From an optimization exercise on the open Yosys and OpenROAD flow, aimed at small area; shortcuts taken in it are not production practice.
At most, simulation tests tie the RTL to the original design; equivalence was not proved.
Some runs may be left out. An edit can pass the tests and still lose a function that they never use.
Function not checked in runs 5 and 6: the RTL went through the layout flow alone.

==> run_1/final_congestion.png <==
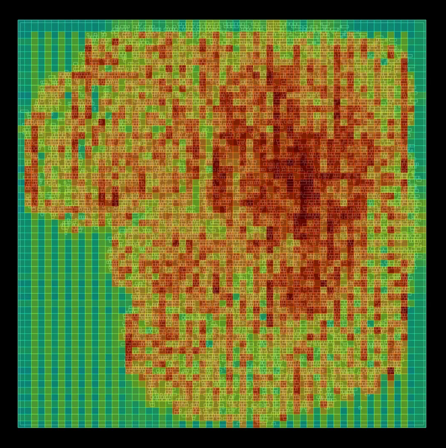
==> run_1/final_ir_drop.png <==
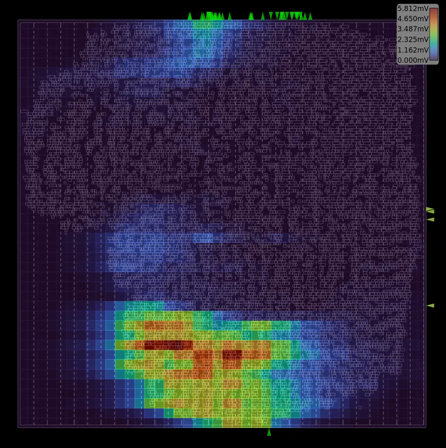
==> run_1/metal_stack.png <==
Drawn at 1 px/um.
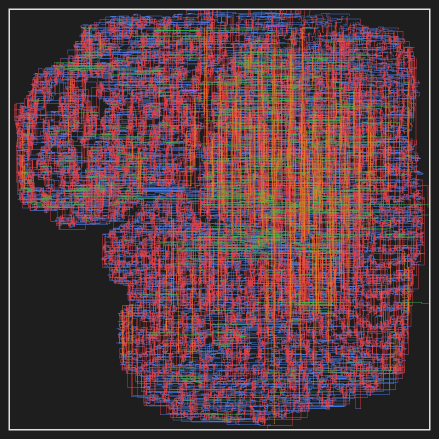
### design/flow/run.sh
#!/bin/bash
# synth_recipe.tcl (not shown) runs the flow's synth.tcl, then flattens the netlist and writes it again
# the make line also repeats each setting of config.mk as NAME=value (left out here)
make -C /OpenROAD-flow-scripts/flow DESIGN_CONFIG=/design/flow/config.mk WORK_HOME=/design/flow/orfs CLKGATE_MAP_FILE= SYNTH_SCRIPT=/design/flow/synth_recipe.tcl finish
### design/flow/config.mk
export PLATFORM = sky130hd
export DESIGN_NAME = calc
export DESIGN_NICKNAME = calc
export VERILOG_FILES = /design/flow/design.v
export SDC_FILE = /design/flow/constraint.sdc
export NUM_CORES = 4
export LEC_CHECK = 0
export CAP_MARGIN = 20
export CORE_MARGIN = 2
export CORE_UTILIZATION = 40
export SLEW_MARGIN = 20
### design/flow/constraint.sdc
create_clock -name core_clock -period 150.0 [get_ports {clk}]
set_input_delay 30.0000 -clock core_clock [delete_from_list [all_inputs] [get_ports {clk}]]
set_output_delay 30.0000 -clock core_clock [all_outputs]
set_load 0.01 [all_outputs]
### design/flow/design.v
`timescale 1ns / 1ps
module bin2bcd (
    input [23:0] bin,
    output reg [23:0] bcd,
    output reg neg
);
  reg [23:0] foo;
  always @(bin) begin
    if (bin[23]) begin
      foo = 'd16777216 - bin;
      neg = 1;
    end else begin
      foo = bin;
      neg = 0;
    end
    bcd[3:0]   = foo % 'd10;
    bcd[7:4]   = foo / 'd10 % 'd10;
    bcd[11:8]  = foo / 'd100 % 'd10;
    bcd[15:12] = foo / 'd1000 % 'd10;
    bcd[19:16] = foo / 'd10000 % 'd10;
    bcd[23:20] = foo / 'd100000 % 'd10;
  end
endmodule
`timescale 1ns / 1ps
module calc (
    input         clk,
    input         rst,       
    input  [15:0] buttons,   
    output [23:0] bcd,       
    output        neg        
);
  reg [23:0] inputnumber;
  reg [23:0] resultnumber;
  reg [23:0] bin;
  bin2bcd trans (
      .bin(bin),
      .bcd(bcd),
      .neg(neg)
  );
  reg  [15:0] b0;
  reg  [15:0] b1;
  wire [15:0] br;
  assign br = b0 & ~b1;
  always @(posedge clk) begin
    if (rst) begin
      b0 <= 0;
      b1 <= 0;
      inputnumber = 0;
      resultnumber = 0;
      bin = 0;
    end else begin
    b0 <= buttons;
    b1 <= b0;
    if (br)
      if (br[3]) begin   
        if (inputnumber < 'd100000) inputnumber = inputnumber * 10;
        bin = inputnumber;
      end else if (br[7]) begin   
        if (inputnumber < 'd100000) inputnumber = inputnumber * 10 + 1;
        bin = inputnumber;
      end else if (br[6]) begin   
        if (inputnumber < 'd100000) inputnumber = inputnumber * 10 + 2;
        bin = inputnumber;
      end else if (br[5]) begin   
        if (inputnumber < 'd100000) inputnumber = inputnumber * 10 + 3;
        bin = inputnumber;
      end else if (br[11]) begin   
        if (inputnumber < 'd100000) inputnumber = inputnumber * 10 + 4;
        bin = inputnumber;
      end else if (br[10]) begin   
        if (inputnumber < 'd100000) inputnumber = inputnumber * 10 + 5;
        bin = inputnumber;
      end else if (br[9]) begin   
        if (inputnumber < 'd100000) inputnumber = inputnumber * 10 + 6;
        bin = inputnumber;
      end else if (br[15]) begin   
        if (inputnumber < 'd100000) inputnumber = inputnumber * 10 + 7;
        bin = inputnumber;
      end else if (br[14]) begin   
        if (inputnumber < 'd100000) inputnumber = inputnumber * 10 + 8;
        bin = inputnumber;
      end else if (br[13]) begin   
        if (inputnumber < 'd100000) inputnumber = inputnumber * 10 + 9;
        bin = inputnumber;
      end else if (br[2]) begin   
        inputnumber = inputnumber / 10;
        bin = inputnumber;
      end else if (br[1]) begin   
        resultnumber = 0;
        bin = resultnumber;
        inputnumber = 0;
      end else if (br[0]) begin   
        resultnumber = resultnumber + inputnumber;
        bin = resultnumber;
        inputnumber = 0;
      end else if (br[4]) begin   
        resultnumber = resultnumber - inputnumber;
        bin = resultnumber;
        inputnumber = 0;
      end else if (br[8]) begin   
        resultnumber = resultnumber * inputnumber;
        bin = resultnumber;
        inputnumber = 0;
      end else if (br[12]) begin   
        if (inputnumber == 0) resultnumber = 0;
        else if (resultnumber[23] == 0) resultnumber = resultnumber / inputnumber;
        else resultnumber = 'h1000000 - ('h1000000 - resultnumber) / inputnumber;
        bin = resultnumber;
        inputnumber = 0;
      end
    end
  end
endmodule
==> results.rst, run 1 <==
.. list-table::
   :header-rows: 1

   * - Metric
     - Value
   * - Avg Synthesized Cell Area
     - 7.02 um2
   * - Status
     - finished clean
   * - Total wire length
     - 258000 um
   * - Post-synthesis simple-gate area fraction
     - 25.5%
   * - Arithmetic-cell share of the synthesized area counting full adders, half adders and majority gates
     - 24.6%
   * - Clock buffer count from CTS
     - 9
   * - Leading cell type by number of instances after synthesis
     - sky130_fd_sc_hd__nand2_1
   * - Clock latency (worst-skew pair)
     - 0.39 ns
   * - Detailed-router iteration count before antenna repair
     - 6
   * - Hold Startpoint
     - resultnumber[8]
   * - Critical Path Sink Type
     - flip-flop
   * - DRC violation count after routing
     - 0
   * - Fraction of synthesized cell area in xor and xnor cells
     - 5.31%
   * - Buffers plus inverters on the worst setup path
     - 20
   * - Post-Syn Area
     - 68900 um2
   * - Final setup margin
     - 22.74 ns
   * - Max-slew headroom at the worst pin
     - 26.6%
   * - Number of inserted filler cells in the final layout
     - 17700
   * - Die X
     - 419 um
   * - Last element of the critical path
     - bin[18]
   * - Count of standard-cell rows
     - 152
   * - Total stage count of the critical path
     - 599
   * - Maximum count of clock buffers along a single path
     - 2
   * - Maximum number of pins on one net before global-route repair
     - 74
   * - Total vias in the final route
     - 75300
   * - Maximum clock frequency
     - 7.86 MHz
   * - Setup TNS Final
     - 0 ns
   * - Post-synthesis compound-gate area fraction
     - 31.0%
   * - Max Fanout on Critical Path
     - 43
   * - Number of flops mapped to enable cells by yosys
     - 0
   * - Synth unique cells
     - 128
   * - Initial antenna violation count
     - 8
   * - Synthesis-stage register bit count
     - 104
   * - Final weighted congestion in routability-driven placement
     - 0.984
   * - Mux share of post-synthesis cell area
     - 5.48%
   * - Top-area cell type share of the netlist area
     - 17.8%
   * - Kind of critical path
     - reg2reg
   * - Pre-CTS setup slack
     - 24.19 ns
   * - Worst Hold Margin
     - 0.464 ns
   * - Setup Fix Bufs, Post-CTS
     - 0
   * - Share of flip-flops with an asynchronous set or reset
     - 0%
   * - Synthesis warning total
     - 2
   * - Number of failing hold endpoints at the final stage
     - 0
   * - Minimum period implied by the final worst setup slack
     - 127.26 ns
   * - Capturing point of the worst reg2reg path
     - bin[18]
   * - Unrepaired setup endpoints after global routing
     - false
   * - Total area of multi-input combinational cells
     - 63700 um2
   * - Final #Nets
     - 10800
   * - CTS Hold Buffers Added
     - 0
   * - Final worst path period share
     - 84.8%
   * - First-pass GRT wire length
     - 400000 um
   * - Critical Path Most Common Cell
     - sky130_fd_sc_hd__o21a_1
   * - Gate family responsible for the most delay along the worst path
     - compound AO/OA/AOI/OAI gates
   * - Total of max-cap violations
     - 0
   * - Cell accounting for the most synthesized area
     - sky130_fd_sc_hd__ha_1
   * - Area enclosed by the die boundary
     - 176000 um2
Notes on final_congestion.png above:
average routed wire per standard cell: 21.6 um
overall track demand over capacity in global routing: 28.3%
fin util: 42.3%
met1 GRT Util: 37.1%
routing usage on met3: 2.93%

Notes on final_ir_drop.png above:

Notes on metal_stack.png above:
color	layer	wire length
blue	met1	112 mm
red	met2	115 mm
orange	met4	12700 um
purple	met5	33.1 um
green	met3	17300 um

[run 1: logic make-up (layout without fill, tap and decap cells)]
logic type,Yosys count,after routing
other,1,8
muxes,345,345
xor gates and xnor gates,416,416
and+or+nand+nor,3714,3714
buffers and inverters,914,698
DFF,104,104
adders and majority gates,1230,1230
AOI/OAI and AO/OA,3092,3092
[run 1: through the flow]
step | instances | instance area (um2)
3_5_place_dp | 11900 | 72200
5_1_grt | 11900 | 72600
4_1_cts | 11900 | 72500
6_report | 11900 | 72600
3_3_place_gp | 11900 | 72200
2_1_floorplan | 9821 | 68900
[run 1: flip-flops by register name (all words and copies together) (netlist names)]
name	flops
b0	16
b1	16
bin	24
inputnumber	24
resultnumber	24
[run 1: layout by cell type (no fill, tap or decap), drive strengths merged, types with 120 or more instances in the layout]
master,netlist,final
xnor2,296,296
nand2,987,987
nor2,912,912
inv,422,427
nand3,168,168
mux2,251,251
a21oi,574,574
nor3,791,791
o21a,640,640
o21ai,533,533
and2,167,167
xor2,120,120
fa,216,216
o31ai,363,363
buf,71,206
ha,982,982
[run 1: routing by layer]
layer	vias to the layer above	global-route usage [%]	wire length [um]
met5	-	0	33
met4	4	12.1	12700
met3	542	2.93	17300
met2	2701	46.8	115000
met1	36000	37.1	112000
li1	36100	-	-
[run 1: layout make-up]
cell class | instances | share of cell area, %
Timing Repair Buffer | 248 | 2.70
Clock buffer | 10 | 0.329
Multi-Input combinational cell | 8803 | 87.8
Inverter | 434 | 2.25
Antenna cell | 2 | 0.00690
Tap cell | 2310 | 3.98
Clock inverter | 6 | 0.0931
Sequential cell | 104 | 2.88
==> run_1/cell_classes.png <==
Drawn at 1 px/um. Fill, decap, tap and diode cells in gray.
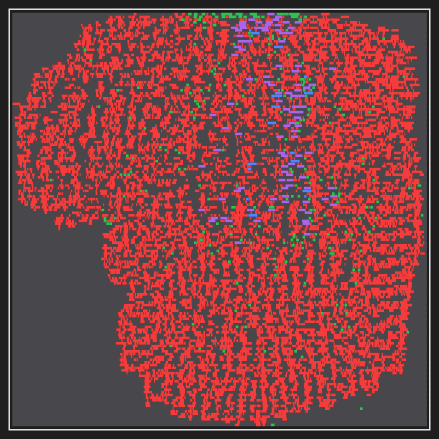

==> run 2: a larger rewrite; changed files in full <==
==> design/flow/design.v <==
`timescale 1ns / 1ps
module calc (
    input         clk,
    input         rst,       
    input  [15:0] buttons,   
    output [23:0] bcd,       
    output        neg        
);
  reg [15:0] p;       
  reg [23:0] X;       
  reg [23:0] R;       
  reg [23:0] W;       
  reg [5:0]  cnt;     
  reg        showR;   
  reg        sg;      
  assign bcd = X;
  assign neg = showR & R[23];
  wire [15:0] e = buttons & ~p;
  reg isdig, isbs, isclr, isadd, issub, ismul, isdiv;
  reg [3:0] dig;
  always @* begin
    isdig = 1'b1; isbs = 1'b0; isclr = 1'b0; isadd = 1'b0;
    issub = 1'b0; ismul = 1'b0; isdiv = 1'b0; dig = 4'd0;
    if      (e[3])  dig = 4'd0;
    else if (e[7])  dig = 4'd1;
    else if (e[6])  dig = 4'd2;
    else if (e[5])  dig = 4'd3;
    else if (e[11]) dig = 4'd4;
    else if (e[10]) dig = 4'd5;
    else if (e[9])  dig = 4'd6;
    else if (e[15]) dig = 4'd7;
    else if (e[14]) dig = 4'd8;
    else if (e[13]) dig = 4'd9;
    else begin
      isdig = 1'b0;
      if      (e[2])  isbs  = 1'b1;
      else if (e[1])  isclr = 1'b1;
      else if (e[0])  isadd = 1'b1;
      else if (e[4])  issub = 1'b1;
      else if (e[8])  ismul = 1'b1;
      else if (e[12]) isdiv = 1'b1;
    end
  end
  wire busy = (cnt != 6'd0) | (e != 16'd0);
  localparam XH = 2'd0, XADD = 2'd1, XDD = 2'd2, XCLR = 2'd3;
  localparam RH = 2'd0, RSHL = 2'd1, RLX = 2'd2, RLW = 2'd3;
  localparam WH = 2'd0, WSHL = 2'd1, WLX = 2'd2, WLR = 2'd3;
  localparam WI0 = 2'd0, WIROT = 2'd1, WIQ = 2'd2;
  reg [1:0] xs, rs, ws, wi;
  reg a0, g, inv, b10, last, setsg, shw, setshw;
  reg [5:0] pb;   
  always @* begin
    xs = XH; rs = RH; ws = WH; wi = WI0;
    a0 = 1'b0; g = 1'b0; inv = 1'b0; b10 = 1'b0;
    last = 1'b0; setsg = 1'b0; shw = 1'b0; setshw = 1'b0;
    pb = 6'd25;
    if (isdig) begin
      if (cnt == 6'd0 && !(showR || X[23:20] == 4'd0)) last = 1'b1;
      else if (cnt == 6'd0) xs = XCLR;
      else if (cnt <= 6'd4) begin
        xs = XADD;
        a0 = dig[6'd4 - cnt];
        g  = cnt[0];
      end else if (cnt == 6'd5) begin
        ws = WLX; xs = XCLR;
      end else begin
        xs = XDD; ws = WSHL; wi = WIROT;
        if (cnt == 6'd29) begin last = 1'b1; setshw = 1'b1; end
      end
    end else if (isbs) begin
      if (cnt == 6'd0) xs = XCLR;
      else if (cnt <= 6'd24) begin
        xs = XADD; a0 = W[23]; g = 1'b1; b10 = 1'b1; inv = ~X[23];
        ws = WSHL; wi = WIQ;
      end else if (cnt == 6'd25) xs = XCLR;
      else begin
        xs = XDD; ws = WSHL; wi = WIROT;
        if (cnt == 6'd49) begin last = 1'b1; setshw = 1'b1; end
      end
    end else if (isclr) begin
      if (cnt == 6'd0) xs = XCLR;
      else begin
        rs = RLX; ws = WLX; last = 1'b1; setshw = 1'b1;
      end
    end else if (isadd | issub | ismul | isdiv) begin
      if (isdiv) pb = 6'd29;
      if (cnt < pb) begin
        if (!isdiv) begin
          if (cnt == 6'd0) xs = XCLR;
          else begin
            xs = XADD; rs = RSHL;
            if (ismul) g = R[23];
            else begin
              a0 = R[23];
              g = (cnt == 6'd24);
              inv = issub & g;
            end
          end
        end else begin
          if (cnt == 6'd0) begin
            rs = RLW; ws = WLR; xs = XCLR;
          end else if (cnt == 6'd1) begin
            xs = XADD; g = 1'b1; inv = W[23]; setsg = 1'b1;
          end else if (cnt == 6'd2) begin
            ws = WLR; rs = RLX; xs = XCLR;
          end else if (cnt <= 6'd26) begin
            xs = XADD; a0 = R[23]; g = 1'b1; inv = ~X[23]; rs = RSHL;
          end else if (cnt == 6'd27) begin
            ws = WLR; xs = XCLR;
          end else begin
            xs = XADD; g = ~(W[23] & W[22]); inv = sg & g;
          end
        end
      end else if (cnt == pb) begin
        rs = RLX; ws = WLX; xs = XCLR;
      end else if (cnt == pb + 6'd1) begin
        xs = XADD; g = 1'b1; inv = W[23];
      end else if (cnt == pb + 6'd2) begin
        ws = WLX; xs = XCLR;
      end else begin
        xs = XDD; ws = WSHL; wi = WI0;
        if (cnt == pb + 6'd26) begin last = 1'b1; setshw = 1'b1; shw = 1'b1; end
      end
    end
  end
  wire [23:0] bop = (b10 ? 24'd10 : W) & {24{g}};
  wire [23:0] sum = {X[22:0], a0} + (bop ^ {24{inv}}) + {23'd0, inv};
  wire q = ~sum[23];
  function [23:0] adj(input [23:0] v);
    integer i;
    begin
      for (i = 0; i < 6; i = i + 1)
        adj[4*i+:4] = (v[4*i+:4] >= 4'd5) ? v[4*i+:4] + 4'd3 : v[4*i+:4];
    end
  endfunction
  wire [23:0] xa = adj(X);
  always @(posedge clk) begin
    if (rst) begin
      p <= 16'd0;
      X <= 24'd0;
      R <= X;
      W <= X;
      cnt <= 6'd0;
      showR <= 1'b0;
    end else begin
      if (!busy || last) p <= buttons;
      if (busy) cnt <= last ? 6'd0 : cnt + 6'd1;
      if (setshw) showR <= shw;
      if (setsg) sg <= W[23];
      case (xs)
        XADD: X <= sum;
        XDD:  X <= {xa[22:0], W[23]};
        XCLR: X <= 24'd0;
        default: ;
      endcase
      case (rs)
        RSHL: R <= {R[22:0], q};
        RLX:  R <= X;
        RLW:  R <= W;
        default: ;
      endcase
      case (ws)
        WSHL: W <= {W[22:0], wi == WIROT ? W[23] : wi == WIQ ? q : 1'b0};
        WLX:  W <= X;
        WLR:  W <= R;
        default: ;
      endcase
    end
  end
endmodule
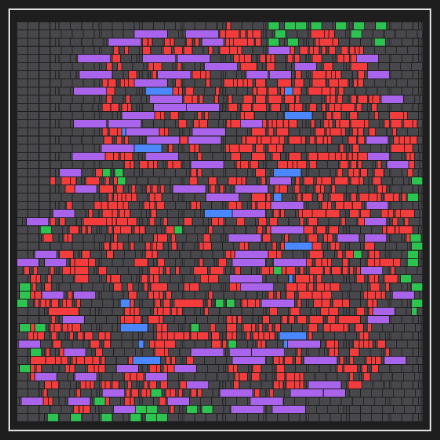
(run_2/cell_classes.png)
Drawn at 3 px/um. Fill, decap, tap and diode cells in gray.
color	class	cells
purple	flops	96
red	all other logic	787
green	other buffers and delay cells	52
blue	clock drivers and dummy loads	16

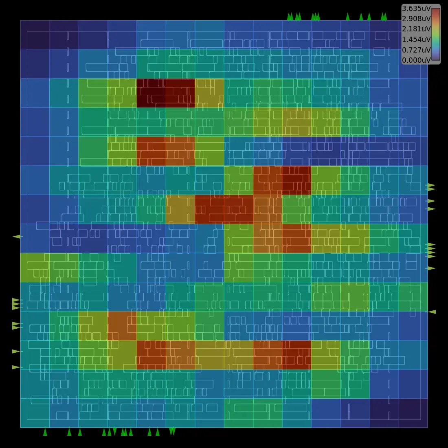
(run_2/final_ir_drop.png)

==> run 2 against run 1 <==
Compared with the run above: still clean; global-route usage shrank 5.4 points; setup slack improved by 91 ns; die area decreased by 89%; critical path depth fell by 574; flip-flop and latch count is 8 lower; non-clock buffer count shrank 196; sequential share of layout area up 26 points; register-to-register slack gained 120 ns; clock skew decreased by 0.0087 ns; maximum frequency grew to 3.5 times the previous value.
==> results.rst, run 2 <==
.. list-table::
   :header-rows: 1

   * - Metric
     - Value
   * - Status
     - finished clean (unchanged)
   * - Minimum period implied by the final worst setup slack
     - 36.44 ns (was 127.26 ns)
   * - Placeable core area
     - 18000 um2 (was 171000 um2)
   * - Setup TNS Final
     - 0 ns (unchanged)
   * - Fraction of layout instances using a drive strength above 1
     - 4.52% (was 7.87%)
   * - Flip-flop cell with the highest count after synthesis
     - sky130_fd_sc_hd__edfxtp_1 (was sky130_fd_sc_hd__dfxtp_1)
   * - First-pass GRT wire length
     - 36000 um (was 400000 um)
   * - Share of flip-flops with an asynchronous set or reset
     - 0% (unchanged)
   * - Met1 GRT Util
     - 34.0% (was 37.1%)
   * - Drt initial violations
     - 712 (was 6878)
   * - Startpoint types
     - input pin (was flip-flop)
   * - Overall track demand over capacity in global routing
     - 22.8% (was 28.3%)
   * - Gate count after technology mapping
     - 940 (was 9816)
   * - Max Transition Viols Final
     - 0 (unchanged)
   * - Leading post-synthesis cells by cell area
     - sky130_fd_sc_hd__edfxtp_1, sky130_fd_sc_hd__dfxtp_1, sky130_fd_sc_hd__nand2_1 (was sky130_fd_sc_hd__ha_1, sky130_fd_sc_hd__o21a_1, sky130_fd_sc_hd__fa_1)
   * - Final Setup Violations
     - 0 (unchanged)
   * - Sequential cell area fraction in the yosys report
     - 32.6% (was 3.02%)
   * - Number of inserted filler cells in the final layout
     - 1836 (was 17700)
   * - Placed cells
     - 1164 (was 11900)
   * - Average routed wire per standard cell
     - 18.8 um (was 21.6 um)
   * - I/O pin count
     - 43 (unchanged)
   * - Buffers plus inverters on the worst setup path
     - 3 (was 20)
   * - Total area of multi-input combinational cells
     - 4630 um2 (was 63700 um2)
   * - Number of sinks on the clock net
     - 96 (was 104)
   * - Number of failing hold endpoints at the final stage
     - 0 (unchanged)
   * - FF+latch area
     - 2410 um2 (was 2090 um2)
   * - Maximum clock frequency
     - 27.4 MHz (was 7.86 MHz)
   * - Cell accounting for the most synthesized area
     - sky130_fd_sc_hd__edfxtp_1 (was sky130_fd_sc_hd__ha_1)
   * - Critical Path Sink Type
     - flip-flop (unchanged)
   * - Vertical die dimension
     - 140 um (was 419 um)
   * - Final worst path period share
     - 24.3% (was 84.8%)
   * - Synthesis-stage register bit count
     - 96 (was 104)
   * - Gates resized, CTS repair
     - 0 (unchanged)
   * - Buffer cell driving the clock tree root
     - sky130_fd_sc_hd__clkbuf_16 (unchanged)
   * - Routing usage on met2
     - 35.2% (was 46.8%)
   * - Final weighted congestion in routability-driven placement
     - 0.900 (was 0.984)
   * - Worst Hold Margin
     - 0.452 ns (was 0.464 ns)
   * - CTS Hold Buffers Added
     - 0 (unchanged)
   * - Kind of critical path
     - in2reg (was reg2reg)
   * - Setup Fix Bufs, Post-CTS
     - 0 (unchanged)
   * - Slowest cell on the critical path
     - sky130_fd_sc_hd__a2111o_1 (was sky130_fd_sc_hd__o21ai_1)
   * - Leading cell type by number of instances after synthesis
     - sky130_fd_sc_hd__nand2_1 (unchanged)
   * - Number of flops mapped to enable cells by yosys
     - 49 (was 0)
   * - Max Fanout on Critical Path
     - 25 (was 43)
   * - Leading cell type in the layout, fill and taps excluded
     - sky130_fd_sc_hd__nand2_1 (unchanged)
   * - Remaining number of nets flagged by the antenna check after routing
     - 0 (unchanged)
   * - Top-area cell type share of the netlist area
     - 19.9% (was 17.8%)
   * - # diodes
     - 0 (was 2)
   * - Clock slew at the register clock pins of the worst setup and hold paths
     - 0.07 ns (was 0.09 ns)
   * - Final #Nets
     - 1008 (was 10800)
   * - Area after detailed placement
     - 7970 um2 (was 72200 um2)
   * - CTS H-tree depth
     - 3 (unchanged)
   * - Synthesis warning total
     - 1 (was 2)
   * - Routing usage on met3
     - 2.74% (was 2.93%)
   * - Total vias in the final route
     - 6937 (was 75300)
   * - Area growth syn-to-layout
     - 11.4% (was 5.34%)
   * - Avg Synthesized Cell Area
     - 7.86 um2 (was 7.02 um2)
   * - DRC violation count after routing
     - 0 (unchanged)
   * - Die X
     - 140 um (was 419 um)
   * - Critical path arrival
     - 36.70 ns (was 127.55 ns)
   * - Slew at the pin closest to its max-slew limit
     - 1.08 ns (was 1.09 ns)
   * - Number of buffers added on ports
     - 42 (unchanged)
   * - Maximum number of pins on one net before global-route repair
     - 57 (was 74)
   * - Maximum count of clock buffers along a single path
     - 2 (unchanged)
   * - Gate family responsible for the most delay along the worst path
     - compound AO/OA/AOI/OAI gates (unchanged)
   * - HPWL after detailed placement
     - 15900 um (was 199000 um)
   * - Layer with the highest usage
     - met2 (unchanged)
   * - Critical Path Max Stage Delay
     - 0.47 ns (was 0.81 ns)
   * - Total of max-cap violations
     - 0 (unchanged)
   * - CTS tree
     - built (unchanged)
   * - Area enclosed by the die boundary
     - 19600 um2 (was 176000 um2)
   * - Synth top cells by count
     - sky130_fd_sc_hd__nand2_1, sky130_fd_sc_hd__o21ai_0, sky130_fd_sc_hd__a21oi_1, sky130_fd_sc_hd__a22oi_1, sky130_fd_sc_hd__nor2_1 (was sky130_fd_sc_hd__nand2_1, sky130_fd_sc_hd__ha_1, sky130_fd_sc_hd__nor2_1, sky130_fd_sc_hd__nor3_1, sky130_fd_sc_hd__o21a_1)
   * - Worst path required time
     - 150.26 ns (was 150.30 ns)
   * - Max-slew headroom at the worst pin
     - 28.0% (was 26.6%)
   * - Clock buffer count from CTS
     - 9 (unchanged)
   * - Hold Path Class
     - reg2reg (unchanged)
   * - Design Area, Final
     - 8230 um2 (was 72600 um2)
   * - Post-Syn Area
     - 7390 um2 (was 68900 um2)
   * - Clk_skew
     - 0.00777 ns (was 0.0165 ns)
   * - Final setup margin
     - 113.56 ns (was 22.74 ns)
   * - Global-route congestion overflow total
     - 0 (unchanged)
   * - Commonest cells after routing, fill and taps aside
     - sky130_fd_sc_hd__nand2_1, sky130_fd_sc_hd__o21ai_0, sky130_fd_sc_hd__a21oi_1 (was sky130_fd_sc_hd__nand2_1, sky130_fd_sc_hd__ha_1, sky130_fd_sc_hd__nor2_1)
   * - Post-route insts no fill
     - 1180 (was 11900)
   * - Unrepaired setup endpoints after global routing
     - false (unchanged)
   * - Initial cell density of the core
     - 41.0% (was 40.2%)
   * - Detailed-router iteration count before antenna repair
     - 5 (was 6)
   * - Vias in the first global route
     - 6476 (was 70500)
   * - Count of standard-cell rows
     - 49 (was 152)
   * - Initial antenna violation count
     - 0 (was 8)
   * - Total wire length
     - 22200 um (was 258000 um)
   * - Detail-routed via count per cell
     - 5.88 (was 6.32)
   * - Synth unique cells
     - 68 (was 128)
   * - Clock latency (worst-skew pair)
     - 0.36 ns (was 0.39 ns)
   * - Pre-CTS setup slack
     - 113.27 ns (was 24.19 ns)
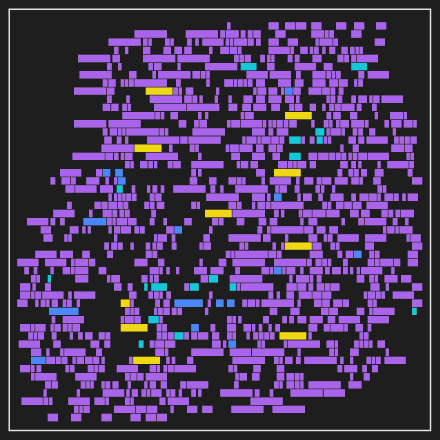
(run_2/drive_strength.png)
Drawn at 3 px/um.
color	size	cells	share
cyan	drive 2	17	1.8%
blue	drive 3 to 4	16	1.7%
yellow	drive 6 and up	10	1.1%
purple	drive 1 or less	908	95%

## run 2: cell families after synthesis
kind of cell             synth area share [%]
AO/OA/AOI/OAI                            27.8
flip-flops                               32.6
adder cells (fa/ha/maj)                  7.55
AND/OR/NAND/NOR                          20.5
multiplexers                            0.406
XOR/XNOR                                 6.04
buffers and inverters                    5.01
## run 2: tightest hold or removal path, delay by kind of cell, from the launching register on
| kind | cells | cell delay [ns] |
|---|---|---|
| flip-flops | 1 | 0.31 |
| AND/OR/NAND/NOR | 1 | 0.05 |
| AO/OA/AOI/OAI | 1 | 0.05 |
## run 2: routing by layer
layer | up-vias | share of wire, %
met2 | 255 | 44
met3 | 28 | 6.0
met5 | - | 0
met4 | 0 | 1.6
met1 | 3242 | 48
li1 | 3412 | -
## run 2: path summary, 6_finish.rpt
path | from | end | slack (ns) | depth (start not counted)
setup / recovery | buttons[10] | X[22] | 113.56 | 25
hold / removal | p[0] | p[0] | 0.45 | 2
hold reg to reg | p[0] | p[0] | 0.45 | 2
setup reg to reg | p[10] | X[22] | 143.32 | 24
## run 2: area by class of cell
cell class                      count  share of cell area, %
Multi-Input combinational cell    747                   56.2
Timing Repair Buffer               52                   5.96
Tap cell                          229                   3.48
Clock buffer                       11                   2.83
Sequential cell                    96                   29.3
Inverter                           40                   1.82
Clock inverter                      5                  0.395
## run 2: per-stage QoR
stage	utilization [%]
detailed placement	44.2
finish	45.7
floorplan	-
CTS	45.7
global route	45.7
global placement	44.2
==> run_2/gate_families.png <==
Drawn at 4 px/um.
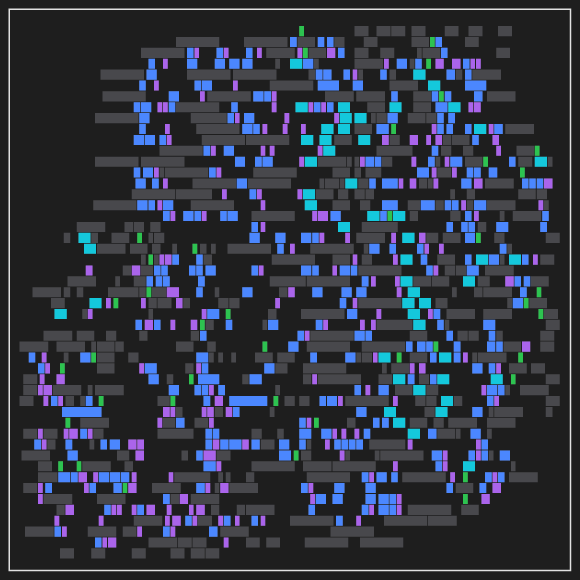

==> run 3: a larger rewrite; changed files in full <==
==> design/flow/design.v <==
`timescale 1ns / 1ps
module calc (
    input         clk,
    input         rst,       
    input  [15:0] buttons,   
    output [23:0] bcd,       
    output        neg        
);
  reg [15:0] p;       
  reg [3:0]  k;       
  reg [23:0] X;       
  reg [23:0] R;       
  reg [23:0] W;       
  reg [5:0]  cnt;     
  reg        s;       
  reg        showR;   
  assign bcd = X;
  assign neg = showR & (R[23] | (s & (R != 24'd0)));
  wire [15:0] e = buttons & ~p;
  reg [3:0] kc;
  always @* begin
    if      (e[3])  kc = 4'd0;
    else if (e[7])  kc = 4'd1;
    else if (e[6])  kc = 4'd2;
    else if (e[5])  kc = 4'd3;
    else if (e[11]) kc = 4'd4;
    else if (e[10]) kc = 4'd5;
    else if (e[9])  kc = 4'd6;
    else if (e[15]) kc = 4'd7;
    else if (e[14]) kc = 4'd8;
    else if (e[13]) kc = 4'd9;
    else if (e[2])  kc = 4'd10;
    else if (e[1])  kc = 4'd11;
    else if (e[0])  kc = 4'd12;
    else if (e[4])  kc = 4'd13;
    else if (e[8])  kc = 4'd14;
    else            kc = 4'd15;
  end
  wire isdig = ~(k[3] & (k[2] | k[1]));
  wire isbs  = (k == 4'd10);
  wire isclr = (k == 4'd11);
  wire isadd = (k == 4'd12);
  wire issub = (k == 4'd13);
  wire ismul = (k == 4'd14);
  wire isdiv = (k == 4'd15);
  localparam XH = 2'd0, XADD = 2'd1, XDD = 2'd2, XCLR = 2'd3;
  reg [1:0] xs;
  reg rshl, rlx, wshl, wlx, rrot, wrot, ddr;
  reg a0, g, inv, b10, last, flips, sets, clrs, setshw, shw;
  always @* begin
    xs = XH; rshl = 1'b0; rlx = 1'b0; wshl = 1'b0; wlx = 1'b0;
    rrot = 1'b0; wrot = 1'b0; ddr = 1'b0;
    a0 = 1'b0; g = 1'b0; inv = 1'b0; b10 = 1'b0; last = 1'b0;
    flips = 1'b0; sets = 1'b0; clrs = 1'b0; setshw = 1'b0; shw = 1'b0;
    if (cnt == 6'd0) begin
    end else if (isdig) begin
      if (cnt == 6'd1 && !(showR || X[23:20] == 4'd0)) last = 1'b1;
      else if (cnt == 6'd1) xs = XCLR;
      else if (lt(cnt, 6'd6)) begin
        xs = XADD;
        a0 = cnt[1] ? (cnt[0] ? k[2] : k[3]) : (cnt[0] ? k[0] : k[1]);
        g  = ~cnt[0];
      end else if (cnt == 6'd6) begin
        wlx = 1'b1; xs = XCLR;
      end else begin
        xs = XDD; wshl = 1'b1; wrot = 1'b1;
        if (cnt == 6'd30) begin last = 1'b1; setshw = 1'b1; end
      end
    end else if (isbs) begin
      if (cnt == 6'd1) xs = XCLR;
      else if (lt(cnt, 6'd26)) begin
        xs = XADD; a0 = W[23]; g = 1'b1; b10 = 1'b1; inv = ~X[23];
        wshl = 1'b1;
      end else if (cnt == 6'd26) xs = XCLR;
      else begin
        xs = XDD; wshl = 1'b1; wrot = 1'b1;
        if (cnt == 6'd50) begin last = 1'b1; setshw = 1'b1; end
      end
    end else if (isclr) begin
      if (cnt == 6'd1) xs = XCLR;
      else begin
        rlx = 1'b1; wlx = 1'b1; clrs = 1'b1; last = 1'b1; setshw = 1'b1;
      end
    end else if (isdiv) begin
      if (cnt == 6'd1) begin
        xs = XCLR; sets = R[23];
      end else if (lt(cnt, 6'd26)) begin
        xs = XADD; a0 = R[23]; g = 1'b1; inv = ~X[23]; rshl = 1'b1;
      end else if (cnt == 6'd26) xs = XCLR;
      else if (cnt == 6'd27) begin
        wlx = 1'b1; rlx = R[23] & R[22];   
      end else begin
        xs = XDD; rshl = 1'b1; rrot = 1'b1; ddr = 1'b1;
        if (cnt == 6'd51) begin last = 1'b1; setshw = 1'b1; shw = 1'b1; end
      end
    end else begin
      if (cnt == 6'd1) xs = XCLR;
      else if (lt(cnt, 6'd26)) begin
        xs = XADD; rshl = 1'b1;
        if (ismul) g = R[23];
        else begin
          a0 = R[23];
          g = (cnt == 6'd25);
          inv = (issub ^ s) & g;
        end
      end else if (cnt == 6'd26) begin
        wlx = 1'b1; xs = XCLR; flips = X[23];
      end else if (cnt == 6'd27) begin
        xs = XADD; g = 1'b1; inv = W[23];
      end else if (cnt == 6'd28) begin
        rlx = 1'b1; xs = XCLR;
      end else begin
        if (cnt == 6'd29) wlx = 1'b1;
        xs = XDD; rshl = 1'b1; rrot = 1'b1; ddr = 1'b1;
        if (cnt == 6'd52) begin last = 1'b1; setshw = 1'b1; shw = 1'b1; end
      end
    end
  end
  wire [23:0] bop = ((b10 ? 24'd10 : W) & {24{g}}) ^ {24{inv}};
  wire [23:0] aop = {X[22:0], a0};
  wire [24:0] c;
  wire [23:0] sum;
  assign c[0] = inv;
  genvar i;
  generate
    for (i = 0; i < 24; i = i + 1) begin : fa
      assign sum[i] = aop[i] ^ bop[i] ^ c[i];
      assign c[i+1] = (aop[i] & bop[i]) | (c[i] & (aop[i] ^ bop[i]));
    end
  endgenerate
  wire q = ~sum[23];
  function [3:0] adj(input [3:0] a);
    begin
      adj[3] = a[3] | (a[2] & (a[1] | a[0]));
      adj[2] = (a[2] & ~a[1] & ~a[0]) | (a[3] & a[0]);
      adj[1] = (a[3] & ~a[0]) | (a[1] & (~a[2] | a[0]));
      adj[0] = (~a[3] & ~a[2] & a[0]) | (a[2] & a[1] & ~a[0]) | (a[3] & ~a[0]);
    end
  endfunction
  wire [23:0] xa;
  generate
    for (i = 0; i < 6; i = i + 1) begin : dd
      assign xa[4*i+:4] = adj(X[4*i+:4]);
    end
  endgenerate
  function lt(input [5:0] a, input [5:0] b);
    integer j;
    reg r;
    begin
      r = 1'b0;
      for (j = 0; j < 6; j = j + 1)
        r = (~a[j] & b[j]) | (~(a[j] ^ b[j]) & r);
      lt = r;
    end
  endfunction
  wire [5:0] cinc;
  wire [6:0] cc;
  assign cc[0] = 1'b1;
  generate
    for (i = 0; i < 6; i = i + 1) begin : inc
      assign cinc[i] = cnt[i] ^ cc[i];
      assign cc[i+1] = cnt[i] & cc[i];
    end
  endgenerate
  always @(posedge clk) begin
    p <= rst ? 16'd0 : buttons;
    if (rst) begin
      X <= 24'd0;
      R <= X;
      W <= X;
      cnt <= 6'd0;
      s <= 1'b0;
      showR <= 1'b0;
    end else begin
      if (cnt == 6'd0) begin
        if (e != 16'd0) begin
          k <= kc;
          cnt <= 6'd1;
        end
      end else
        cnt <= last ? 6'd0 : cinc;
      if (setshw) showR <= shw;
      if (flips) s <= ~s;
      if (sets) s <= 1'b1;
      if (clrs) s <= 1'b0;
      case (xs)
        XADD: X <= sum;
        XDD:  X <= {xa[22:0], ddr ? R[23] : W[23]};
        XCLR: X <= 24'd0;
        default: ;
      endcase
      if (rlx) R <= X;
      else if (rshl) R <= {R[22:0], rrot ? R[23] : q};
      if (wlx) W <= X;
      else if (wshl) W <= {W[22:0], wrot ? W[23] : q};
    end
  end
endmodule
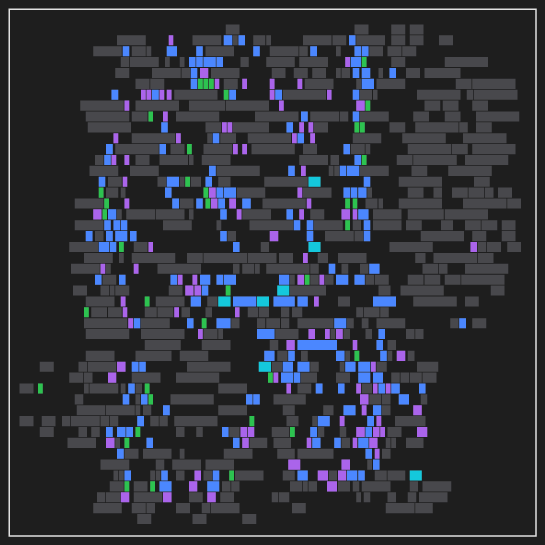
(run_3/gate_families.png)
Drawn at 4 px/um.
color	family	cells	most used
blue	inverting AOI/OAI gates	154	o21ai_0
cyan	XOR/XNOR gates	7	xor2_1
purple	NAND gates	102	nand2_1
green	inverters	38	inv_1

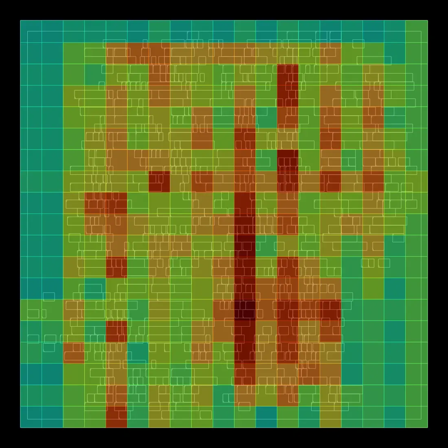
(run_3/final_congestion.png)
average routed wire per standard cell: 17.8 um
routing usage on met2: 29.6%
overall track demand over capacity in global routing: 19.5%
fin util: 45.8%
layer with the highest usage: met2

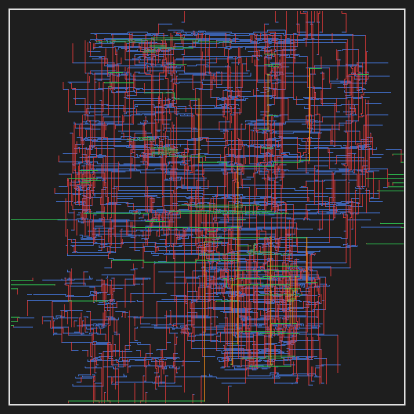
(run_3/metal_stack.png)
Drawn at 3 px/um.
color	layer	wire length
blue	met1	7880 um
green	met3	942 um
orange	met4	306 um
red	met2	7390 um

==> run 3 against run 2 <==
Compared with the run above: still clean on timing, DRC and antenna; global-route usage decreased by 3.3 points; wire length decreased by 25%; synthesized cell count decreased by 26%; critical path type is now reg2out.
==> results.rst, run 3 <==
.. list-table::
   :header-rows: 1

   * - Metric
     - Value
   * - Vias in the first global route
     - 5008 (was 6476)
   * - Number of buffers added on ports
     - 42 (unchanged)
   * - Status
     - finished clean (unchanged)
   * - Gate count after technology mapping
     - 700 (was 940)
   * - Worst Hold Margin
     - 0.560 ns (was 0.452 ns)
   * - CTS H-tree depth
     - 3 (unchanged)
   * - Max Transition Viols Final
     - 0 (unchanged)
   * - Number of sinks on the clock net
     - 100 (was 96)
   * - FF+latch area
     - 2520 um2 (was 2410 um2)
   * - Minimum period implied by the final worst setup slack
     - 32.13 ns (was 36.44 ns)
   * - Synthesis-stage register bit count
     - 100 (was 96)
   * - Maximum number of pins on one net before global-route repair
     - 52 (was 57)
   * - First-pass GRT wire length
     - 26900 um (was 36000 um)
   * - Critical path arrival
     - 2.13 ns (was 36.70 ns)
   * - Setup Fix Bufs, Post-CTS
     - 0 (unchanged)
   * - Drt initial violations
     - 510 (was 712)
   * - Clock latency (worst-skew pair)
     - 0.36 ns (about the same)
   * - Placeable core area
     - 15900 um2 (was 18000 um2)
   * - Setup TNS Final
     - 0 ns (unchanged)
   * - Hold Path Class
     - reg2reg (unchanged)
   * - Initial cell density of the core
     - 40.8% (was 41.0%)
   * - Final weighted congestion in routability-driven placement
     - 0.952 (was 0.900)
   * - Post-Syn Area
     - 6490 um2 (was 7390 um2)
   * - Number of inserted filler cells in the final layout
     - 1531 (was 1836)
   * - Endpoint, Worst Hold
     - W[21] (was p[0])
   * - Final setup margin
     - 117.87 ns (was 113.56 ns)
   * - Number of cells on the worst reg-to-reg path
     - 38 (was 24)
   * - CTS tree
     - built (unchanged)
   * - Count of standard-cell rows
     - 46 (was 49)
   * - Top-area cell type share of the netlist area
     - 24.1% (was 19.9%)
   * - Clk_skew
     - 0.00728 ns (was 0.00777 ns)
   * - Number of flops mapped to enable cells by yosys
     - 52 (was 49)
   * - Global-route congestion overflow total
     - 0 (unchanged)
   * - Leading post-synthesis cells by cell area
     - sky130_fd_sc_hd__edfxtp_1, sky130_fd_sc_hd__dfxtp_1, sky130_fd_sc_hd__fa_1 (was sky130_fd_sc_hd__edfxtp_1, sky130_fd_sc_hd__dfxtp_1, sky130_fd_sc_hd__nand2_1)
   * - I/O pin count
     - 43 (unchanged)
   * - Final #Nets
     - 754 (was 1008)
   * - Synth top cells by count
     - sky130_fd_sc_hd__nand2_1, sky130_fd_sc_hd__o21ai_0, sky130_fd_sc_hd__edfxtp_1, sky130_fd_sc_hd__dfxtp_1, sky130_fd_sc_hd__nor2_1 (was sky130_fd_sc_hd__nand2_1, sky130_fd_sc_hd__o21ai_0, sky130_fd_sc_hd__a21oi_1, sky130_fd_sc_hd__a22oi_1, sky130_fd_sc_hd__nor2_1)
   * - Cell accounting for the most synthesized area
     - sky130_fd_sc_hd__edfxtp_1 (unchanged)
   * - Die X
     - 131 um (was 140 um)
   * - Total area of multi-input combinational cells
     - 3610 um2 (was 4630 um2)
   * - Share of flip-flops with an asynchronous set or reset
     - 0% (unchanged)
   * - Flip-flop cell with the highest count after synthesis
     - sky130_fd_sc_hd__edfxtp_1 (unchanged)
   * - Post-route insts no fill
     - 928 (was 1180)
   * - Worst path required time
     - 120.00 ns (was 150.26 ns)
   * - Capturing point of the worst reg2reg path
     - R[0] (was X[22])
   * - Area growth syn-to-layout
     - 12.2% (was 11.4%)
   * - Leading cell type by number of instances after synthesis
     - sky130_fd_sc_hd__nand2_1 (unchanged)
   * - Critical Path Sink Type
     - output pin (was flip-flop)
   * - # diodes
     - 0 (unchanged)
   * - Buffer cell driving the clock tree root
     - sky130_fd_sc_hd__clkbuf_16 (unchanged)
   * - Clock slew at the register clock pins of the worst setup and hold paths
     - 0.07 ns (about the same)
   * - HPWL after detailed placement
     - 11400 um (was 15900 um)
   * - Gates resized, CTS repair
     - 0 (unchanged)
   * - Detailed-router iteration count before antenna repair
     - 7 (was 5)
   * - FF-to-FF Start
     - cnt[1] (was p[10])
   * - Hold Startpoint
     - W[20] (was p[0])
   * - DRC violation count after routing
     - 0 (unchanged)
   * - Total vias in the final route
     - 5291 (was 6937)
   * - Leading cell type in the layout, fill and taps excluded
     - sky130_fd_sc_hd__nand2_1 (unchanged)
   * - Number of failing hold endpoints at the final stage
     - 0 (unchanged)
   * - Avg Synthesized Cell Area
     - 9.27 um2 (was 7.86 um2)
   * - Fraction of layout instances using a drive strength above 1
     - 10.1% (was 4.52%)
   * - Vertical die dimension
     - 131 um (was 140 um)
   * - CTS Hold Buffers Added
     - 0 (unchanged)
   * - Commonest cells after routing, fill and taps aside
     - sky130_fd_sc_hd__nand2_1, sky130_fd_sc_hd__o21ai_0, sky130_fd_sc_hd__edfxtp_1 (was sky130_fd_sc_hd__nand2_1, sky130_fd_sc_hd__o21ai_0, sky130_fd_sc_hd__a21oi_1)
   * - Total of max-cap violations
     - 0 (unchanged)
run 3: changes by cell type after synthesis, moves of 17 or more:
cell	before	now
sky130_fd_sc_hd__a21oi_1	73	41
sky130_fd_sc_hd__nand2_1	160	65
sky130_fd_sc_hd__o21ai_0	100	61
sky130_fd_sc_hd__buf_2	5	22
sky130_fd_sc_hd__mux2i_1	3	20
sky130_fd_sc_hd__ha_1	43	7
sky130_fd_sc_hd__xnor2_1	23	3
sky130_fd_sc_hd__xor2_1	28	4
sky130_fd_sc_hd__fa_1	1	22
sky130_fd_sc_hd__mux2_2	0	30
sky130_fd_sc_hd__clkbuf_1	51	24
sky130_fd_sc_hd__a22oi_1	57	0
run 3: worst max-delay path, cell delays in order, from the launching register on:
cell,delay [ns]
sky130_fd_sc_hd__edfxtp_1,0.40
sky130_fd_sc_hd__nor4_1,0.36
sky130_fd_sc_hd__and4_1,0.25
sky130_fd_sc_hd__nand3_1,0.08
sky130_fd_sc_hd__a21oi_1,0.15
sky130_fd_sc_hd__nor2b_1,0.06
sky130_fd_sc_hd__clkdlybuf4s50_1,0.47
run 3: layout make-up:
| type | instances | area share, % |
|---|---|---|
| clock inverter | 7 | 0.808 |
| inverter | 38 | 1.96 |
| tap | 216 | 3.71 |
| timing repair buffer | 46 | 6.12 |
| clock buffer | 9 | 3.10 |
| multi-input combinational | 512 | 49.6 |
| sequential | 100 | 34.7 |
run 3: worst max-delay path by stage:
stage | startpoint | to | slack [ns]
2_1_floorplan | rst | W[0] | 118.32
3_3_place_gp | rst | R[10] | 117.84
3_5_place_dp | rst | R[10] | 117.78
4_1_cts | R[11] | neg | 117.82
5_1_grt | R[11] | neg | 117.77
6_report | R[11] | neg | 117.87
run 3: metal layers:
metal	routed length (um)	part of all wire [%]	global-route usage [%]
met1	7880	48	28.3
met2	7390	45	29.6
met3	941	5.7	3.43
met4	306	1.9	6.22
met5	0	0	0
run 3: cell families (layout without fill, tap and decap cells):
| group | Yosys count | after routing | share of synthesized area (%) |
|---|---|---|---|
| multiplexers | 51 | 51 | 8.64 |
| AND/OR/NAND/NOR | 247 | 247 | 19.8 |
| adder cells (fa/ha/maj) | 29 | 29 | 8.14 |
| XOR/XNOR | 7 | 7 | 0.945 |
| AO/OA/AOI/OAI | 178 | 178 | 17.9 |
| flip-flops | 100 | 100 | 38.9 |
| buffers and inverters | 88 | 100 | 5.69 |
==> run_3/final_ir_drop.png <==
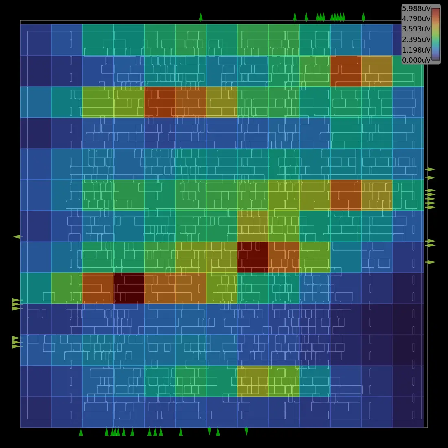

## Run 4: files that changed since run 3, shown whole
==> design/flow/design.v <==
`timescale 1ns / 1ps
module calc (
    input         clk,
    input         rst,       
    input  [15:0] buttons,   
    output [23:0] bcd,       
    output        neg        
);
  reg [15:0] p;       
  reg [3:0]  k;       
  reg [23:0] X;       
  reg [23:0] R;       
  reg [23:0] W;       
  reg [5:0]  cnt;     
  reg        s;       
  reg        showR;   
  assign bcd = X;
  assign neg = showR & (R[23] | (s & (R != 24'd0)));
  wire [15:0] e = buttons & ~p;
  reg [3:0] kc;
  always @* begin
    if      (e[3])  kc = 4'd0;
    else if (e[7])  kc = 4'd1;
    else if (e[6])  kc = 4'd2;
    else if (e[5])  kc = 4'd3;
    else if (e[11]) kc = 4'd4;
    else if (e[10]) kc = 4'd5;
    else if (e[9])  kc = 4'd6;
    else if (e[15]) kc = 4'd7;
    else if (e[14]) kc = 4'd8;
    else if (e[13]) kc = 4'd9;
    else if (e[2])  kc = 4'd10;
    else if (e[1])  kc = 4'd11;
    else if (e[0])  kc = 4'd12;
    else if (e[4])  kc = 4'd13;
    else if (e[8])  kc = 4'd14;
    else            kc = 4'd15;
  end
  wire isdig = ~(k[3] & (k[2] | k[1]));
  wire isbs  = (k == 4'd10);
  wire issub = (k == 4'd13);
  wire ismul = (k == 4'd14);
  wire isdiv = (k == 4'd15);
  function lt(input [5:0] a, input [5:0] b);
    integer j;
    reg r;
    begin
      r = 1'b0;
      for (j = 0; j < 6; j = j + 1)
        r = (~a[j] & b[j]) | (~(a[j] ^ b[j]) & r);
      lt = r;
    end
  endfunction
  localparam A0 = 2'd0, AK = 2'd1, AR = 2'd2, AW = 2'd3;
  localparam RQ = 2'd0, RR = 2'd1, RW = 2'd2, R0 = 2'd3;
  reg [1:0] as, ri;
  reg xe, za, g, inv, b10, dd;
  reg rshl, wshl, wlx, wrot;
  reg last, flips, sets, setshw, shw, kmul;
  always @* begin
    as = A0; ri = RQ; xe = 1'b0; za = 1'b0; g = 1'b0; inv = 1'b0; b10 = 1'b0; dd = 1'b0;
    rshl = 1'b0; wshl = 1'b0; wlx = 1'b0; wrot = 1'b0;
    last = 1'b0; flips = 1'b0; sets = 1'b0; setshw = 1'b0; shw = 1'b0; kmul = 1'b0;
    if (rst) begin
      xe = 1'b1; za = 1'b1; rshl = 1'b1; ri = R0; wlx = 1'b1;
    end else if (cnt == 6'd0) begin
    end else if (isdig) begin
      if (cnt == 6'd1) begin
        if (!(showR || X[23:20] == 4'd0)) last = 1'b1;
        else begin xe = 1'b1; za = 1'b1; end
      end else if (lt(cnt, 6'd6)) begin
        xe = 1'b1; as = AK; g = ~cnt[0];
      end else if (cnt == 6'd6) begin
        wlx = 1'b1; xe = 1'b1; za = 1'b1;
      end else begin
        xe = 1'b1; dd = 1'b1; as = AW; wshl = 1'b1; wrot = 1'b1;
        if (cnt == 6'd30) begin last = 1'b1; setshw = 1'b1; end
      end
    end else if (isbs) begin
      if (cnt == 6'd1) begin xe = 1'b1; za = 1'b1; end
      else if (lt(cnt, 6'd26)) begin
        xe = 1'b1; as = AW; g = 1'b1; b10 = 1'b1; inv = ~X[23]; wshl = 1'b1;
      end else if (cnt == 6'd26) begin xe = 1'b1; za = 1'b1; end
      else begin
        xe = 1'b1; dd = 1'b1; as = AW; wshl = 1'b1; wrot = 1'b1;
        if (cnt == 6'd50) begin last = 1'b1; setshw = 1'b1; end
      end
    end else if (isdiv) begin
      if (cnt == 6'd1) begin
        xe = 1'b1; za = 1'b1; sets = R[23];
      end else if (lt(cnt, 6'd26)) begin
        xe = 1'b1; as = AR; g = 1'b1; inv = ~X[23]; rshl = 1'b1;
      end else if (cnt == 6'd26) begin
        xe = 1'b1; za = 1'b1; kmul = R[23] & R[22];
      end else begin
        xe = 1'b1; dd = 1'b1; as = AR; rshl = 1'b1; ri = RR; wshl = 1'b1;
        if (cnt == 6'd50) begin last = 1'b1; setshw = 1'b1; shw = 1'b1; end
      end
    end else begin
      if (cnt == 6'd1) begin xe = 1'b1; za = 1'b1; end
      else if (lt(cnt, 6'd26)) begin
        xe = 1'b1; rshl = 1'b1;
        if (k[1]) g = R[23] & k[2];
        else begin
          as = AR;
          g = (cnt == 6'd25);
          inv = (issub ^ s) & g;
        end
      end else if (cnt == 6'd26) begin
        wlx = 1'b1; xe = 1'b1; za = 1'b1; flips = X[23];
      end else if (cnt == 6'd27) begin
        xe = 1'b1; g = 1'b1; inv = W[23];
      end else if (cnt == 6'd28) begin
        wlx = 1'b1; xe = 1'b1; za = 1'b1;
      end else begin
        xe = 1'b1; dd = 1'b1; as = AW; wshl = 1'b1; rshl = 1'b1; ri = RW;
        if (cnt == 6'd52) begin last = 1'b1; setshw = 1'b1; shw = 1'b1; end
      end
    end
  end
  reg a0;
  always @* begin
    case (as)
      AK: a0 = cnt[1] ? (cnt[0] ? k[2] : k[3]) : (cnt[0] ? k[0] : k[1]);
      AR: a0 = R[23];
      AW: a0 = W[23];
      default: a0 = 1'b0;
    endcase
  end
  wire [23:0] ddb;
  genvar i;
  generate
    for (i = 0; i < 6; i = i + 1) begin : ddm
      wire m = dd & (X[4*i+3] | (X[4*i+2] & (X[4*i+1] | X[4*i])));
      assign ddb[4*i+:4] = {1'b0, m, m, 1'b0};
    end
  endgenerate
  wire [23:0] bop = (((b10 ? 24'd10 : W) & {24{g}}) | ddb) ^ {24{inv}};
  wire [23:0] aop = {X[22:0] & {23{~za}}, a0};
  wire [24:0] c;
  wire [23:0] sum;
  assign c[0] = inv;
  generate
    for (i = 0; i < 24; i = i + 1) begin : fa
      assign sum[i] = aop[i] ^ bop[i] ^ c[i];
      assign c[i+1] = (aop[i] & bop[i]) | (c[i] & (aop[i] ^ bop[i]));
    end
  endgenerate
  wire q = ~sum[23];
  wire [5:0] cinc;
  wire [6:0] cc;
  assign cc[0] = 1'b1;
  generate
    for (i = 0; i < 6; i = i + 1) begin : inc
      assign cinc[i] = cnt[i] ^ cc[i];
      assign cc[i+1] = cnt[i] & cc[i];
    end
  endgenerate
  reg rin;
  always @* begin
    case (ri)
      RQ: rin = q;
      RR: rin = R[23];
      RW: rin = W[23];
      default: rin = 1'b0;
    endcase
  end
  always @(posedge clk) begin
    p <= rst ? 16'd0 : buttons;
    if (rst) begin
      cnt <= 6'd0;
      s <= 1'b0;
      showR <= 1'b0;
    end else begin
      if (cnt == 6'd0) begin
        if (e != 16'd0) begin
          k <= kc;
          cnt <= 6'd1;
        end
      end else
        cnt <= last ? 6'd0 : cinc;
      if (kmul) k[0] <= 1'b0;
      if (setshw) showR <= shw;
      if (flips) s <= ~s;
      if (sets) s <= 1'b1;
    end
    if (xe) X <= sum;
    if (rshl) R <= {R[22:0], rin};
    if (wlx) W <= X;
    else if (wshl) W <= {W[22:0], wrot ? W[23] : (as == AW && !dd) ? q : 1'b0};
  end
endmodule
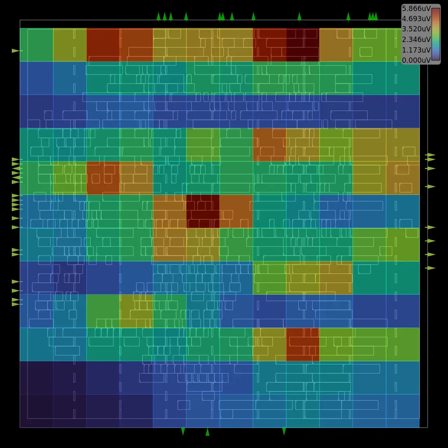
(run_4/final_ir_drop.png)

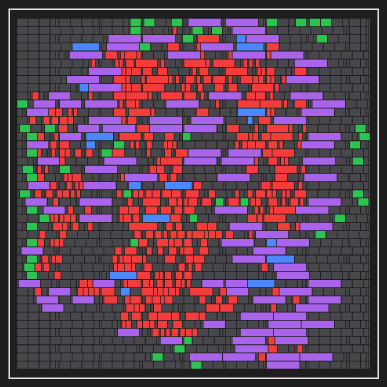
(run_4/cell_classes.png)
Drawn at 3 px/um. Fill, decap, tap and diode cells in gray.
color	class	cells
green	other buffers and delay cells	49
purple	flops	100
red	all other logic	381
blue	clock drivers and dummy loads	16

==> run 4 against run 3 <==
Compared with the run above: maximum frequency decreased by 22%; design area decreased by 11%; synthesized cell count decreased by 28%; final cell count decreased by 22%; still clean on timing, DRC and antenna; register-to-register slack got worse by 0.16 ns; flip-flop and latch count unchanged; via count decreased by 26%; clock skew increased by 0.0038 ns; area after synthesis decreased by 13%; highest routed layer unchanged; first-iteration DRC count decreased by 18%.
==> results.rst, run 4 <==
.. list-table::
   :header-rows: 1

   * - Metric
     - Value
   * - Status
     - finished clean (unchanged)
   * - Final weighted congestion in routability-driven placement
     - 0.911 (was 0.952)
   * - Number of flops mapped to enable cells by yosys
     - 76 (was 52)
   * - Top-area cell type share of the netlist area
     - 40.7% (was 24.1%)
   * - First-pass GRT wire length
     - 19800 um (was 26900 um)
   * - Leading cell type in the layout, fill and taps excluded
     - sky130_fd_sc_hd__edfxtp_1 (was sky130_fd_sc_hd__nand2_1)
   * - Number of failing hold endpoints at the final stage
     - 0 (unchanged)
   * - Pre-CTS setup slack
     - 108.21 ns (was 117.78 ns)
   * - Area enclosed by the die boundary
     - 15000 um2 (was 17300 um2)
   * - Vias in the first global route
     - 3915 (was 5008)
   * - Buffer cell driving the clock tree root
     - sky130_fd_sc_hd__clkbuf_16 (unchanged)
   * - Area after detailed placement
     - 6210 um2 (was 6990 um2)
   * - Unrepaired setup endpoints after global routing
     - false (unchanged)
   * - Setup TNS Final
     - 0 ns (unchanged)
   * - Die X
     - 122 um (was 131 um)
   * - Drt initial violations
     - 417 (was 510)
   * - Cell accounting for the most synthesized area
     - sky130_fd_sc_hd__edfxtp_1 (unchanged)
   * - Initial cell density of the core
     - 40.8% (about the same)
   * - Final setup margin
     - 108.56 ns (was 117.87 ns)
   * - Synth top cells by count
     - sky130_fd_sc_hd__edfxtp_1, sky130_fd_sc_hd__nand2_1, sky130_fd_sc_hd__inv_1 (was sky130_fd_sc_hd__nand2_1, sky130_fd_sc_hd__o21ai_0, sky130_fd_sc_hd__edfxtp_1, sky130_fd_sc_hd__dfxtp_1, sky130_fd_sc_hd__nor2_1)
   * - Number of buffers added on ports
     - 42 (unchanged)
   * - Clk_skew
     - 0.0111 ns (was 0.00728 ns)
   * - Routing usage on met2
     - 26.4% (was 29.6%)
   * - Startpoint types
     - input pin (was flip-flop)
   * - Area growth syn-to-layout
     - 15.8% (was 12.2%)
   * - Max Fanout on Critical Path
     - 31 (was 2)
   * - Total wire length
     - 12100 um (was 16500 um)
   * - Slowest cell on the critical path
     - sky130_fd_sc_hd__o32ai_1 (was sky130_fd_sc_hd__clkdlybuf4s50_1)
   * - Critical path arrival
     - 41.54 ns (was 2.13 ns)
   * - Gates resized, CTS repair
     - 0 (unchanged)
   * - Critical Path Sink Type
     - flip-flop (was output pin)
   * - Placed cells
     - 710 (was 912)
   * - CTS H-tree depth
     - 3 (unchanged)
   * - Commonest cells after routing, fill and taps aside
     - sky130_fd_sc_hd__edfxtp_1, sky130_fd_sc_hd__nand2_1, sky130_fd_sc_hd__clkdlybuf4s50_1 (was sky130_fd_sc_hd__nand2_1, sky130_fd_sc_hd__o21ai_0, sky130_fd_sc_hd__edfxtp_1)
   * - Clock slew at the register clock pins of the worst setup and hold paths
     - 0.07 ns (about the same)
   * - Number of inserted filler cells in the final layout
     - 1311 (was 1531)
   * - Maximum number of pins on one net before global-route repair
     - 32 (was 52)
   * - CTS Hold Buffers Added
     - 0 (unchanged)
   * - Clock buffer count from CTS
     - 9 (unchanged)
   * - Total vias in the final route
     - 3936 (was 5291)
   * - HPWL after detailed placement
     - 8550 um (was 11400 um)
   * - Overall track demand over capacity in global routing
     - 17.3% (was 19.5%)
   * - # diodes
     - 0 (unchanged)
   * - Gate count after technology mapping
     - 501 (was 700)
   * - Avg Synthesized Cell Area
     - 11.2 um2 (was 9.27 um2)
   * - Minimum period implied by the final worst setup slack
     - 41.44 ns (was 32.13 ns)
   * - Setup Fix Bufs, Post-CTS
     - 0 (unchanged)
   * - Layer with the highest usage
     - met2 (unchanged)
   * - Post-route insts no fill
     - 726 (was 928)
   * - Share of flip-flops with an asynchronous set or reset
     - 0% (unchanged)
   * - Met1 GRT Util
     - 23.1% (was 28.3%)
   * - Final #Nets
     - 588 (was 754)
   * - Final Setup Violations
     - 0 (unchanged)
   * - Vertical die dimension
     - 122 um (was 131 um)
   * - Synthesis-stage register bit count
     - 100 (unchanged)
   * - Max Transition Viols Final
     - 0 (unchanged)
   * - Maximum clock frequency
     - 24.1 MHz (was 31.1 MHz)
   * - Kind of critical path
     - in2reg (was reg2out)
   * - Remaining number of nets flagged by the antenna check after routing
     - 0 (unchanged)
   * - Routing usage on met3
     - 3.81% (was 3.43%)
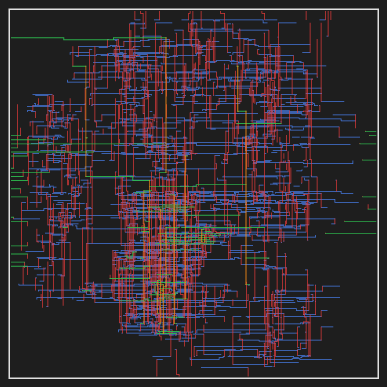
(run_4/metal_stack.png)
Drawn at 3 px/um.
color	layer	wire length
green	met3	677 um
orange	met4	410 um
red	met2	5480 um
blue	met1	5560 um

## run 4: cell types whose count changed in the layout (fill, tap and decap cells not counted), sizes merged, moves of 9 or more
cell    before  now
edfxtp      52   76
mux2i       20    1
nor2        48   24
xor2         4   15
or3         16    2
xnor2        3   14
a21oi       42   14
nand2       66   57
dfxtp       48   24
o21ai       64   24
## run 4: stage by stage
step / utilization (%) / hold slack [ns]
after detailed placement: 45.1 / 0.439
final: 47.2 / 0.451
after floorplan: - / 0.427
after CTS: 47.2 / 0.453
after global placement: 45.1 / 0.432
after global routing: 47.2 / 0.469
## run 4: critical path, delay by kind of cell
kind / cells / cell delay [ns]
compound gates: 5 / 1.37
xor+xnor: 2 / 0.39
fa+ha+maj: 22 / 8.49
buf+inv: 3 / 0.72
simple gates: 2 / 0.54
## run 4: final cells by class
class	instances	area share [%]
clock buffer	9	3.46
clock inverter	7	0.924
inverter	34	1.96
multi-input combinational	347	40.4
sequential	100	42.5
tap	180	3.46
timing repair buffer	49	7.27
## run 4: path summary, 6_finish.rpt
path	startpoint	cells after the start	end	slack (ns)
worst min register to register	R[6]	0	R[7]	0.45
worst max register to register	cnt[1]	35	R[0]	137.46
worst min-delay path	R[6]	0	R[7]	0.45
worst max-delay path	rst	34	R[0]	108.56
## run 4: cells by family (layout without fill, tap and decap cells)
logic type,count (synthesis),count (layout),share of synthesized area (%)
and+or+nand+nor,173,173,16.4
DFF,100,100,49.2
xor gates and xnor gates,29,29,4.66
muxes,26,26,5.46
AOI/OAI and AO/OA,90,90,10.9
adders and majority gates,29,29,9.40
buffers and inverters,54,99,4.03
## run 4: per-layer routing
metal | part of all wire [%] | up-vias
met5 | 0 | -
met4 | 3.4 | 0
met3 | 5.6 | 36
met2 | 45 | 132
met1 | 46 | 1896
li1 | - | 1872
==> run_4/gate_families.png <==
Drawn at 4 px/um.
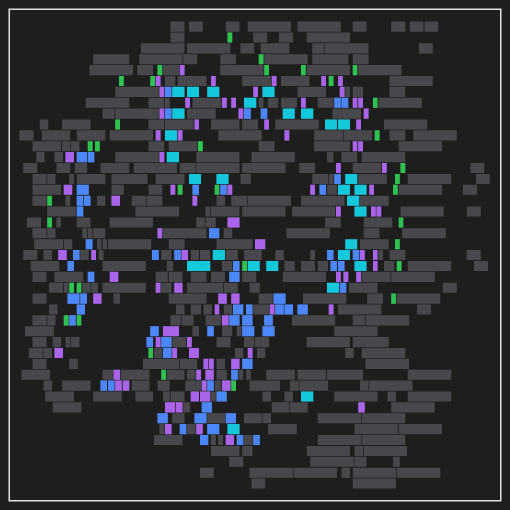

==> run 5: a larger rewrite; changed files in full <==
==> design/flow/design.v <==
`timescale 1ns / 1ps
module calc (
    input         clk,
    input         rst,       
    input  [15:0] buttons,   
    output [23:0] bcd,       
    output        neg        
);
  reg [15:0] p;       
  reg [3:0]  k;       
  reg [23:0] X;       
  reg [23:0] R;       
  reg [23:0] W;       
  reg [5:0]  cnt;     
  reg        s;       
  reg        showR;   
  assign bcd = X;
  assign neg = showR & (R[23] | (s & (R != 24'd0)));
  wire [15:0] e = buttons & ~p;
  reg [3:0] kc;
  always @* begin
    if      (e[3])  kc = 4'd0;
    else if (e[7])  kc = 4'd1;
    else if (e[6])  kc = 4'd2;
    else if (e[5])  kc = 4'd3;
    else if (e[11]) kc = 4'd4;
    else if (e[10]) kc = 4'd5;
    else if (e[9])  kc = 4'd6;
    else if (e[15]) kc = 4'd7;
    else if (e[14]) kc = 4'd8;
    else if (e[13]) kc = 4'd9;
    else if (e[2])  kc = 4'd10;
    else if (e[1])  kc = 4'd11;
    else if (e[0])  kc = 4'd12;
    else if (e[4])  kc = 4'd13;
    else if (e[8])  kc = 4'd14;
    else            kc = 4'd15;
  end
  wire isdig = ~(k[3] & (k[2] | k[1]));
  wire isbs  = (k == 4'd10);
  wire isdiv = (k == 4'd15);
  function lt(input [5:0] a, input [5:0] b);
    integer j;
    reg r;
    begin
      r = 1'b0;
      for (j = 0; j < 6; j = j + 1)
        r = (~a[j] & b[j]) | (~(a[j] ^ b[j]) & r);
      lt = r;
    end
  endfunction
  localparam A0 = 2'd0, AK = 2'd1, AR = 2'd2, AW = 2'd3;
  reg [1:0] as;
  reg xe, za, g, inv, b10, dd;
  reg rshl, rinw, wshl, wlx, wrot;
  reg last, flips, sets;
  wire arith = ~isdig & ~isbs;         
  wire sub   = (k == 4'd13);
  wire loop  = ~cnt[5] & ~(cnt[4] & cnt[3] & (cnt[1] | cnt[2])) & (cnt[4:1] != 4'd0);   
  wire ddph  = ~lt(cnt, 6'd29);
  always @* begin
    as = A0; xe = 1'b1; za = 1'b0; g = 1'b0; inv = 1'b0; b10 = 1'b0; dd = 1'b0;
    rshl = 1'b0; rinw = 1'b0; wshl = 1'b0; wlx = 1'b0; wrot = 1'b0;
    last = 1'b0; flips = 1'b0; sets = 1'b0;
    if (rst) begin
      za = 1'b1; rshl = 1'b1; wlx = 1'b1;
    end else if (cnt == 6'd0) begin
      xe = 1'b0;   
    end else if (loop) begin
      rshl = 1'b1;
      if (isdig) begin
        as = cnt[4] & (cnt[3] | (cnt[2] & cnt[1])) ? AK : A0;
        g = cnt[4] & (cnt[3] | (cnt[2] & cnt[1])) & ~cnt[0];
      end else if (isbs) begin
        as = AW; g = 1'b1; b10 = 1'b1; inv = ~X[23]; wshl = 1'b1;
      end else if (isdiv) begin
        as = AR; g = 1'b1; inv = ~X[23];
      end else if (k[1]) begin
        g = R[23] & k[2];   
      end else begin
        as = AR; g = (cnt == 6'd25); inv = (sub ^ s) & g;
      end
    end else if (ddph) begin
      dd = 1'b1; as = isdiv ? AR : AW; wshl = 1'b1; wrot = ~arith;
      rshl = 1'b1; rinw = arith & ~isdiv;
      last = (cnt == 6'd52);
    end else if (cnt == 6'd27) begin
      g = 1'b1; inv = W[23];
    end else begin
      za = 1'b1;
      if (cnt[4]) begin
        wlx = cnt[2] | ~(isbs | isdiv);
        flips = ~cnt[2] & X[23] & ~(isbs | isdiv);
      end else begin
        sets = isdiv & R[23];
        if (isdig & ~(showR | X[23:20] == 4'd0)) begin
          xe = 1'b0; last = 1'b1;
        end
      end
    end
  end
  reg a0;
  always @* begin
    case (as)
      AK: a0 = cnt[1] ? (cnt[0] ? k[2] : k[3]) : (cnt[0] ? k[0] : k[1]);   
      AR: a0 = R[23];
      AW: a0 = W[23];
      default: a0 = 1'b0;
    endcase
  end
  wire [23:0] ddb;
  genvar i;
  generate
    for (i = 0; i < 6; i = i + 1) begin : ddm
      wire m = dd & (X[4*i+3] | (X[4*i+2] & (X[4*i+1] | X[4*i])));
      assign ddb[4*i+:4] = {1'b0, m, m, 1'b0};
    end
  endgenerate
  wire [23:0] bop = (((b10 ? 24'd10 : W) & {24{g}}) | ddb) ^ {24{inv}};
  wire [23:0] aop = {X[22:0] & {23{~za}}, a0};
  wire [24:0] c;
  wire [23:0] sum;
  assign c[0] = inv;
  generate
    for (i = 0; i < 24; i = i + 1) begin : fa
      assign sum[i] = aop[i] ^ bop[i] ^ c[i];
      assign c[i+1] = (aop[i] & bop[i]) | (c[i] & (aop[i] ^ bop[i]));
    end
  endgenerate
  wire q = ~sum[23];
  wire [5:0] cinc;
  wire [6:0] cc;
  assign cc[0] = 1'b1;
  generate
    for (i = 0; i < 6; i = i + 1) begin : inc
      assign cinc[i] = cnt[i] ^ cc[i];
      assign cc[i+1] = cnt[i] & cc[i];
    end
  endgenerate
  wire rin = rst ? 1'b0 : ddph ? (rinw ? W[23] : R[23]) : (isdiv ? q : R[23]);
  always @(posedge clk) begin
    p <= rst ? 16'd0 : buttons;
    if (rst) begin
      cnt <= 6'd0;
      s <= 1'b0;
      showR <= 1'b0;
    end else begin
      if (cnt == 6'd0) begin
        if (e != 16'd0) begin
          k <= kc;
          cnt <= 6'd1;
        end
      end else
        cnt <= last ? 6'd0 : cinc;
      if (cnt == 6'd26 && isdiv && R[23] && R[22]) k[0] <= 1'b0;   
      if (last && cnt[5]) showR <= arith;
      if (flips) s <= ~s;
      if (sets) s <= 1'b1;
    end
    if (xe) X <= sum;
    if (rshl) R <= {R[22:0], rin};
    if (wlx) W <= X;
    else if (wshl) W <= {W[22:0], dd ? (wrot & W[23]) : q};
  end
endmodule
==> design/flow/config.mk <==
export PLATFORM = sky130hd
export DESIGN_NAME = calc
export DESIGN_NICKNAME = calc
export VERILOG_FILES = /design/flow/design.v
export SDC_FILE = /design/flow/constraint.sdc
export NUM_CORES = 4
export LEC_CHECK = 0
export CAP_MARGIN = 20
export CORE_MARGIN = 2
export CORE_UTILIZATION = 70
export SLEW_MARGIN = 20
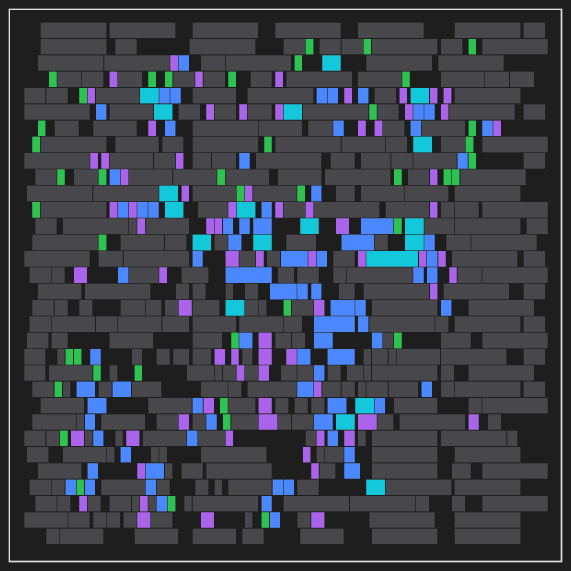
(run_5/gate_families.png)
Drawn at 6 px/um.
color	family	cells	most used
cyan	XOR/XNOR gates	19	xor2_1
purple	NAND gates	74	nand2_1
green	inverters	42	inv_1
blue	inverting AOI/OAI gates	78	a21oi_1

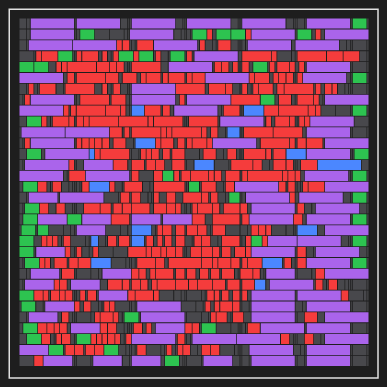
(run_5/cell_classes.png)
Drawn at 4 px/um. Fill, decap, tap and diode cells in gray.
color	class	cells
blue	clock drivers and dummy loads	16
green	other buffers and delay cells	47
red	all other logic	360
purple	flops	100

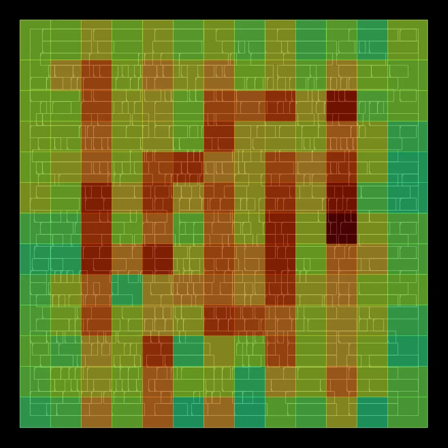
(run_5/final_congestion.png)
overall track demand over capacity in global routing: 26.8%
routing usage on met3: 4.27%
met1 GRT Util: 38.3%
average routed wire per standard cell: 16.9 um

==> run 5 against run 4 <==
Compared with the run above: still clean; flip-flop and latch count stayed put; final cell count is 14% lower; first-iteration DRC count is 18% lower; critical path depth decreased by 3; critical endpoint is now R[0]; largest cell class unchanged.
==> results.rst, run 5 <==
.. list-table::
   :header-rows: 1

   * - Metric
     - Value
   * - Status
     - finished clean (unchanged)
   * - Pre-CTS setup slack
     - 108.44 ns (was 108.21 ns)
   * - Source of the critical timing path
     - rst (unchanged)
   * - Placeable core area
     - 7610 um2 (was 13800 um2)
   * - CTS H-tree depth
     - 3 (unchanged)
   * - Number of sinks on the clock net
     - 100 (unchanged)
   * - HPWL after detailed placement
     - 7370 um (was 8550 um)
   * - Sequential cell area fraction in the yosys report
     - 51.2% (was 49.2%)
   * - Commonest cells after routing, fill and taps aside
     - sky130_fd_sc_hd__edfxtp_1, sky130_fd_sc_hd__nand2_1, sky130_fd_sc_hd__inv_1, sky130_fd_sc_hd__clkdlybuf4s50_1, sky130_fd_sc_hd__a21oi_1 (was sky130_fd_sc_hd__edfxtp_1, sky130_fd_sc_hd__nand2_1, sky130_fd_sc_hd__clkdlybuf4s50_1)
   * - First-pass GRT wire length
     - 17700 um (was 19800 um)
   * - Synthesis-stage register bit count
     - 100 (unchanged)
   * - Kind of critical path
     - in2reg (unchanged)
   * - Setup TNS Final
     - 0 ns (unchanged)
   * - Worst path required time
     - 150.19 ns (was 150.09 ns)
   * - Area enclosed by the die boundary
     - 8430 um2 (was 15000 um2)
   * - Leading cell type in the layout, fill and taps excluded
     - sky130_fd_sc_hd__edfxtp_1 (unchanged)
   * - # diodes
     - 0 (unchanged)
   * - Hold Path Class
     - reg2reg (unchanged)
   * - Synth top cells by count
     - sky130_fd_sc_hd__edfxtp_1, sky130_fd_sc_hd__nand2_1, sky130_fd_sc_hd__inv_1, sky130_fd_sc_hd__a21oi_1, sky130_fd_sc_hd__o21ai_0 (was sky130_fd_sc_hd__edfxtp_1, sky130_fd_sc_hd__nand2_1, sky130_fd_sc_hd__inv_1)
   * - Detailed-router iteration count before antenna repair
     - 8 (was 6)
   * - Hold Startpoint
     - R[20] (was R[6])
   * - Final setup margin
     - 108.67 ns (was 108.56 ns)
   * - Number of failing hold endpoints at the final stage
     - 0 (unchanged)
   * - Maximum clock frequency
     - 24.2 MHz (was 24.1 MHz)
   * - Buffer cell driving the clock tree root
     - sky130_fd_sc_hd__clkbuf_8 (was sky130_fd_sc_hd__clkbuf_16)
   * - Buffers plus inverters on the worst setup path
     - 4 (was 3)
   * - Clock buffer count from CTS
     - 9 (unchanged)
   * - Die X
     - 91.8 um (was 122 um)
   * - Drt initial violations
     - 341 (was 417)
   * - Clk_skew
     - 0.00826 ns (was 0.0111 ns)
   * - CTS tree
     - built (unchanged)
   * - Minimum period implied by the final worst setup slack
     - 41.33 ns (was 41.44 ns)
   * - Leading cell type by number of instances after synthesis
     - sky130_fd_sc_hd__edfxtp_1 (unchanged)
   * - Gate family responsible for the most delay along the worst path
     - adder cells (unchanged)
   * - Share of flip-flops with an asynchronous set or reset
     - 0% (unchanged)
   * - Final weighted congestion in routability-driven placement
     - 0.855 (was 0.911)
   * - Total wire length
     - 10600 um (was 12100 um)
   * - Max Fanout on Critical Path
     - 30 (was 31)
   * - Cell accounting for the most synthesized area
     - sky130_fd_sc_hd__edfxtp_1 (unchanged)
   * - Critical Path Sink Type
     - flip-flop (unchanged)
   * - Initial antenna violation count
     - 0 (unchanged)
   * - Count of standard-cell rows
     - 32 (was 43)
   * - Slowest cell on the critical path
     - sky130_fd_sc_hd__and3_1 (was sky130_fd_sc_hd__o32ai_1)
   * - Maximum count of clock buffers along a single path
     - 2 (unchanged)
   * - Critical Path Most Common Cell
     - sky130_fd_sc_hd__fa_1 (unchanged)
   * - Post-Syn Area
     - 5400 um2 (was 5610 um2)
   * - Number of buffers added on ports
     - 42 (unchanged)
   * - Synthesis warning total
     - 1 (unchanged)
   * - Clock slew at the register clock pins of the worst setup and hold paths
     - 0.09 ns (was 0.07 ns)
   * - Remaining number of nets flagged by the antenna check after routing
     - 0 (unchanged)
   * - Unrepaired setup endpoints after global routing
     - false (unchanged)
   * - Number of flops mapped to enable cells by yosys
     - 76 (unchanged)
   * - Setup Fix Bufs, Post-CTS
     - 0 (unchanged)
   * - Max-slew headroom at the worst pin
     - 30.5% (was 39.6%)
   * - Vertical die dimension
     - 91.8 um (was 122 um)
   * - Final Setup Violations
     - 0 (unchanged)
   * - Vias in the first global route
     - 3705 (was 3915)
   * - Post-route insts no fill
     - 625 (was 726)
   * - CTS Hold Buffers Added
     - 0 (unchanged)
   * - Worst Hold Margin
     - 0.454 ns (was 0.451 ns)
   * - Maximum number of pins on one net before global-route repair
     - 33 (was 32)
   * - Gates resized, CTS repair
     - 0 (unchanged)
   * - Final #Nets
     - 565 (was 588)
   * - Startpoint types
     - input pin (unchanged)
   * - Area growth syn-to-layout
     - 13.2% (was 15.8%)
   * - I/O pin count
     - 43 (unchanged)
   * - Placed cells
     - 609 (was 710)
   * - Fraction of layout instances using a drive strength above 1
     - 11.3% (was 11.0%)
   * - Total vias in the final route
     - 3739 (was 3936)
   * - Initial cell density of the core
     - 70.9% (was 40.8%)
   * - Critical path arrival
     - 41.51 ns (was 41.54 ns)
   * - Critical Path Max Stage Delay
     - 0.92 ns (was 0.47 ns)
   * - Detail-routed via count per cell
     - 5.98 (was 5.42)
   * - Synth unique cells
     - 54 (was 68)
   * - Max Transition Viols Final
     - 0 (unchanged)
   * - FF-to-FF Start
     - cnt[1] (unchanged)
   * - DRC violation count after routing
     - 0 (unchanged)
   * - Clock latency (worst-skew pair)
     - 0.36 ns (was 0.35 ns)
   * - Leading post-synthesis cells by cell area
     - sky130_fd_sc_hd__edfxtp_1, sky130_fd_sc_hd__dfxtp_1, sky130_fd_sc_hd__fa_1 (unchanged)
run 5: cell count changes in the layout (fill, tap and decap cells not counted), sizes merged, moves of 4 or more:
cell / change
a21oi: +18
o21ai: +4
o21a: -7
mux2i: +12
inv: +8
or2: +4
nand2: -5
and2: -4
nor3: -6
nand3b: -4
mux2: -7
xnor2: -9
run 5: cell type report:
type / count / area, um2
inverters: 42 / 158
clock inverters: 7 / 72.6
well taps: 102 / 128
fillers: 473 / 1500
clock buffers: 9 / 124
flip-flops and latches: 100 / 2760
multi-input cells: 318 / 2400
repair buffers: 47 / 458
run 5: per-stage QoR:
stage / utilization, % / area [um2]
after global routing: 80.3 / 6110
after CTS: 80.1 / 6090
after global placement: 77.5 / 5890
after detailed placement: 77.5 / 5890
after floorplan: - / 5400
final: 80.3 / 6110
run 5: cells by family (layout without fill, tap and decap cells):
group,count (synthesis),after routing,synth area share [%]
and+or+nand+nor,152,152,14.2
DFF,100,100,51.2
AOI/OAI and AO/OA,87,87,10.1
buffers and inverters,65,105,4.96
muxes,31,31,6.38
adders and majority gates,29,29,9.79
xor gates and xnor gates,19,19,3.36
run 5: final timing paths:
kind | cells past startpoint | end
worst max register to register | 32 | R[0]
worst min-delay path | 0 | R[21]
worst min register to register | 0 | R[21]
worst max-delay path | 31 | R[0]
run 5: metal layers:
metal | wire length (um) | global-route usage (%) | up-vias
met3 | 536 | 4.27 | 16
li1 | - | - | 1751
met2 | 5080 | 42.5 | 145
met1 | 4810 | 38.3 | 1827
met5 | 0 | 0 | -
met4 | 142 | 8.83 | 0
run 5: worst register-to-register path, delay by kind of cell, from the launching register on:
| family | cells | cell delay (ns) |
|---|---|---|
| buf+inv | 2 | 0.12 |
| compound gates | 2 | 0.42 |
| xor+xnor | 2 | 0.64 |
| flops | 1 | 0.59 |
| fa+ha+maj | 23 | 8.91 |
| simple gates | 3 | 1.49 |
==> run_5/final_ir_drop.png <==
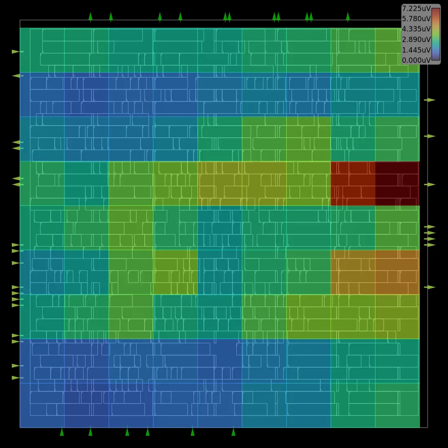

--- run 6 (diff from run 5) ---
==> design/flow/flow/run.sh (new file) <==
#!/bin/bash
# The standard layout (standard.sh, unchanged synthesis, floorplan,
# power grid and routing), with two settings changed:
# - the port buffers that placement inserts are buf_1 cells;
# - clock tree synthesis uses clkbuf_8 buffers, clusters of up to 25 sinks
#   and no dummy loads.
set -euo pipefail
export BUFFER_PORTS_ARGS="-buffer_cell sky130_fd_sc_hd__buf_1"
export CTS_ARGS="-sink_clustering_enable -repair_clock_nets -dont_use_dummy_load -buf_list sky130_fd_sc_hd__clkbuf_8 -sink_clustering_size 25"
bash standard.sh > standard.log 2>&1
==> design/flow/standard.sh (new file) <==
#!/bin/bash
# synth_recipe.tcl (not shown) runs the flow's synth.tcl, then flattens the netlist and writes it again
# the make line also repeats each setting of config.mk as NAME=value (left out here)
make -C /OpenROAD-flow-scripts/flow DESIGN_CONFIG=/design/flow/config.mk WORK_HOME=/design/flow/orfs CLKGATE_MAP_FILE= SYNTH_SCRIPT=/design/flow/synth_recipe.tcl "${@:-finish}"
removed: design/flow/run.sh
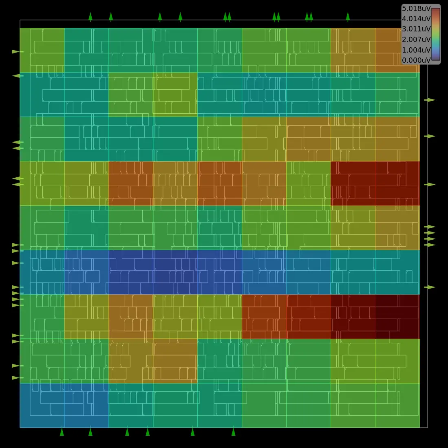
(run_6/final_ir_drop.png)

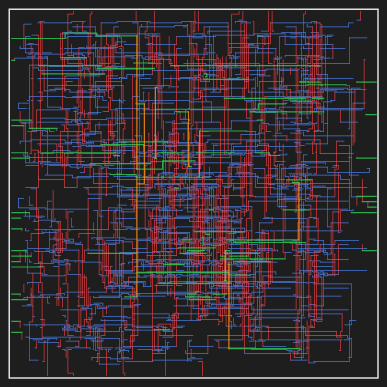
(run_6/metal_stack.png)
Drawn at 4 px/um.
color	layer	wire length
blue	met1	4780 um
orange	met4	171 um
green	met3	712 um
red	met2	5010 um

==> run 6 against run 5 <==
Compared with the run above: still clean on timing, DRC and antenna; flip-flop and latch count unchanged; critical path depth unchanged; global-route usage up 0.58 points; worst hold slack worse by 0.0037 ns; register-to-register slack better by 0.07 ns; non-clock buffer count up 1; utilization down 4.4 points; sequential share of layout area up 2.6 points; first-iteration DRC count down 19%; maximum frequency up 1.0%; critical path type unchanged; critical endpoint unchanged; largest cell class unchanged; highest routed layer unchanged.
==> results.rst, run 6 <==
.. list-table::
   :header-rows: 1

   * - Metric
     - Value
   * - Final weighted congestion in routability-driven placement
     - 0.852 (was 0.855)
   * - Remaining number of nets flagged by the antenna check after routing
     - 0 (unchanged)
   * - Critical path arrival
     - 41.10 ns (was 41.51 ns)
   * - Vertical die dimension
     - 91.8 um (unchanged)
   * - CTS tree
     - built (unchanged)
   * - Area enclosed by the die boundary
     - 8430 um2 (unchanged)
   * - FF-to-FF Start
     - cnt[1] (unchanged)
   * - Critical Path Max Stage Delay
     - 0.94 ns (was 0.92 ns)
   * - Worst path required time
     - 150.19 ns (about the same)
   * - Kind of critical path
     - in2reg (unchanged)
   * - Number of cells on the worst reg-to-reg path
     - 32 (unchanged)
   * - FF+latch area
     - 2760 um2 (unchanged)
   * - Number of failing hold endpoints at the final stage
     - 0 (unchanged)
   * - Avg Synthesized Cell Area
     - 11.2 um2 (unchanged)
   * - Leading cell type by number of instances after synthesis
     - sky130_fd_sc_hd__edfxtp_1 (unchanged)
   * - Final Setup Violations
     - 0 (unchanged)
   * - Max Transition Viols Final
     - 0 (unchanged)
   * - Initial antenna violation count
     - 0 (unchanged)
   * - Die X
     - 91.8 um (unchanged)
   * - Detail-routed via count per cell
     - 6.08 (was 5.98)
   * - I/O pin count
     - 43 (unchanged)
   * - Number of sinks on the clock net
     - 100 (unchanged)
   * - Sequential cell area fraction in the yosys report
     - 51.2% (unchanged)
   * - Post-Syn Area
     - 5400 um2 (unchanged)
   * - Overall track demand over capacity in global routing
     - 27.3% (was 26.8%)
   * - Gates resized, CTS repair
     - 0 (unchanged)
   * - DRC violation count after routing
     - 0 (unchanged)
   * - Status
     - finished clean (unchanged)
   * - Max Fanout on Critical Path
     - 30 (unchanged)
   * - Number of buffers added on ports
     - 42 (unchanged)
   * - Number of inserted filler cells in the final layout
     - 527 (was 473)
   * - Share of flip-flops with an asynchronous set or reset
     - 0% (unchanged)
   * - Final #Nets
     - 566 (was 565)
   * - Average routed wire per standard cell
     - 17.3 um (was 16.9 um)
   * - Maximum count of clock buffers along a single path
     - 2 (unchanged)
   * - Minimum period implied by the final worst setup slack
     - 40.90 ns (was 41.33 ns)
   * - Cell accounting for the most synthesized area
     - sky130_fd_sc_hd__edfxtp_1 (unchanged)
   * - Slew at the pin closest to its max-slew limit
     - 1.07 ns (was 1.04 ns)
   * - HPWL after detailed placement
     - 7310 um (was 7370 um)
   * - Drt initial violations
     - 277 (was 341)
   * - Clock buffer count from CTS
     - 9 (unchanged)
   * - Maximum number of pins on one net before global-route repair
     - 33 (unchanged)
   * - Critical Path Most Common Cell
     - sky130_fd_sc_hd__fa_1 (unchanged)
   * - Synthesis-stage register bit count
     - 100 (unchanged)
   * - Clk_skew
     - 0.0221 ns (was 0.00826 ns)
   * - Vias in the first global route
     - 3722 (was 3705)
   * - Maximum clock frequency
     - 24.4 MHz (was 24.2 MHz)
   * - First-pass GRT wire length
     - 17900 um (was 17700 um)
   * - # diodes
     - 0 (unchanged)
   * - Clock latency (worst-skew pair)
     - 0.37 ns (was 0.36 ns)
   * - Setup Fix Bufs, Post-CTS
     - 0 (unchanged)
   * - Source of the critical timing path
     - rst (unchanged)
   * - Total wire length
     - 10700 um (was 10600 um)
   * - CTS H-tree depth
     - 3 (unchanged)
   * - Placeable core area
     - 7610 um2 (unchanged)
   * - Max-slew headroom at the worst pin
     - 29.0% (was 30.5%)
   * - Unrepaired setup endpoints after global routing
     - false (unchanged)
   * - Gate count after technology mapping
     - 483 (unchanged)
   * - Top-area cell type share of the netlist area
     - 42.3% (unchanged)
   * - Startpoint types
     - input pin (unchanged)
   * - Synthesis warning total
     - 1 (unchanged)
   * - Commonest cells after routing, fill and taps aside
     - sky130_fd_sc_hd__edfxtp_1, sky130_fd_sc_hd__nand2_1, sky130_fd_sc_hd__inv_1, sky130_fd_sc_hd__buf_1, sky130_fd_sc_hd__a21oi_1 (was sky130_fd_sc_hd__edfxtp_1, sky130_fd_sc_hd__nand2_1, sky130_fd_sc_hd__inv_1, sky130_fd_sc_hd__clkdlybuf4s50_1, sky130_fd_sc_hd__a21oi_1)
   * - Fraction of layout instances using a drive strength above 1
     - 10.4% (was 11.3%)
   * - Initial cell density of the core
     - 70.9% (unchanged)
   * - Synth top cells by count
     - sky130_fd_sc_hd__edfxtp_1, sky130_fd_sc_hd__nand2_1, sky130_fd_sc_hd__inv_1, sky130_fd_sc_hd__a21oi_1, sky130_fd_sc_hd__o21ai_0 (unchanged)
   * - CTS Hold Buffers Added
     - 0 (unchanged)
   * - Fin util
     - 75.9% (was 80.3%)
   * - Synth unique cells
     - 54 (unchanged)
   * - Number of flops mapped to enable cells by yosys
     - 76 (unchanged)
   * - Global-route congestion overflow total
     - 0 (unchanged)
   * - Last element of the critical path
     - R[0] (unchanged)
   * - Hold Path Class
     - reg2reg (unchanged)
   * - Final worst path period share
     - 27.3% (was 27.6%)
   * - Setup TNS Final
     - 0 ns (unchanged)
   * - Total of max-cap violations
     - 0 (unchanged)
   * - Hold Crit Depth
     - 0 (unchanged)
   * - Total vias in the final route
     - 3766 (was 3739)
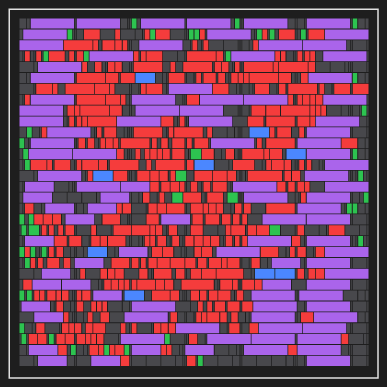
(run_6/cell_classes.png)
Drawn at 4 px/um. Fill, decap, tap and diode cells in gray.
color	class	cells
green	other buffers and delay cells	48
purple	flops	100
red	all other logic	360
blue	cells driving clock nets	9

## run 6: cell counts after synthesis
Identical to the previous run, type by type.
## run 6: critical path, delay by kind of cell
kind | cells | cell delay (ns)
adders and majority gates | 22 | 8.51
and+or+nand+nor | 2 | 1.28
xor gates and xnor gates | 2 | 0.62
buffers and inverters | 4 | 0.42
AOI/OAI and AO/OA | 1 | 0.26
## run 6: how the worst min path moves through the flow
stage / start / endpoint / slack [ns]
2_1_floorplan: R[10] / R[11] / 0.43
3_3_place_gp: R[18] / R[19] / 0.43
3_5_place_dp: R[15] / R[16] / 0.43
4_1_cts: R[14] / R[15] / 0.44
5_1_grt: R[14] / R[15] / 0.45
6_report: R[14] / R[15] / 0.45
## run 6: cells by family (layout without fill, tap and decap cells)
kind of cell	count (synthesis)	after routing	synth area share [%]
AOI/OAI and AO/OA	87	87	10.1
xor gates and xnor gates	19	19	3.36
adders and majority gates	29	29	9.79
buffers and inverters	65	99	4.96
DFF	100	100	51.2
muxes	31	31	6.38
and+or+nand+nor	152	152	14.2
## run 6: per-stage QoR
stage | hold slack, ns | worst slack (ns) | area (um2) | std cells
final | 0.450 | 109.10 | 5770 | 619
after global routing | 0.451 | 108.66 | 5770 | 619
after CTS | 0.438 | 109.12 | 5760 | 619
after detailed placement | 0.435 | 108.77 | 5640 | 610
after global placement | 0.429 | 109.05 | 5640 | 610
after floorplan | 0.427 | 109.82 | 5400 | 483
## run 6: layout make-up
class | count | share of cell area, %
inverters | 42 | 2.73
repair buffers | 48 | 3.51
well taps | 102 | 2.21
multi-input cells | 318 | 41.5
flip-flops and latches | 100 | 47.9
clock buffers | 9 | 2.15
## run 6: routing by layer
layer / vias to the layer above / GRT usage [%] / share of wire [%]
li1: 1754 / - / -
met1: 1839 / 38.9 / 45
met2: 153 / 42.4 / 47
met3: 20 / 7.15 / 6.7
met4: 0 / 7.46 / 1.6
met5: - / 0 / 0
==> run_6/final_congestion.png <==
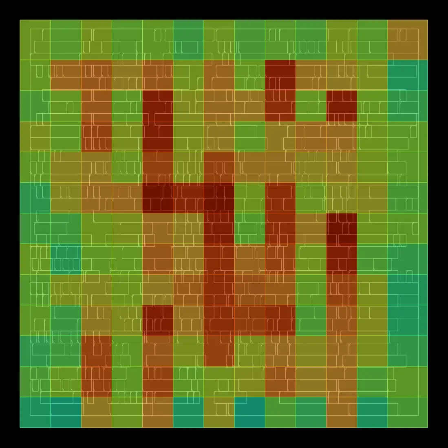

--- run 7 (diff from run 6) ---
--- a/design/flow/design.v
+++ b/design/flow/design.v
@@ -55,7 +55,8 @@
   reg rshl, rinw, wshl, wlx, wrot;
-  reg last, flips, sets;
+  reg flips, sets;
   wire arith = ~isdig & ~isbs;         
   wire sub   = (k == 4'd13);
-  wire loop  = ~cnt[5] & ~(cnt[4] & cnt[3] & (cnt[1] | cnt[2])) & (cnt[4:1] != 4'd0);   
-  wire ddph  = ~lt(cnt, 6'd29);
+  wire loop  = ~cnt[5] & (cnt[4] | cnt[3]);
+  wire ddph  = cnt[5] & (cnt[4] | cnt[3]);
+  wire skip  = (cnt == 6'd1) & isdig & ~(showR | X[23:20] == 4'd0);
   always @* begin
@@ -63,6 +64,6 @@
     rshl = 1'b0; rinw = 1'b0; wshl = 1'b0; wlx = 1'b0; wrot = 1'b0;
-    last = 1'b0; flips = 1'b0; sets = 1'b0;
+    flips = 1'b0; sets = 1'b0;
     if (rst) begin
       za = 1'b1; rshl = 1'b1; wlx = 1'b1;
-    end else if (cnt == 6'd0) begin
+    end else if (cnt == 6'd0 || skip) begin
       xe = 1'b0;   
@@ -71,4 +72,4 @@
       if (isdig) begin
-        as = cnt[4] & (cnt[3] | (cnt[2] & cnt[1])) ? AK : A0;
-        g = cnt[4] & (cnt[3] | (cnt[2] & cnt[1])) & ~cnt[0];
+        as = cnt[4] & cnt[3] & cnt[2] ? AK : A0;
+        g = cnt[4] & cnt[3] & cnt[2] & ~cnt[0];
       end else if (isbs) begin
@@ -80,3 +81,3 @@
       end else begin
-        as = AR; g = (cnt == 6'd25); inv = (sub ^ s) & g;
+        as = AR; g = (cnt[4:0] == 5'd31); inv = (sub ^ s) & g;
       end
@@ -85,4 +86,3 @@
       rshl = 1'b1; rinw = arith & ~isdiv;
-      last = (cnt == 6'd52);
-    end else if (cnt == 6'd27) begin
+    end else if (cnt[5] & (cnt[2:0] == 3'd1)) begin
       g = 1'b1; inv = W[23];
@@ -90,11 +90,7 @@
       za = 1'b1;
-      if (cnt[4]) begin
-        wlx = cnt[2] | ~(isbs | isdiv);
-        flips = ~cnt[2] & X[23] & ~(isbs | isdiv);
-      end else begin
+      if (cnt[5]) begin
+        wlx = (cnt[2:0] == 3'd2) | ((cnt[2:0] == 3'd0) & ~(isbs | isdiv));
+        flips = (cnt[2:0] == 3'd0) & X[23] & ~(isbs | isdiv);
+      end else
         sets = isdiv & R[23];
-        if (isdig & ~(showR | X[23:20] == 4'd0)) begin
-          xe = 1'b0; last = 1'b1;
-        end
-      end
     end
@@ -104,3 +100,3 @@
     case (as)
-      AK: a0 = cnt[1] ? (cnt[0] ? k[2] : k[3]) : (cnt[0] ? k[0] : k[1]);   
+      AK: a0 = cnt[1] ? (cnt[0] ? k[0] : k[1]) : (cnt[0] ? k[2] : k[3]);   
       AR: a0 = R[23];
@@ -153,5 +149,5 @@
       end else
-        cnt <= last ? 6'd0 : cinc;
-      if (cnt == 6'd26 && isdiv && R[23] && R[22]) k[0] <= 1'b0;   
-      if (last && cnt[5]) showR <= arith;
+        cnt <= skip ? 6'd0 : cinc;
+      if (cnt == 6'd32 && isdiv && R[23] && R[22]) k[0] <= 1'b0;   
+      if (cnt == 6'd63) showR <= arith;
       if (flips) s <= ~s;
==> design/flow/flow/run.sh (replaced) <==
#!/bin/bash
# The standard layout (standard.sh, unchanged synthesis, floorplan,
# power grid and routing), with two settings changed:
# - the port buffers that placement inserts are buf_1 cells;
# - clock tree synthesis uses clkbuf_16 buffers, clusters of up to 50 sinks
#   and no dummy loads.
set -euo pipefail
export BUFFER_PORTS_ARGS="-buffer_cell sky130_fd_sc_hd__buf_1"
export CTS_ARGS="-sink_clustering_enable -repair_clock_nets -dont_use_dummy_load -buf_list sky130_fd_sc_hd__clkbuf_16 -sink_clustering_size 50 -sink_clustering_max_diameter 200"
bash standard.sh > standard.log 2>&1
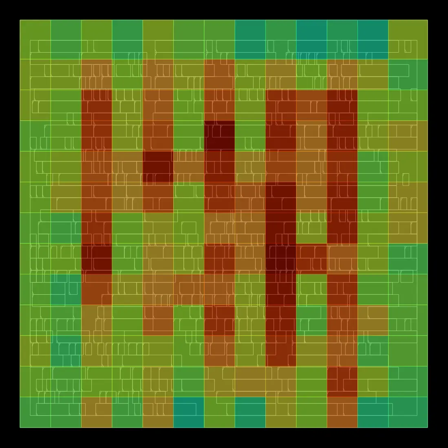
(run_7/final_congestion.png)
met1 GRT Util: 37.7%
fin util: 79.6%
routing usage on met3: 5.26%

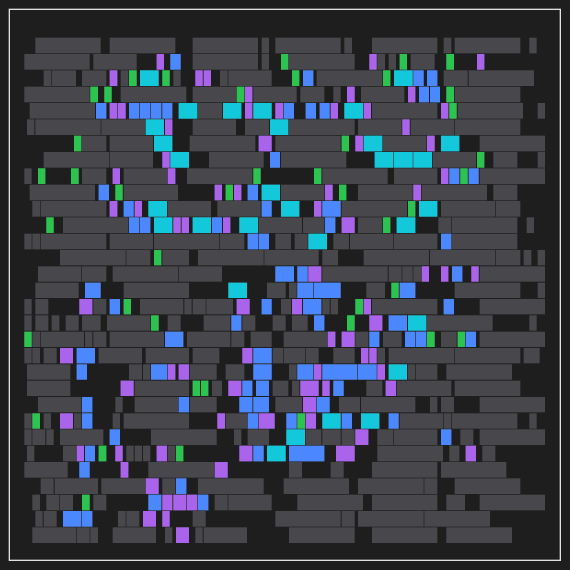
(run_7/gate_families.png)
Drawn at 6 px/um.
color	family	cells	most used
blue	inverting AOI/OAI gates	80	a21oi_1
cyan	XOR/XNOR gates	31	xor2_1
green	inverters	42	inv_1
purple	NAND gates	81	nand2_1

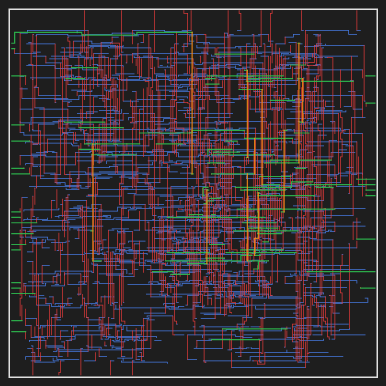
(run_7/metal_stack.png)
Drawn at 4 px/um.
color	layer	wire length
orange	met4	237 um
blue	met1	4630 um
red	met2	5310 um
green	met3	718 um

==> run 7 against run 6 <==
Compared with the run above: still clean; setup slack got worse by 0.60 ns; final cell count decreased by 0.16%; critical endpoint unchanged; count of clock-buffer cells in the layout unchanged; highest routed layer unchanged; critical path type unchanged; critical path depth increased by 4; wire length increased by 2.1%; via count decreased by 0.24%.
==> results.rst, run 7 <==
.. list-table::
   :header-rows: 1

   * - Metric
     - Value
   * - Status
     - finished clean (unchanged)
   * - Worst Hold Margin
     - 0.452 ns (was 0.450 ns)
   * - Critical path arrival
     - 41.56 ns (was 41.10 ns)
   * - Number of inserted filler cells in the final layout
     - 455 (was 527)
   * - Critical Path Max Stage Delay
     - 0.64 ns (was 0.94 ns)
   * - Average routed wire per standard cell
     - 17.6 um (was 17.3 um)
   * - Clock latency (worst-skew pair)
     - 0.34 ns (was 0.37 ns)
   * - Max-slew headroom at the worst pin
     - 33.2% (was 29.0%)
   * - Gate count after technology mapping
     - 482 (was 483)
   * - Number of flops mapped to enable cells by yosys
     - 76 (unchanged)
   * - Setup TNS Final
     - 0 ns (unchanged)
   * - Critical Path Most Common Cell
     - sky130_fd_sc_hd__fa_1 (unchanged)
   * - Kind of critical path
     - in2reg (unchanged)
   * - Buffer cell driving the clock tree root
     - sky130_fd_sc_hd__clkbuf_16 (was sky130_fd_sc_hd__clkbuf_8)
   * - Remaining number of nets flagged by the antenna check after routing
     - 0 (unchanged)
   * - Initial cell density of the core
     - 73.3% (was 70.9%)
   * - Drt initial violations
     - 345 (was 277)
   * - Number of failing hold endpoints at the final stage
     - 0 (unchanged)
   * - Minimum period implied by the final worst setup slack
     - 41.50 ns (was 40.90 ns)
   * - CTS Hold Buffers Added
     - 0 (unchanged)
   * - Vias in the first global route
     - 3678 (was 3722)
   * - First-pass GRT wire length
     - 17900 um (about the same)
   * - Worst path required time
     - 150.06 ns (was 150.19 ns)
   * - Clock slew at the register clock pins of the worst setup and hold paths
     - 0.06 ns (was 0.09 ns)
   * - Unrepaired setup endpoints after global routing
     - false (unchanged)
   * - Clk_skew
     - 0.0127 ns (was 0.0221 ns)
   * - Total wire length
     - 10900 um (was 10700 um)
   * - Final worst path period share
     - 27.7% (was 27.3%)
   * - Maximum number of pins on one net before global-route repair
     - 33 (unchanged)
   * - Cell accounting for the most synthesized area
     - sky130_fd_sc_hd__edfxtp_1 (unchanged)
   * - Detailed-router iteration count before antenna repair
     - 5 (was 6)
   * - Detail-routed via count per cell
     - 6.08 (about the same)
   * - Gates resized, CTS repair
     - 0 (unchanged)
   * - CTS tree
     - built (unchanged)
   * - Post-Syn Area
     - 5370 um2 (was 5400 um2)
   * - Startpoint types
     - input pin (unchanged)
   * - Slew at the pin closest to its max-slew limit
     - 0.999 ns (was 1.07 ns)
   * - Initial antenna violation count
     - 0 (unchanged)
   * - Synthesis-stage register bit count
     - 100 (unchanged)
   * - Share of flip-flops with an asynchronous set or reset
     - 0% (unchanged)
   * - Leading post-synthesis cells by cell area
     - sky130_fd_sc_hd__edfxtp_1, sky130_fd_sc_hd__dfxtp_1, sky130_fd_sc_hd__fa_1 (unchanged)
   * - Fraction of layout instances using a drive strength above 1
     - 8.09% (was 10.4%)
   * - Synth top cells by count
     - sky130_fd_sc_hd__edfxtp_1, sky130_fd_sc_hd__nand2_1, sky130_fd_sc_hd__inv_1, sky130_fd_sc_hd__a21oi_1, sky130_fd_sc_hd__o21ai_0 (unchanged)
   * - Maximum clock frequency
     - 24.1 MHz (was 24.4 MHz)
   * - Commonest cells after routing, fill and taps aside
     - sky130_fd_sc_hd__edfxtp_1, sky130_fd_sc_hd__nand2_1, sky130_fd_sc_hd__inv_1, sky130_fd_sc_hd__buf_1, sky130_fd_sc_hd__a21oi_1 (unchanged)
   * - Synth unique cells
     - 60 (was 54)
   * - Hold Path Class
     - reg2reg (unchanged)
   * - Number of sinks on the clock net
     - 100 (unchanged)
   * - I/O pin count
     - 43 (unchanged)
   * - Number of buffers added on ports
     - 42 (unchanged)
   * - Total vias in the final route
     - 3757 (was 3766)
   * - Slowest cell on the critical path
     - sky130_fd_sc_hd__and2b_1 (was sky130_fd_sc_hd__and3_1)
   * - Vertical die dimension
     - 91.6 um (was 91.8 um)
   * - Critical Path Sink Type
     - flip-flop (unchanged)
   * - Maximum count of clock buffers along a single path
     - 2 (unchanged)
   * - Flip-flop cell with the highest count after synthesis
     - sky130_fd_sc_hd__edfxtp_1 (unchanged)
   * - Area growth syn-to-layout
     - 8.59% (was 6.96%)
   * - Die X
     - 91.6 um (was 91.8 um)
   * - Final #Nets
     - 568 (was 566)
   * - DRC violation count after routing
     - 0 (unchanged)
   * - Clock buffer count from CTS
     - 9 (unchanged)
   * - Global-route congestion overflow total
     - 0 (unchanged)
   * - Placeable core area
     - 7330 um2 (was 7610 um2)
   * - # diodes
     - 0 (unchanged)
   * - Overall track demand over capacity in global routing
     - 27.8% (was 27.3%)
   * - Leading cell type by number of instances after synthesis
     - sky130_fd_sc_hd__edfxtp_1 (unchanged)
   * - Avg Synthesized Cell Area
     - 11.1 um2 (was 11.2 um2)
   * - Count of standard-cell rows
     - 31 (was 32)
   * - Area enclosed by the die boundary
     - 8390 um2 (was 8430 um2)
   * - Max Fanout on Critical Path
     - 29 (was 30)
   * - Final Setup Violations
     - 0 (unchanged)
==> run 7: area by class of cell <==
class	instances	area (um2)	area share, %
flip-flops and latches	100	2760	47.4
multi-input cells	322	2380	40.7
clock buffers	9	225	3.86
repair buffers	46	188	3.22
inverters	42	158	2.70
well taps	99	124	2.12
==> run 7: cell families (layout without fill, tap and decap cells) <==
kind of cell	after synthesis	after routing	synth area share, %
XOR/XNOR	31	31	5.05
flip-flops	100	100	51.4
multiplexers	22	22	4.49
AND/OR/NAND/NOR	152	152	14.4
adder cells (fa/ha/maj)	29	29	9.83
buffers and inverters	60	97	4.56
AO/OA/AOI/OAI	88	88	10.2
==> run 7: worst paths after layout <==
kind,start,endpoint,slack (ns),cells past startpoint
worst min register to register,R[20],R[21],0.45,0
worst min-delay path,R[20],R[21],0.45,0
worst max-delay path,rst,R[0],108.50,35
worst max register to register,X[23],R[0],137.30,34
==> run 7: critical path: cells and delay by family <==
kind,cells,cell delay (ns)
buffers and inverters,5,0.66
muxes,1,0.17
AOI/OAI and AO/OA,3,0.40
xor gates and xnor gates,2,0.55
and+or+nand+nor,2,0.80
adders and majority gates,22,8.96
==> run 7: stage by stage <==
| stage | setup slack [ns] | instances | cell area (um2) |
|---|---|---|---|
| 2_1_floorplan | 109.66 | 482 | 5370 |
| 3_3_place_gp | 108.75 | 609 | 5600 |
| 3_5_place_dp | 108.36 | 609 | 5600 |
| 4_1_cts | 108.57 | 618 | 5830 |
| 5_1_grt | 108.10 | 618 | 5830 |
| 6_report | 108.50 | 618 | 5830 |
==> run 7: metal layers <==
layer / vias up / share of wire, % / track usage, %
li1: 1749 / - / -
met1: 1821 / 42 / 37.7
met2: 164 / 49 / 46.1
met3: 23 / 6.6 / 5.26
met4: 0 / 2.2 / 8.21
met5: - / 0 / 0
==> run_7/cell_classes.png <==
Drawn at 4 px/um. Fill, decap, tap and diode cells in gray.
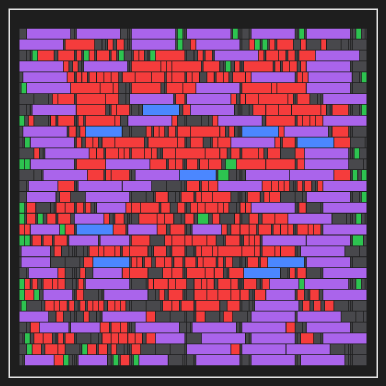

--- run 8 (diff from run 7) ---
--- a/design/flow/config.mk
+++ b/design/flow/config.mk
@@ -9,3 +9,3 @@
 export CORE_MARGIN = 2
-export CORE_UTILIZATION = 70
+export CORE_UTILIZATION = 80
 export SLEW_MARGIN = 20
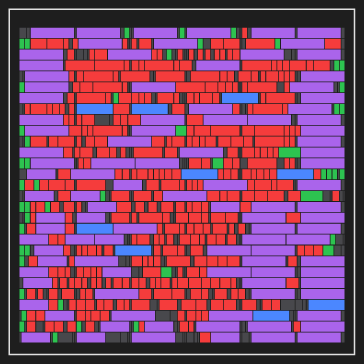
(run_8/cell_classes.png)
Drawn at 4 px/um. Fill, decap, tap and diode cells in gray.
color	class	cells
blue	cells driving clock nets	9
purple	flops	100
red	all other logic	364
green	other buffers and delay cells	48

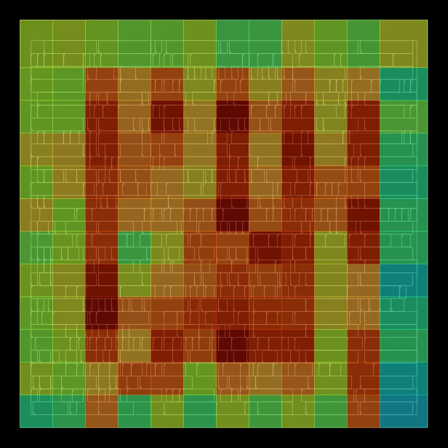
(run_8/final_congestion.png)
average routed wire per standard cell: 20.9 um
overall track demand over capacity in global routing: 35.4%
met1 GRT Util: 46.1%

==> run 8 against run 7 <==
Compared with the run above: flip-flop and latch count is the same; global-route usage is 7.6 points higher; synthesized cell count unchanged; clock skew hardly changed; utilization up 11 points; register-to-register slack gained 0.04 ns; first-iteration DRC count up 100%; maximum frequency is 0.16% higher; die area decreased by 12%; critical path type unchanged.
==> results.rst, run 8 <==
.. list-table::
   :header-rows: 1

   * - Metric
     - Value
   * - Status
     - finished clean (unchanged)
   * - Detailed-router iteration count before antenna repair
     - 6 (was 5)
   * - Maximum count of clock buffers along a single path
     - 2 (unchanged)
   * - Global-route congestion overflow total
     - 0 (unchanged)
   * - Clock buffer count from CTS
     - 9 (unchanged)
   * - Cell accounting for the most synthesized area
     - sky130_fd_sc_hd__edfxtp_1 (unchanged)
   * - Total wire length
     - 12500 um (was 10900 um)
   * - Flip-flop cell with the highest count after synthesis
     - sky130_fd_sc_hd__edfxtp_1 (unchanged)
   * - Number of buffers added on ports
     - 42 (unchanged)
   * - I/O pin count
     - 43 (unchanged)
   * - Max Transition Viols Final
     - 0 (unchanged)
   * - Sequential cell area fraction in the yosys report
     - 51.4% (unchanged)
   * - Number of failing hold endpoints at the final stage
     - 0 (unchanged)
   * - Number of flops mapped to enable cells by yosys
     - 76 (unchanged)
   * - Final #Nets
     - 570 (was 568)
   * - Placeable core area
     - 6420 um2 (was 7330 um2)
   * - Total vias in the final route
     - 4043 (was 3757)
   * - Gate count after technology mapping
     - 482 (unchanged)
   * - Clock slew at the register clock pins of the worst setup and hold paths
     - 0.07 ns (was 0.06 ns)
   * - Area growth syn-to-layout
     - 8.55% (was 8.59%)
   * - Fin util
     - 90.8% (was 79.6%)
   * - Maximum clock frequency
     - 24.1 MHz (about the same)
   * - Leading cell type in the layout, fill and taps excluded
     - sky130_fd_sc_hd__edfxtp_1 (unchanged)
   * - Setup TNS Final
     - 0 ns (unchanged)
   * - Remaining number of nets flagged by the antenna check after routing
     - 0 (unchanged)
   * - Gates resized, CTS repair
     - 0 (unchanged)
   * - Worst Hold Margin
     - 0.447 ns (was 0.452 ns)
   * - CTS H-tree depth
     - 3 (unchanged)
   * - Final worst path period share
     - 27.6% (was 27.7%)
   * - Minimum period implied by the final worst setup slack
     - 41.43 ns (was 41.50 ns)
   * - Final Setup Violations
     - 0 (unchanged)
   * - Commonest cells after routing, fill and taps aside
     - sky130_fd_sc_hd__edfxtp_1, sky130_fd_sc_hd__nand2_1, sky130_fd_sc_hd__inv_1, sky130_fd_sc_hd__buf_1, sky130_fd_sc_hd__a21oi_1 (unchanged)
   * - Leading post-synthesis cells by cell area
     - sky130_fd_sc_hd__edfxtp_1, sky130_fd_sc_hd__dfxtp_1, sky130_fd_sc_hd__fa_1 (unchanged)
   * - Kind of critical path
     - in2reg (unchanged)
   * - Number of sinks on the clock net
     - 100 (unchanged)
   * - Slew at the pin closest to its max-slew limit
     - 0.988 ns (was 0.999 ns)
   * - Max-slew headroom at the worst pin
     - 34.0% (was 33.2%)
   * - Final weighted congestion in routability-driven placement
     - 0.971 (was 0.930)
   * - Initial cell density of the core
     - 83.7% (was 73.3%)
   * - Startpoint types
     - input pin (unchanged)
   * - Unrepaired setup endpoints after global routing
     - false (unchanged)
   * - Synth top cells by count
     - sky130_fd_sc_hd__edfxtp_1, sky130_fd_sc_hd__nand2_1, sky130_fd_sc_hd__inv_1, sky130_fd_sc_hd__a21oi_1, sky130_fd_sc_hd__o21ai_0 (unchanged)
   * - Initial antenna violation count
     - 0 (unchanged)
   * - Critical Path Max Stage Delay
     - 0.61 ns (was 0.64 ns)
   * - Fraction of layout instances using a drive strength above 1
     - 8.06% (was 8.09%)
   * - Die X
     - 86.0 um (was 91.6 um)
   * - Buffer cell driving the clock tree root
     - sky130_fd_sc_hd__clkbuf_16 (unchanged)
   * - Clk_skew
     - 0.0124 ns (was 0.0127 ns)
   * - DRC violation count after routing
     - 0 (unchanged)
   * - Total of max-cap violations
     - 0 (unchanged)
   * - Share of flip-flops with an asynchronous set or reset
     - 0% (unchanged)
   * - Maximum number of pins on one net before global-route repair
     - 33 (unchanged)
   * - Clock latency (worst-skew pair)
     - 0.34 ns (about the same)
   * - Post-Syn Area
     - 5370 um2 (unchanged)
   * - Top-area cell type share of the netlist area
     - 42.5% (unchanged)
   * - CTS tree
     - built (unchanged)
   * - Worst path required time
     - 150.08 ns (was 150.06 ns)
   * - Count of standard-cell rows
     - 29 (was 31)
   * - Critical path arrival
     - 41.52 ns (was 41.56 ns)
   * - Synthesis-stage register bit count
     - 100 (unchanged)
   * - Area enclosed by the die boundary
     - 7390 um2 (was 8390 um2)
   * - Avg Synthesized Cell Area
     - 11.1 um2 (unchanged)
   * - # diodes
     - 0 (unchanged)
   * - Vertical die dimension
     - 86.0 um (was 91.6 um)
   * - CTS Hold Buffers Added
     - 0 (unchanged)
   * - HPWL after detailed placement
     - 7750 um (was 7430 um)
   * - Max Fanout on Critical Path
     - 29 (unchanged)
   * - Final setup margin
     - 108.57 ns (was 108.50 ns)
   * - Pre-CTS setup slack
     - 108.38 ns (was 108.36 ns)
   * - Number of inserted filler cells in the final layout
     - 258 (was 455)
   * - Setup Fix Bufs, Post-CTS
     - 0 (unchanged)
   * - Critical Path Sink Type
     - flip-flop (unchanged)
   * - Drt initial violations
     - 694 (was 345)
   * - Critical Path Most Common Cell
     - sky130_fd_sc_hd__fa_1 (unchanged)
   * - Detail-routed via count per cell
     - 6.76 (was 6.08)
   * - Synth unique cells
     - 60 (unchanged)
   * - Leading cell type by number of instances after synthesis
     - sky130_fd_sc_hd__edfxtp_1 (unchanged)
   * - Synthesis warning total
     - 1 (unchanged)
   * - Slowest cell on the critical path
     - sky130_fd_sc_hd__and2b_1 (unchanged)
   * - First-pass GRT wire length
     - 19900 um (was 17900 um)
   * - Hold Path Class
     - reg2reg (unchanged)
   * - Vias in the first global route
     - 3999 (was 3678)
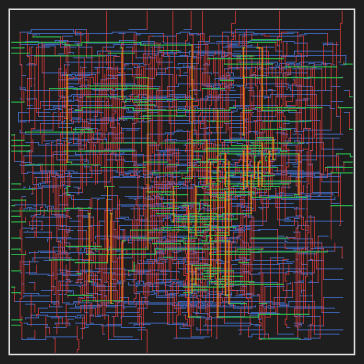
(run_8/metal_stack.png)
Drawn at 4 px/um.
color	layer	wire length
orange	met4	514 um
blue	met1	4690 um
red	met2	5980 um
green	met3	1320 um

-- run 8: cell counts after synthesis --
Identical to the previous run, type by type.
-- run 8: cells by family after synthesis --
kind of cell / Yosys count / synth area share (%)
simple gates: 152 / 14.4
buf+inv: 60 / 4.56
fa+ha+maj: 29 / 9.83
flops: 100 / 51.4
mux: 22 / 4.49
compound gates: 88 / 10.2
xor+xnor: 31 / 5.05
-- run 8: per-layer routing --
metal  global-route usage, %  up-vias  wire [um]  share of wire [%]
li1                        -     1752          -                  -
met1                    46.1     1910       4690                 37
met2                    57.4      311       5980                 48
met3                    6.74       70       1320                 11
met4                    17.5        0        513                4.1
met5                       0        -          0                  0
-- run 8: layout make-up --
cell class	instances	area, um2	area share (%)
Sequential cell	100	2760	47.4
Multi-Input combinational cell	322	2370	40.7
Clock buffer	9	225	3.86
Timing Repair Buffer	48	218	3.73
Inverter	42	158	2.70
Tap cell	77	96.3	1.65
-- run 8: metrics by stage --
stage          instance area (um2)  cells
2_1_floorplan                 5370    482
4_1_cts                       5800    596
3_3_place_gp                  5580    587
5_1_grt                       5830    598
3_5_place_dp                  5580    587
6_report                      5830    598
-- run 8: critical path: cells and delay by family --
family / cells / cell delay, ns
xor gates and xnor gates: 2 / 0.44
and+or+nand+nor: 2 / 0.79
muxes: 1 / 0.19
adders and majority gates: 22 / 8.98
buffers and inverters: 5 / 0.67
AOI/OAI and AO/OA: 3 / 0.41
-- run 8: worst paths after layout --
kind              slack (ns)   end  depth (start not counted)  start
setup / recovery      108.57  R[0]                         35    rst
setup reg to reg      137.34  R[0]                         34  X[23]
hold / removal          0.45  R[5]                          0   R[4]
hold reg to reg         0.45  R[5]                          0   R[4]

==> gallery <==
Cell sizes after repair.
image #1
Drawn at 4 px/um.
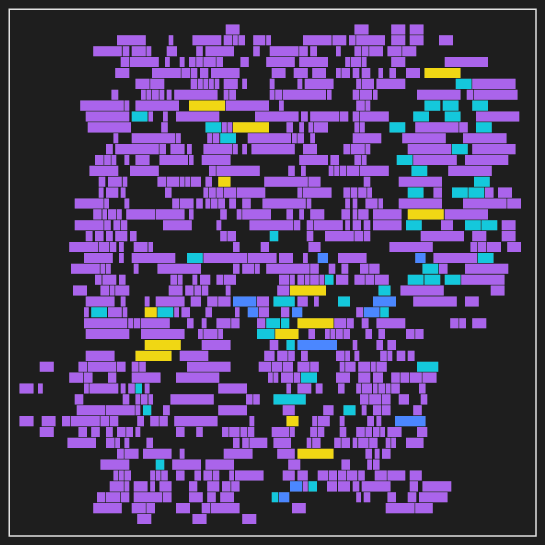
image #2
Drawn at 4 px/um.
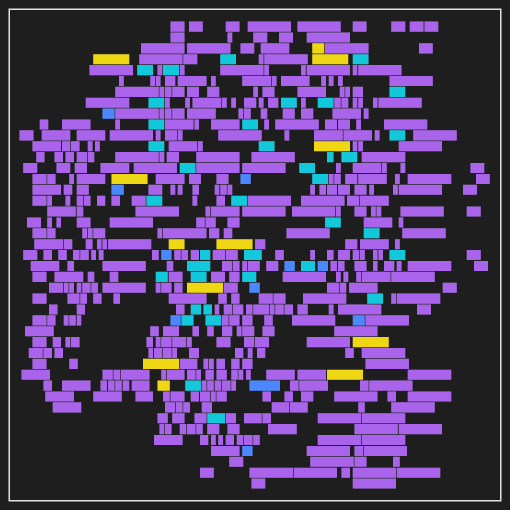
image #3
Drawn at 4 px/um.
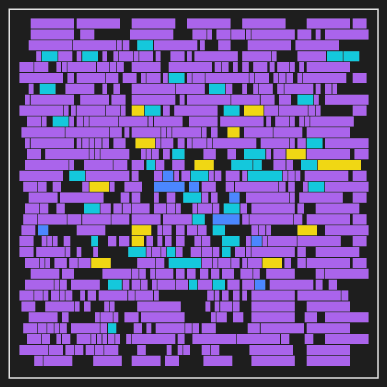
image #4
Drawn at 4 px/um.
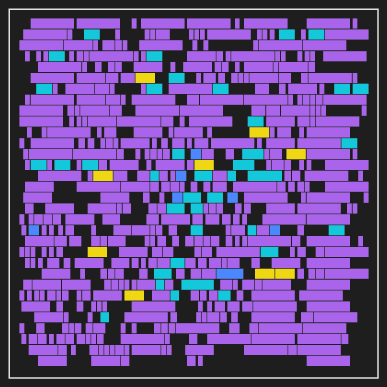
image #5
Drawn at 4 px/um.
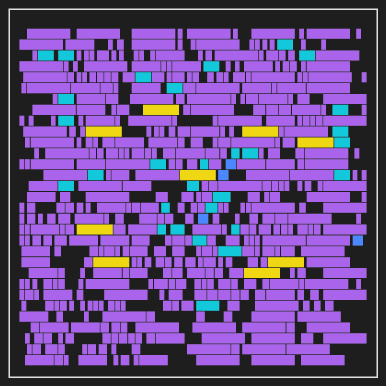
image #6
Drawn at 6 px/um.
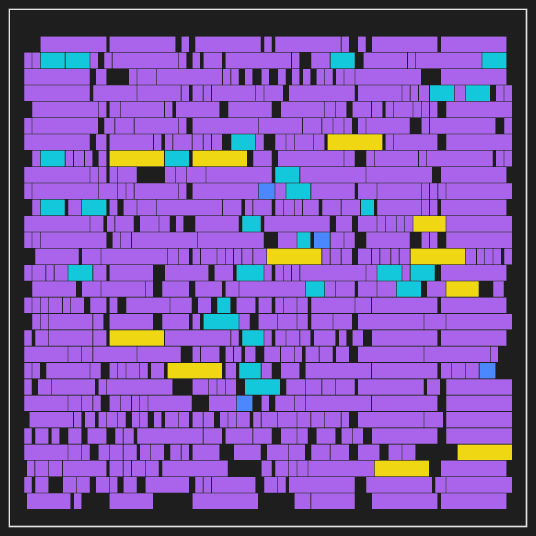
- most cells: image #1
- run 8 = image #6
- run 4 = image #2
- run 6 = image #4
- run 7 = image #5
- run 3 = image #1
- run 5 = image #3


==> screenshots <==
Gate-type map.
panel A
Drawn at 6 px/um.
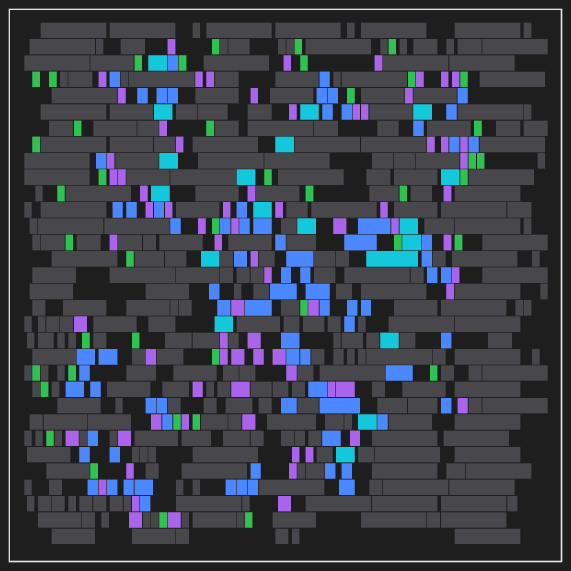
panel B
Drawn at 1.5 px/um.
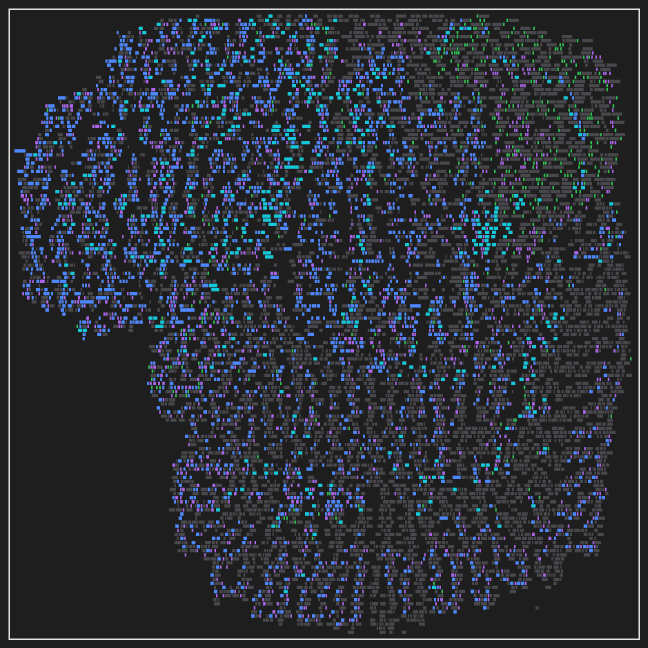
Panel A comes from run 6.
Panel B comes from run 1.
The one with the largest die is panel B.
The one with the most cells is panel B.

Key to panel B:
color	family	cells	most used
blue	inverting AOI/OAI gates	2179	a21oi_1
purple	NAND gates	1380	nand2_1
green	inverters	434	inv_1
cyan	XOR/XNOR gates	416	xnor2_1

separate check: timing with driven ports:
The flow's constraints put no driver on any port. The routed layouts listed below were extracted and timed again, unchanged, in two steps. Step 1 assumes that a clkbuf_16 drives the clock port and a buf_2 every other input. Step 2 moves the port delays by t, midway between the first and last clock arrival at a register: inputs arrive t later, outputs are due t later. That takes back most of the time a late clock gives input paths. a / b / c = ideal ports / drivers / drivers and shift; a / b = the first two.
| run | t, ns | setup slack, ns | clock arrival spread, ns |
|---|---|---|---|
| run 1 | 0.468 | 22.745 / 22.745 / 22.745 | 0.016 / 0.017 |
| run 2 | 0.397 | 113.556 / 113.577 / 113.180 | 0.009 / 0.009 |
| run 3 | 0.394 | 117.867 / 117.828 / 117.797 | 0.008 / 0.007 |
| run 4 | 0.387 | 108.555 / 108.569 / 108.183 | 0.011 / 0.011 |
| run 5 | 0.388 | 108.674 / 108.685 / 108.297 | 0.009 / 0.008 |
| run 6 | 0.390 | 109.099 / 109.113 / 108.723 | 0.022 / 0.022 |
| run 7 | 0.368 | 108.502 / 108.518 / 108.150 | 0.013 / 0.013 |
| run 8 | 0.378 | 108.568 / 108.582 / 108.204 | 0.013 / 0.013 |
After both steps setup and hold are still met in every run listed. The setup slack of run 5, which loses most, moves by +0.011 ns with the drivers and by -0.377 ns with both steps.
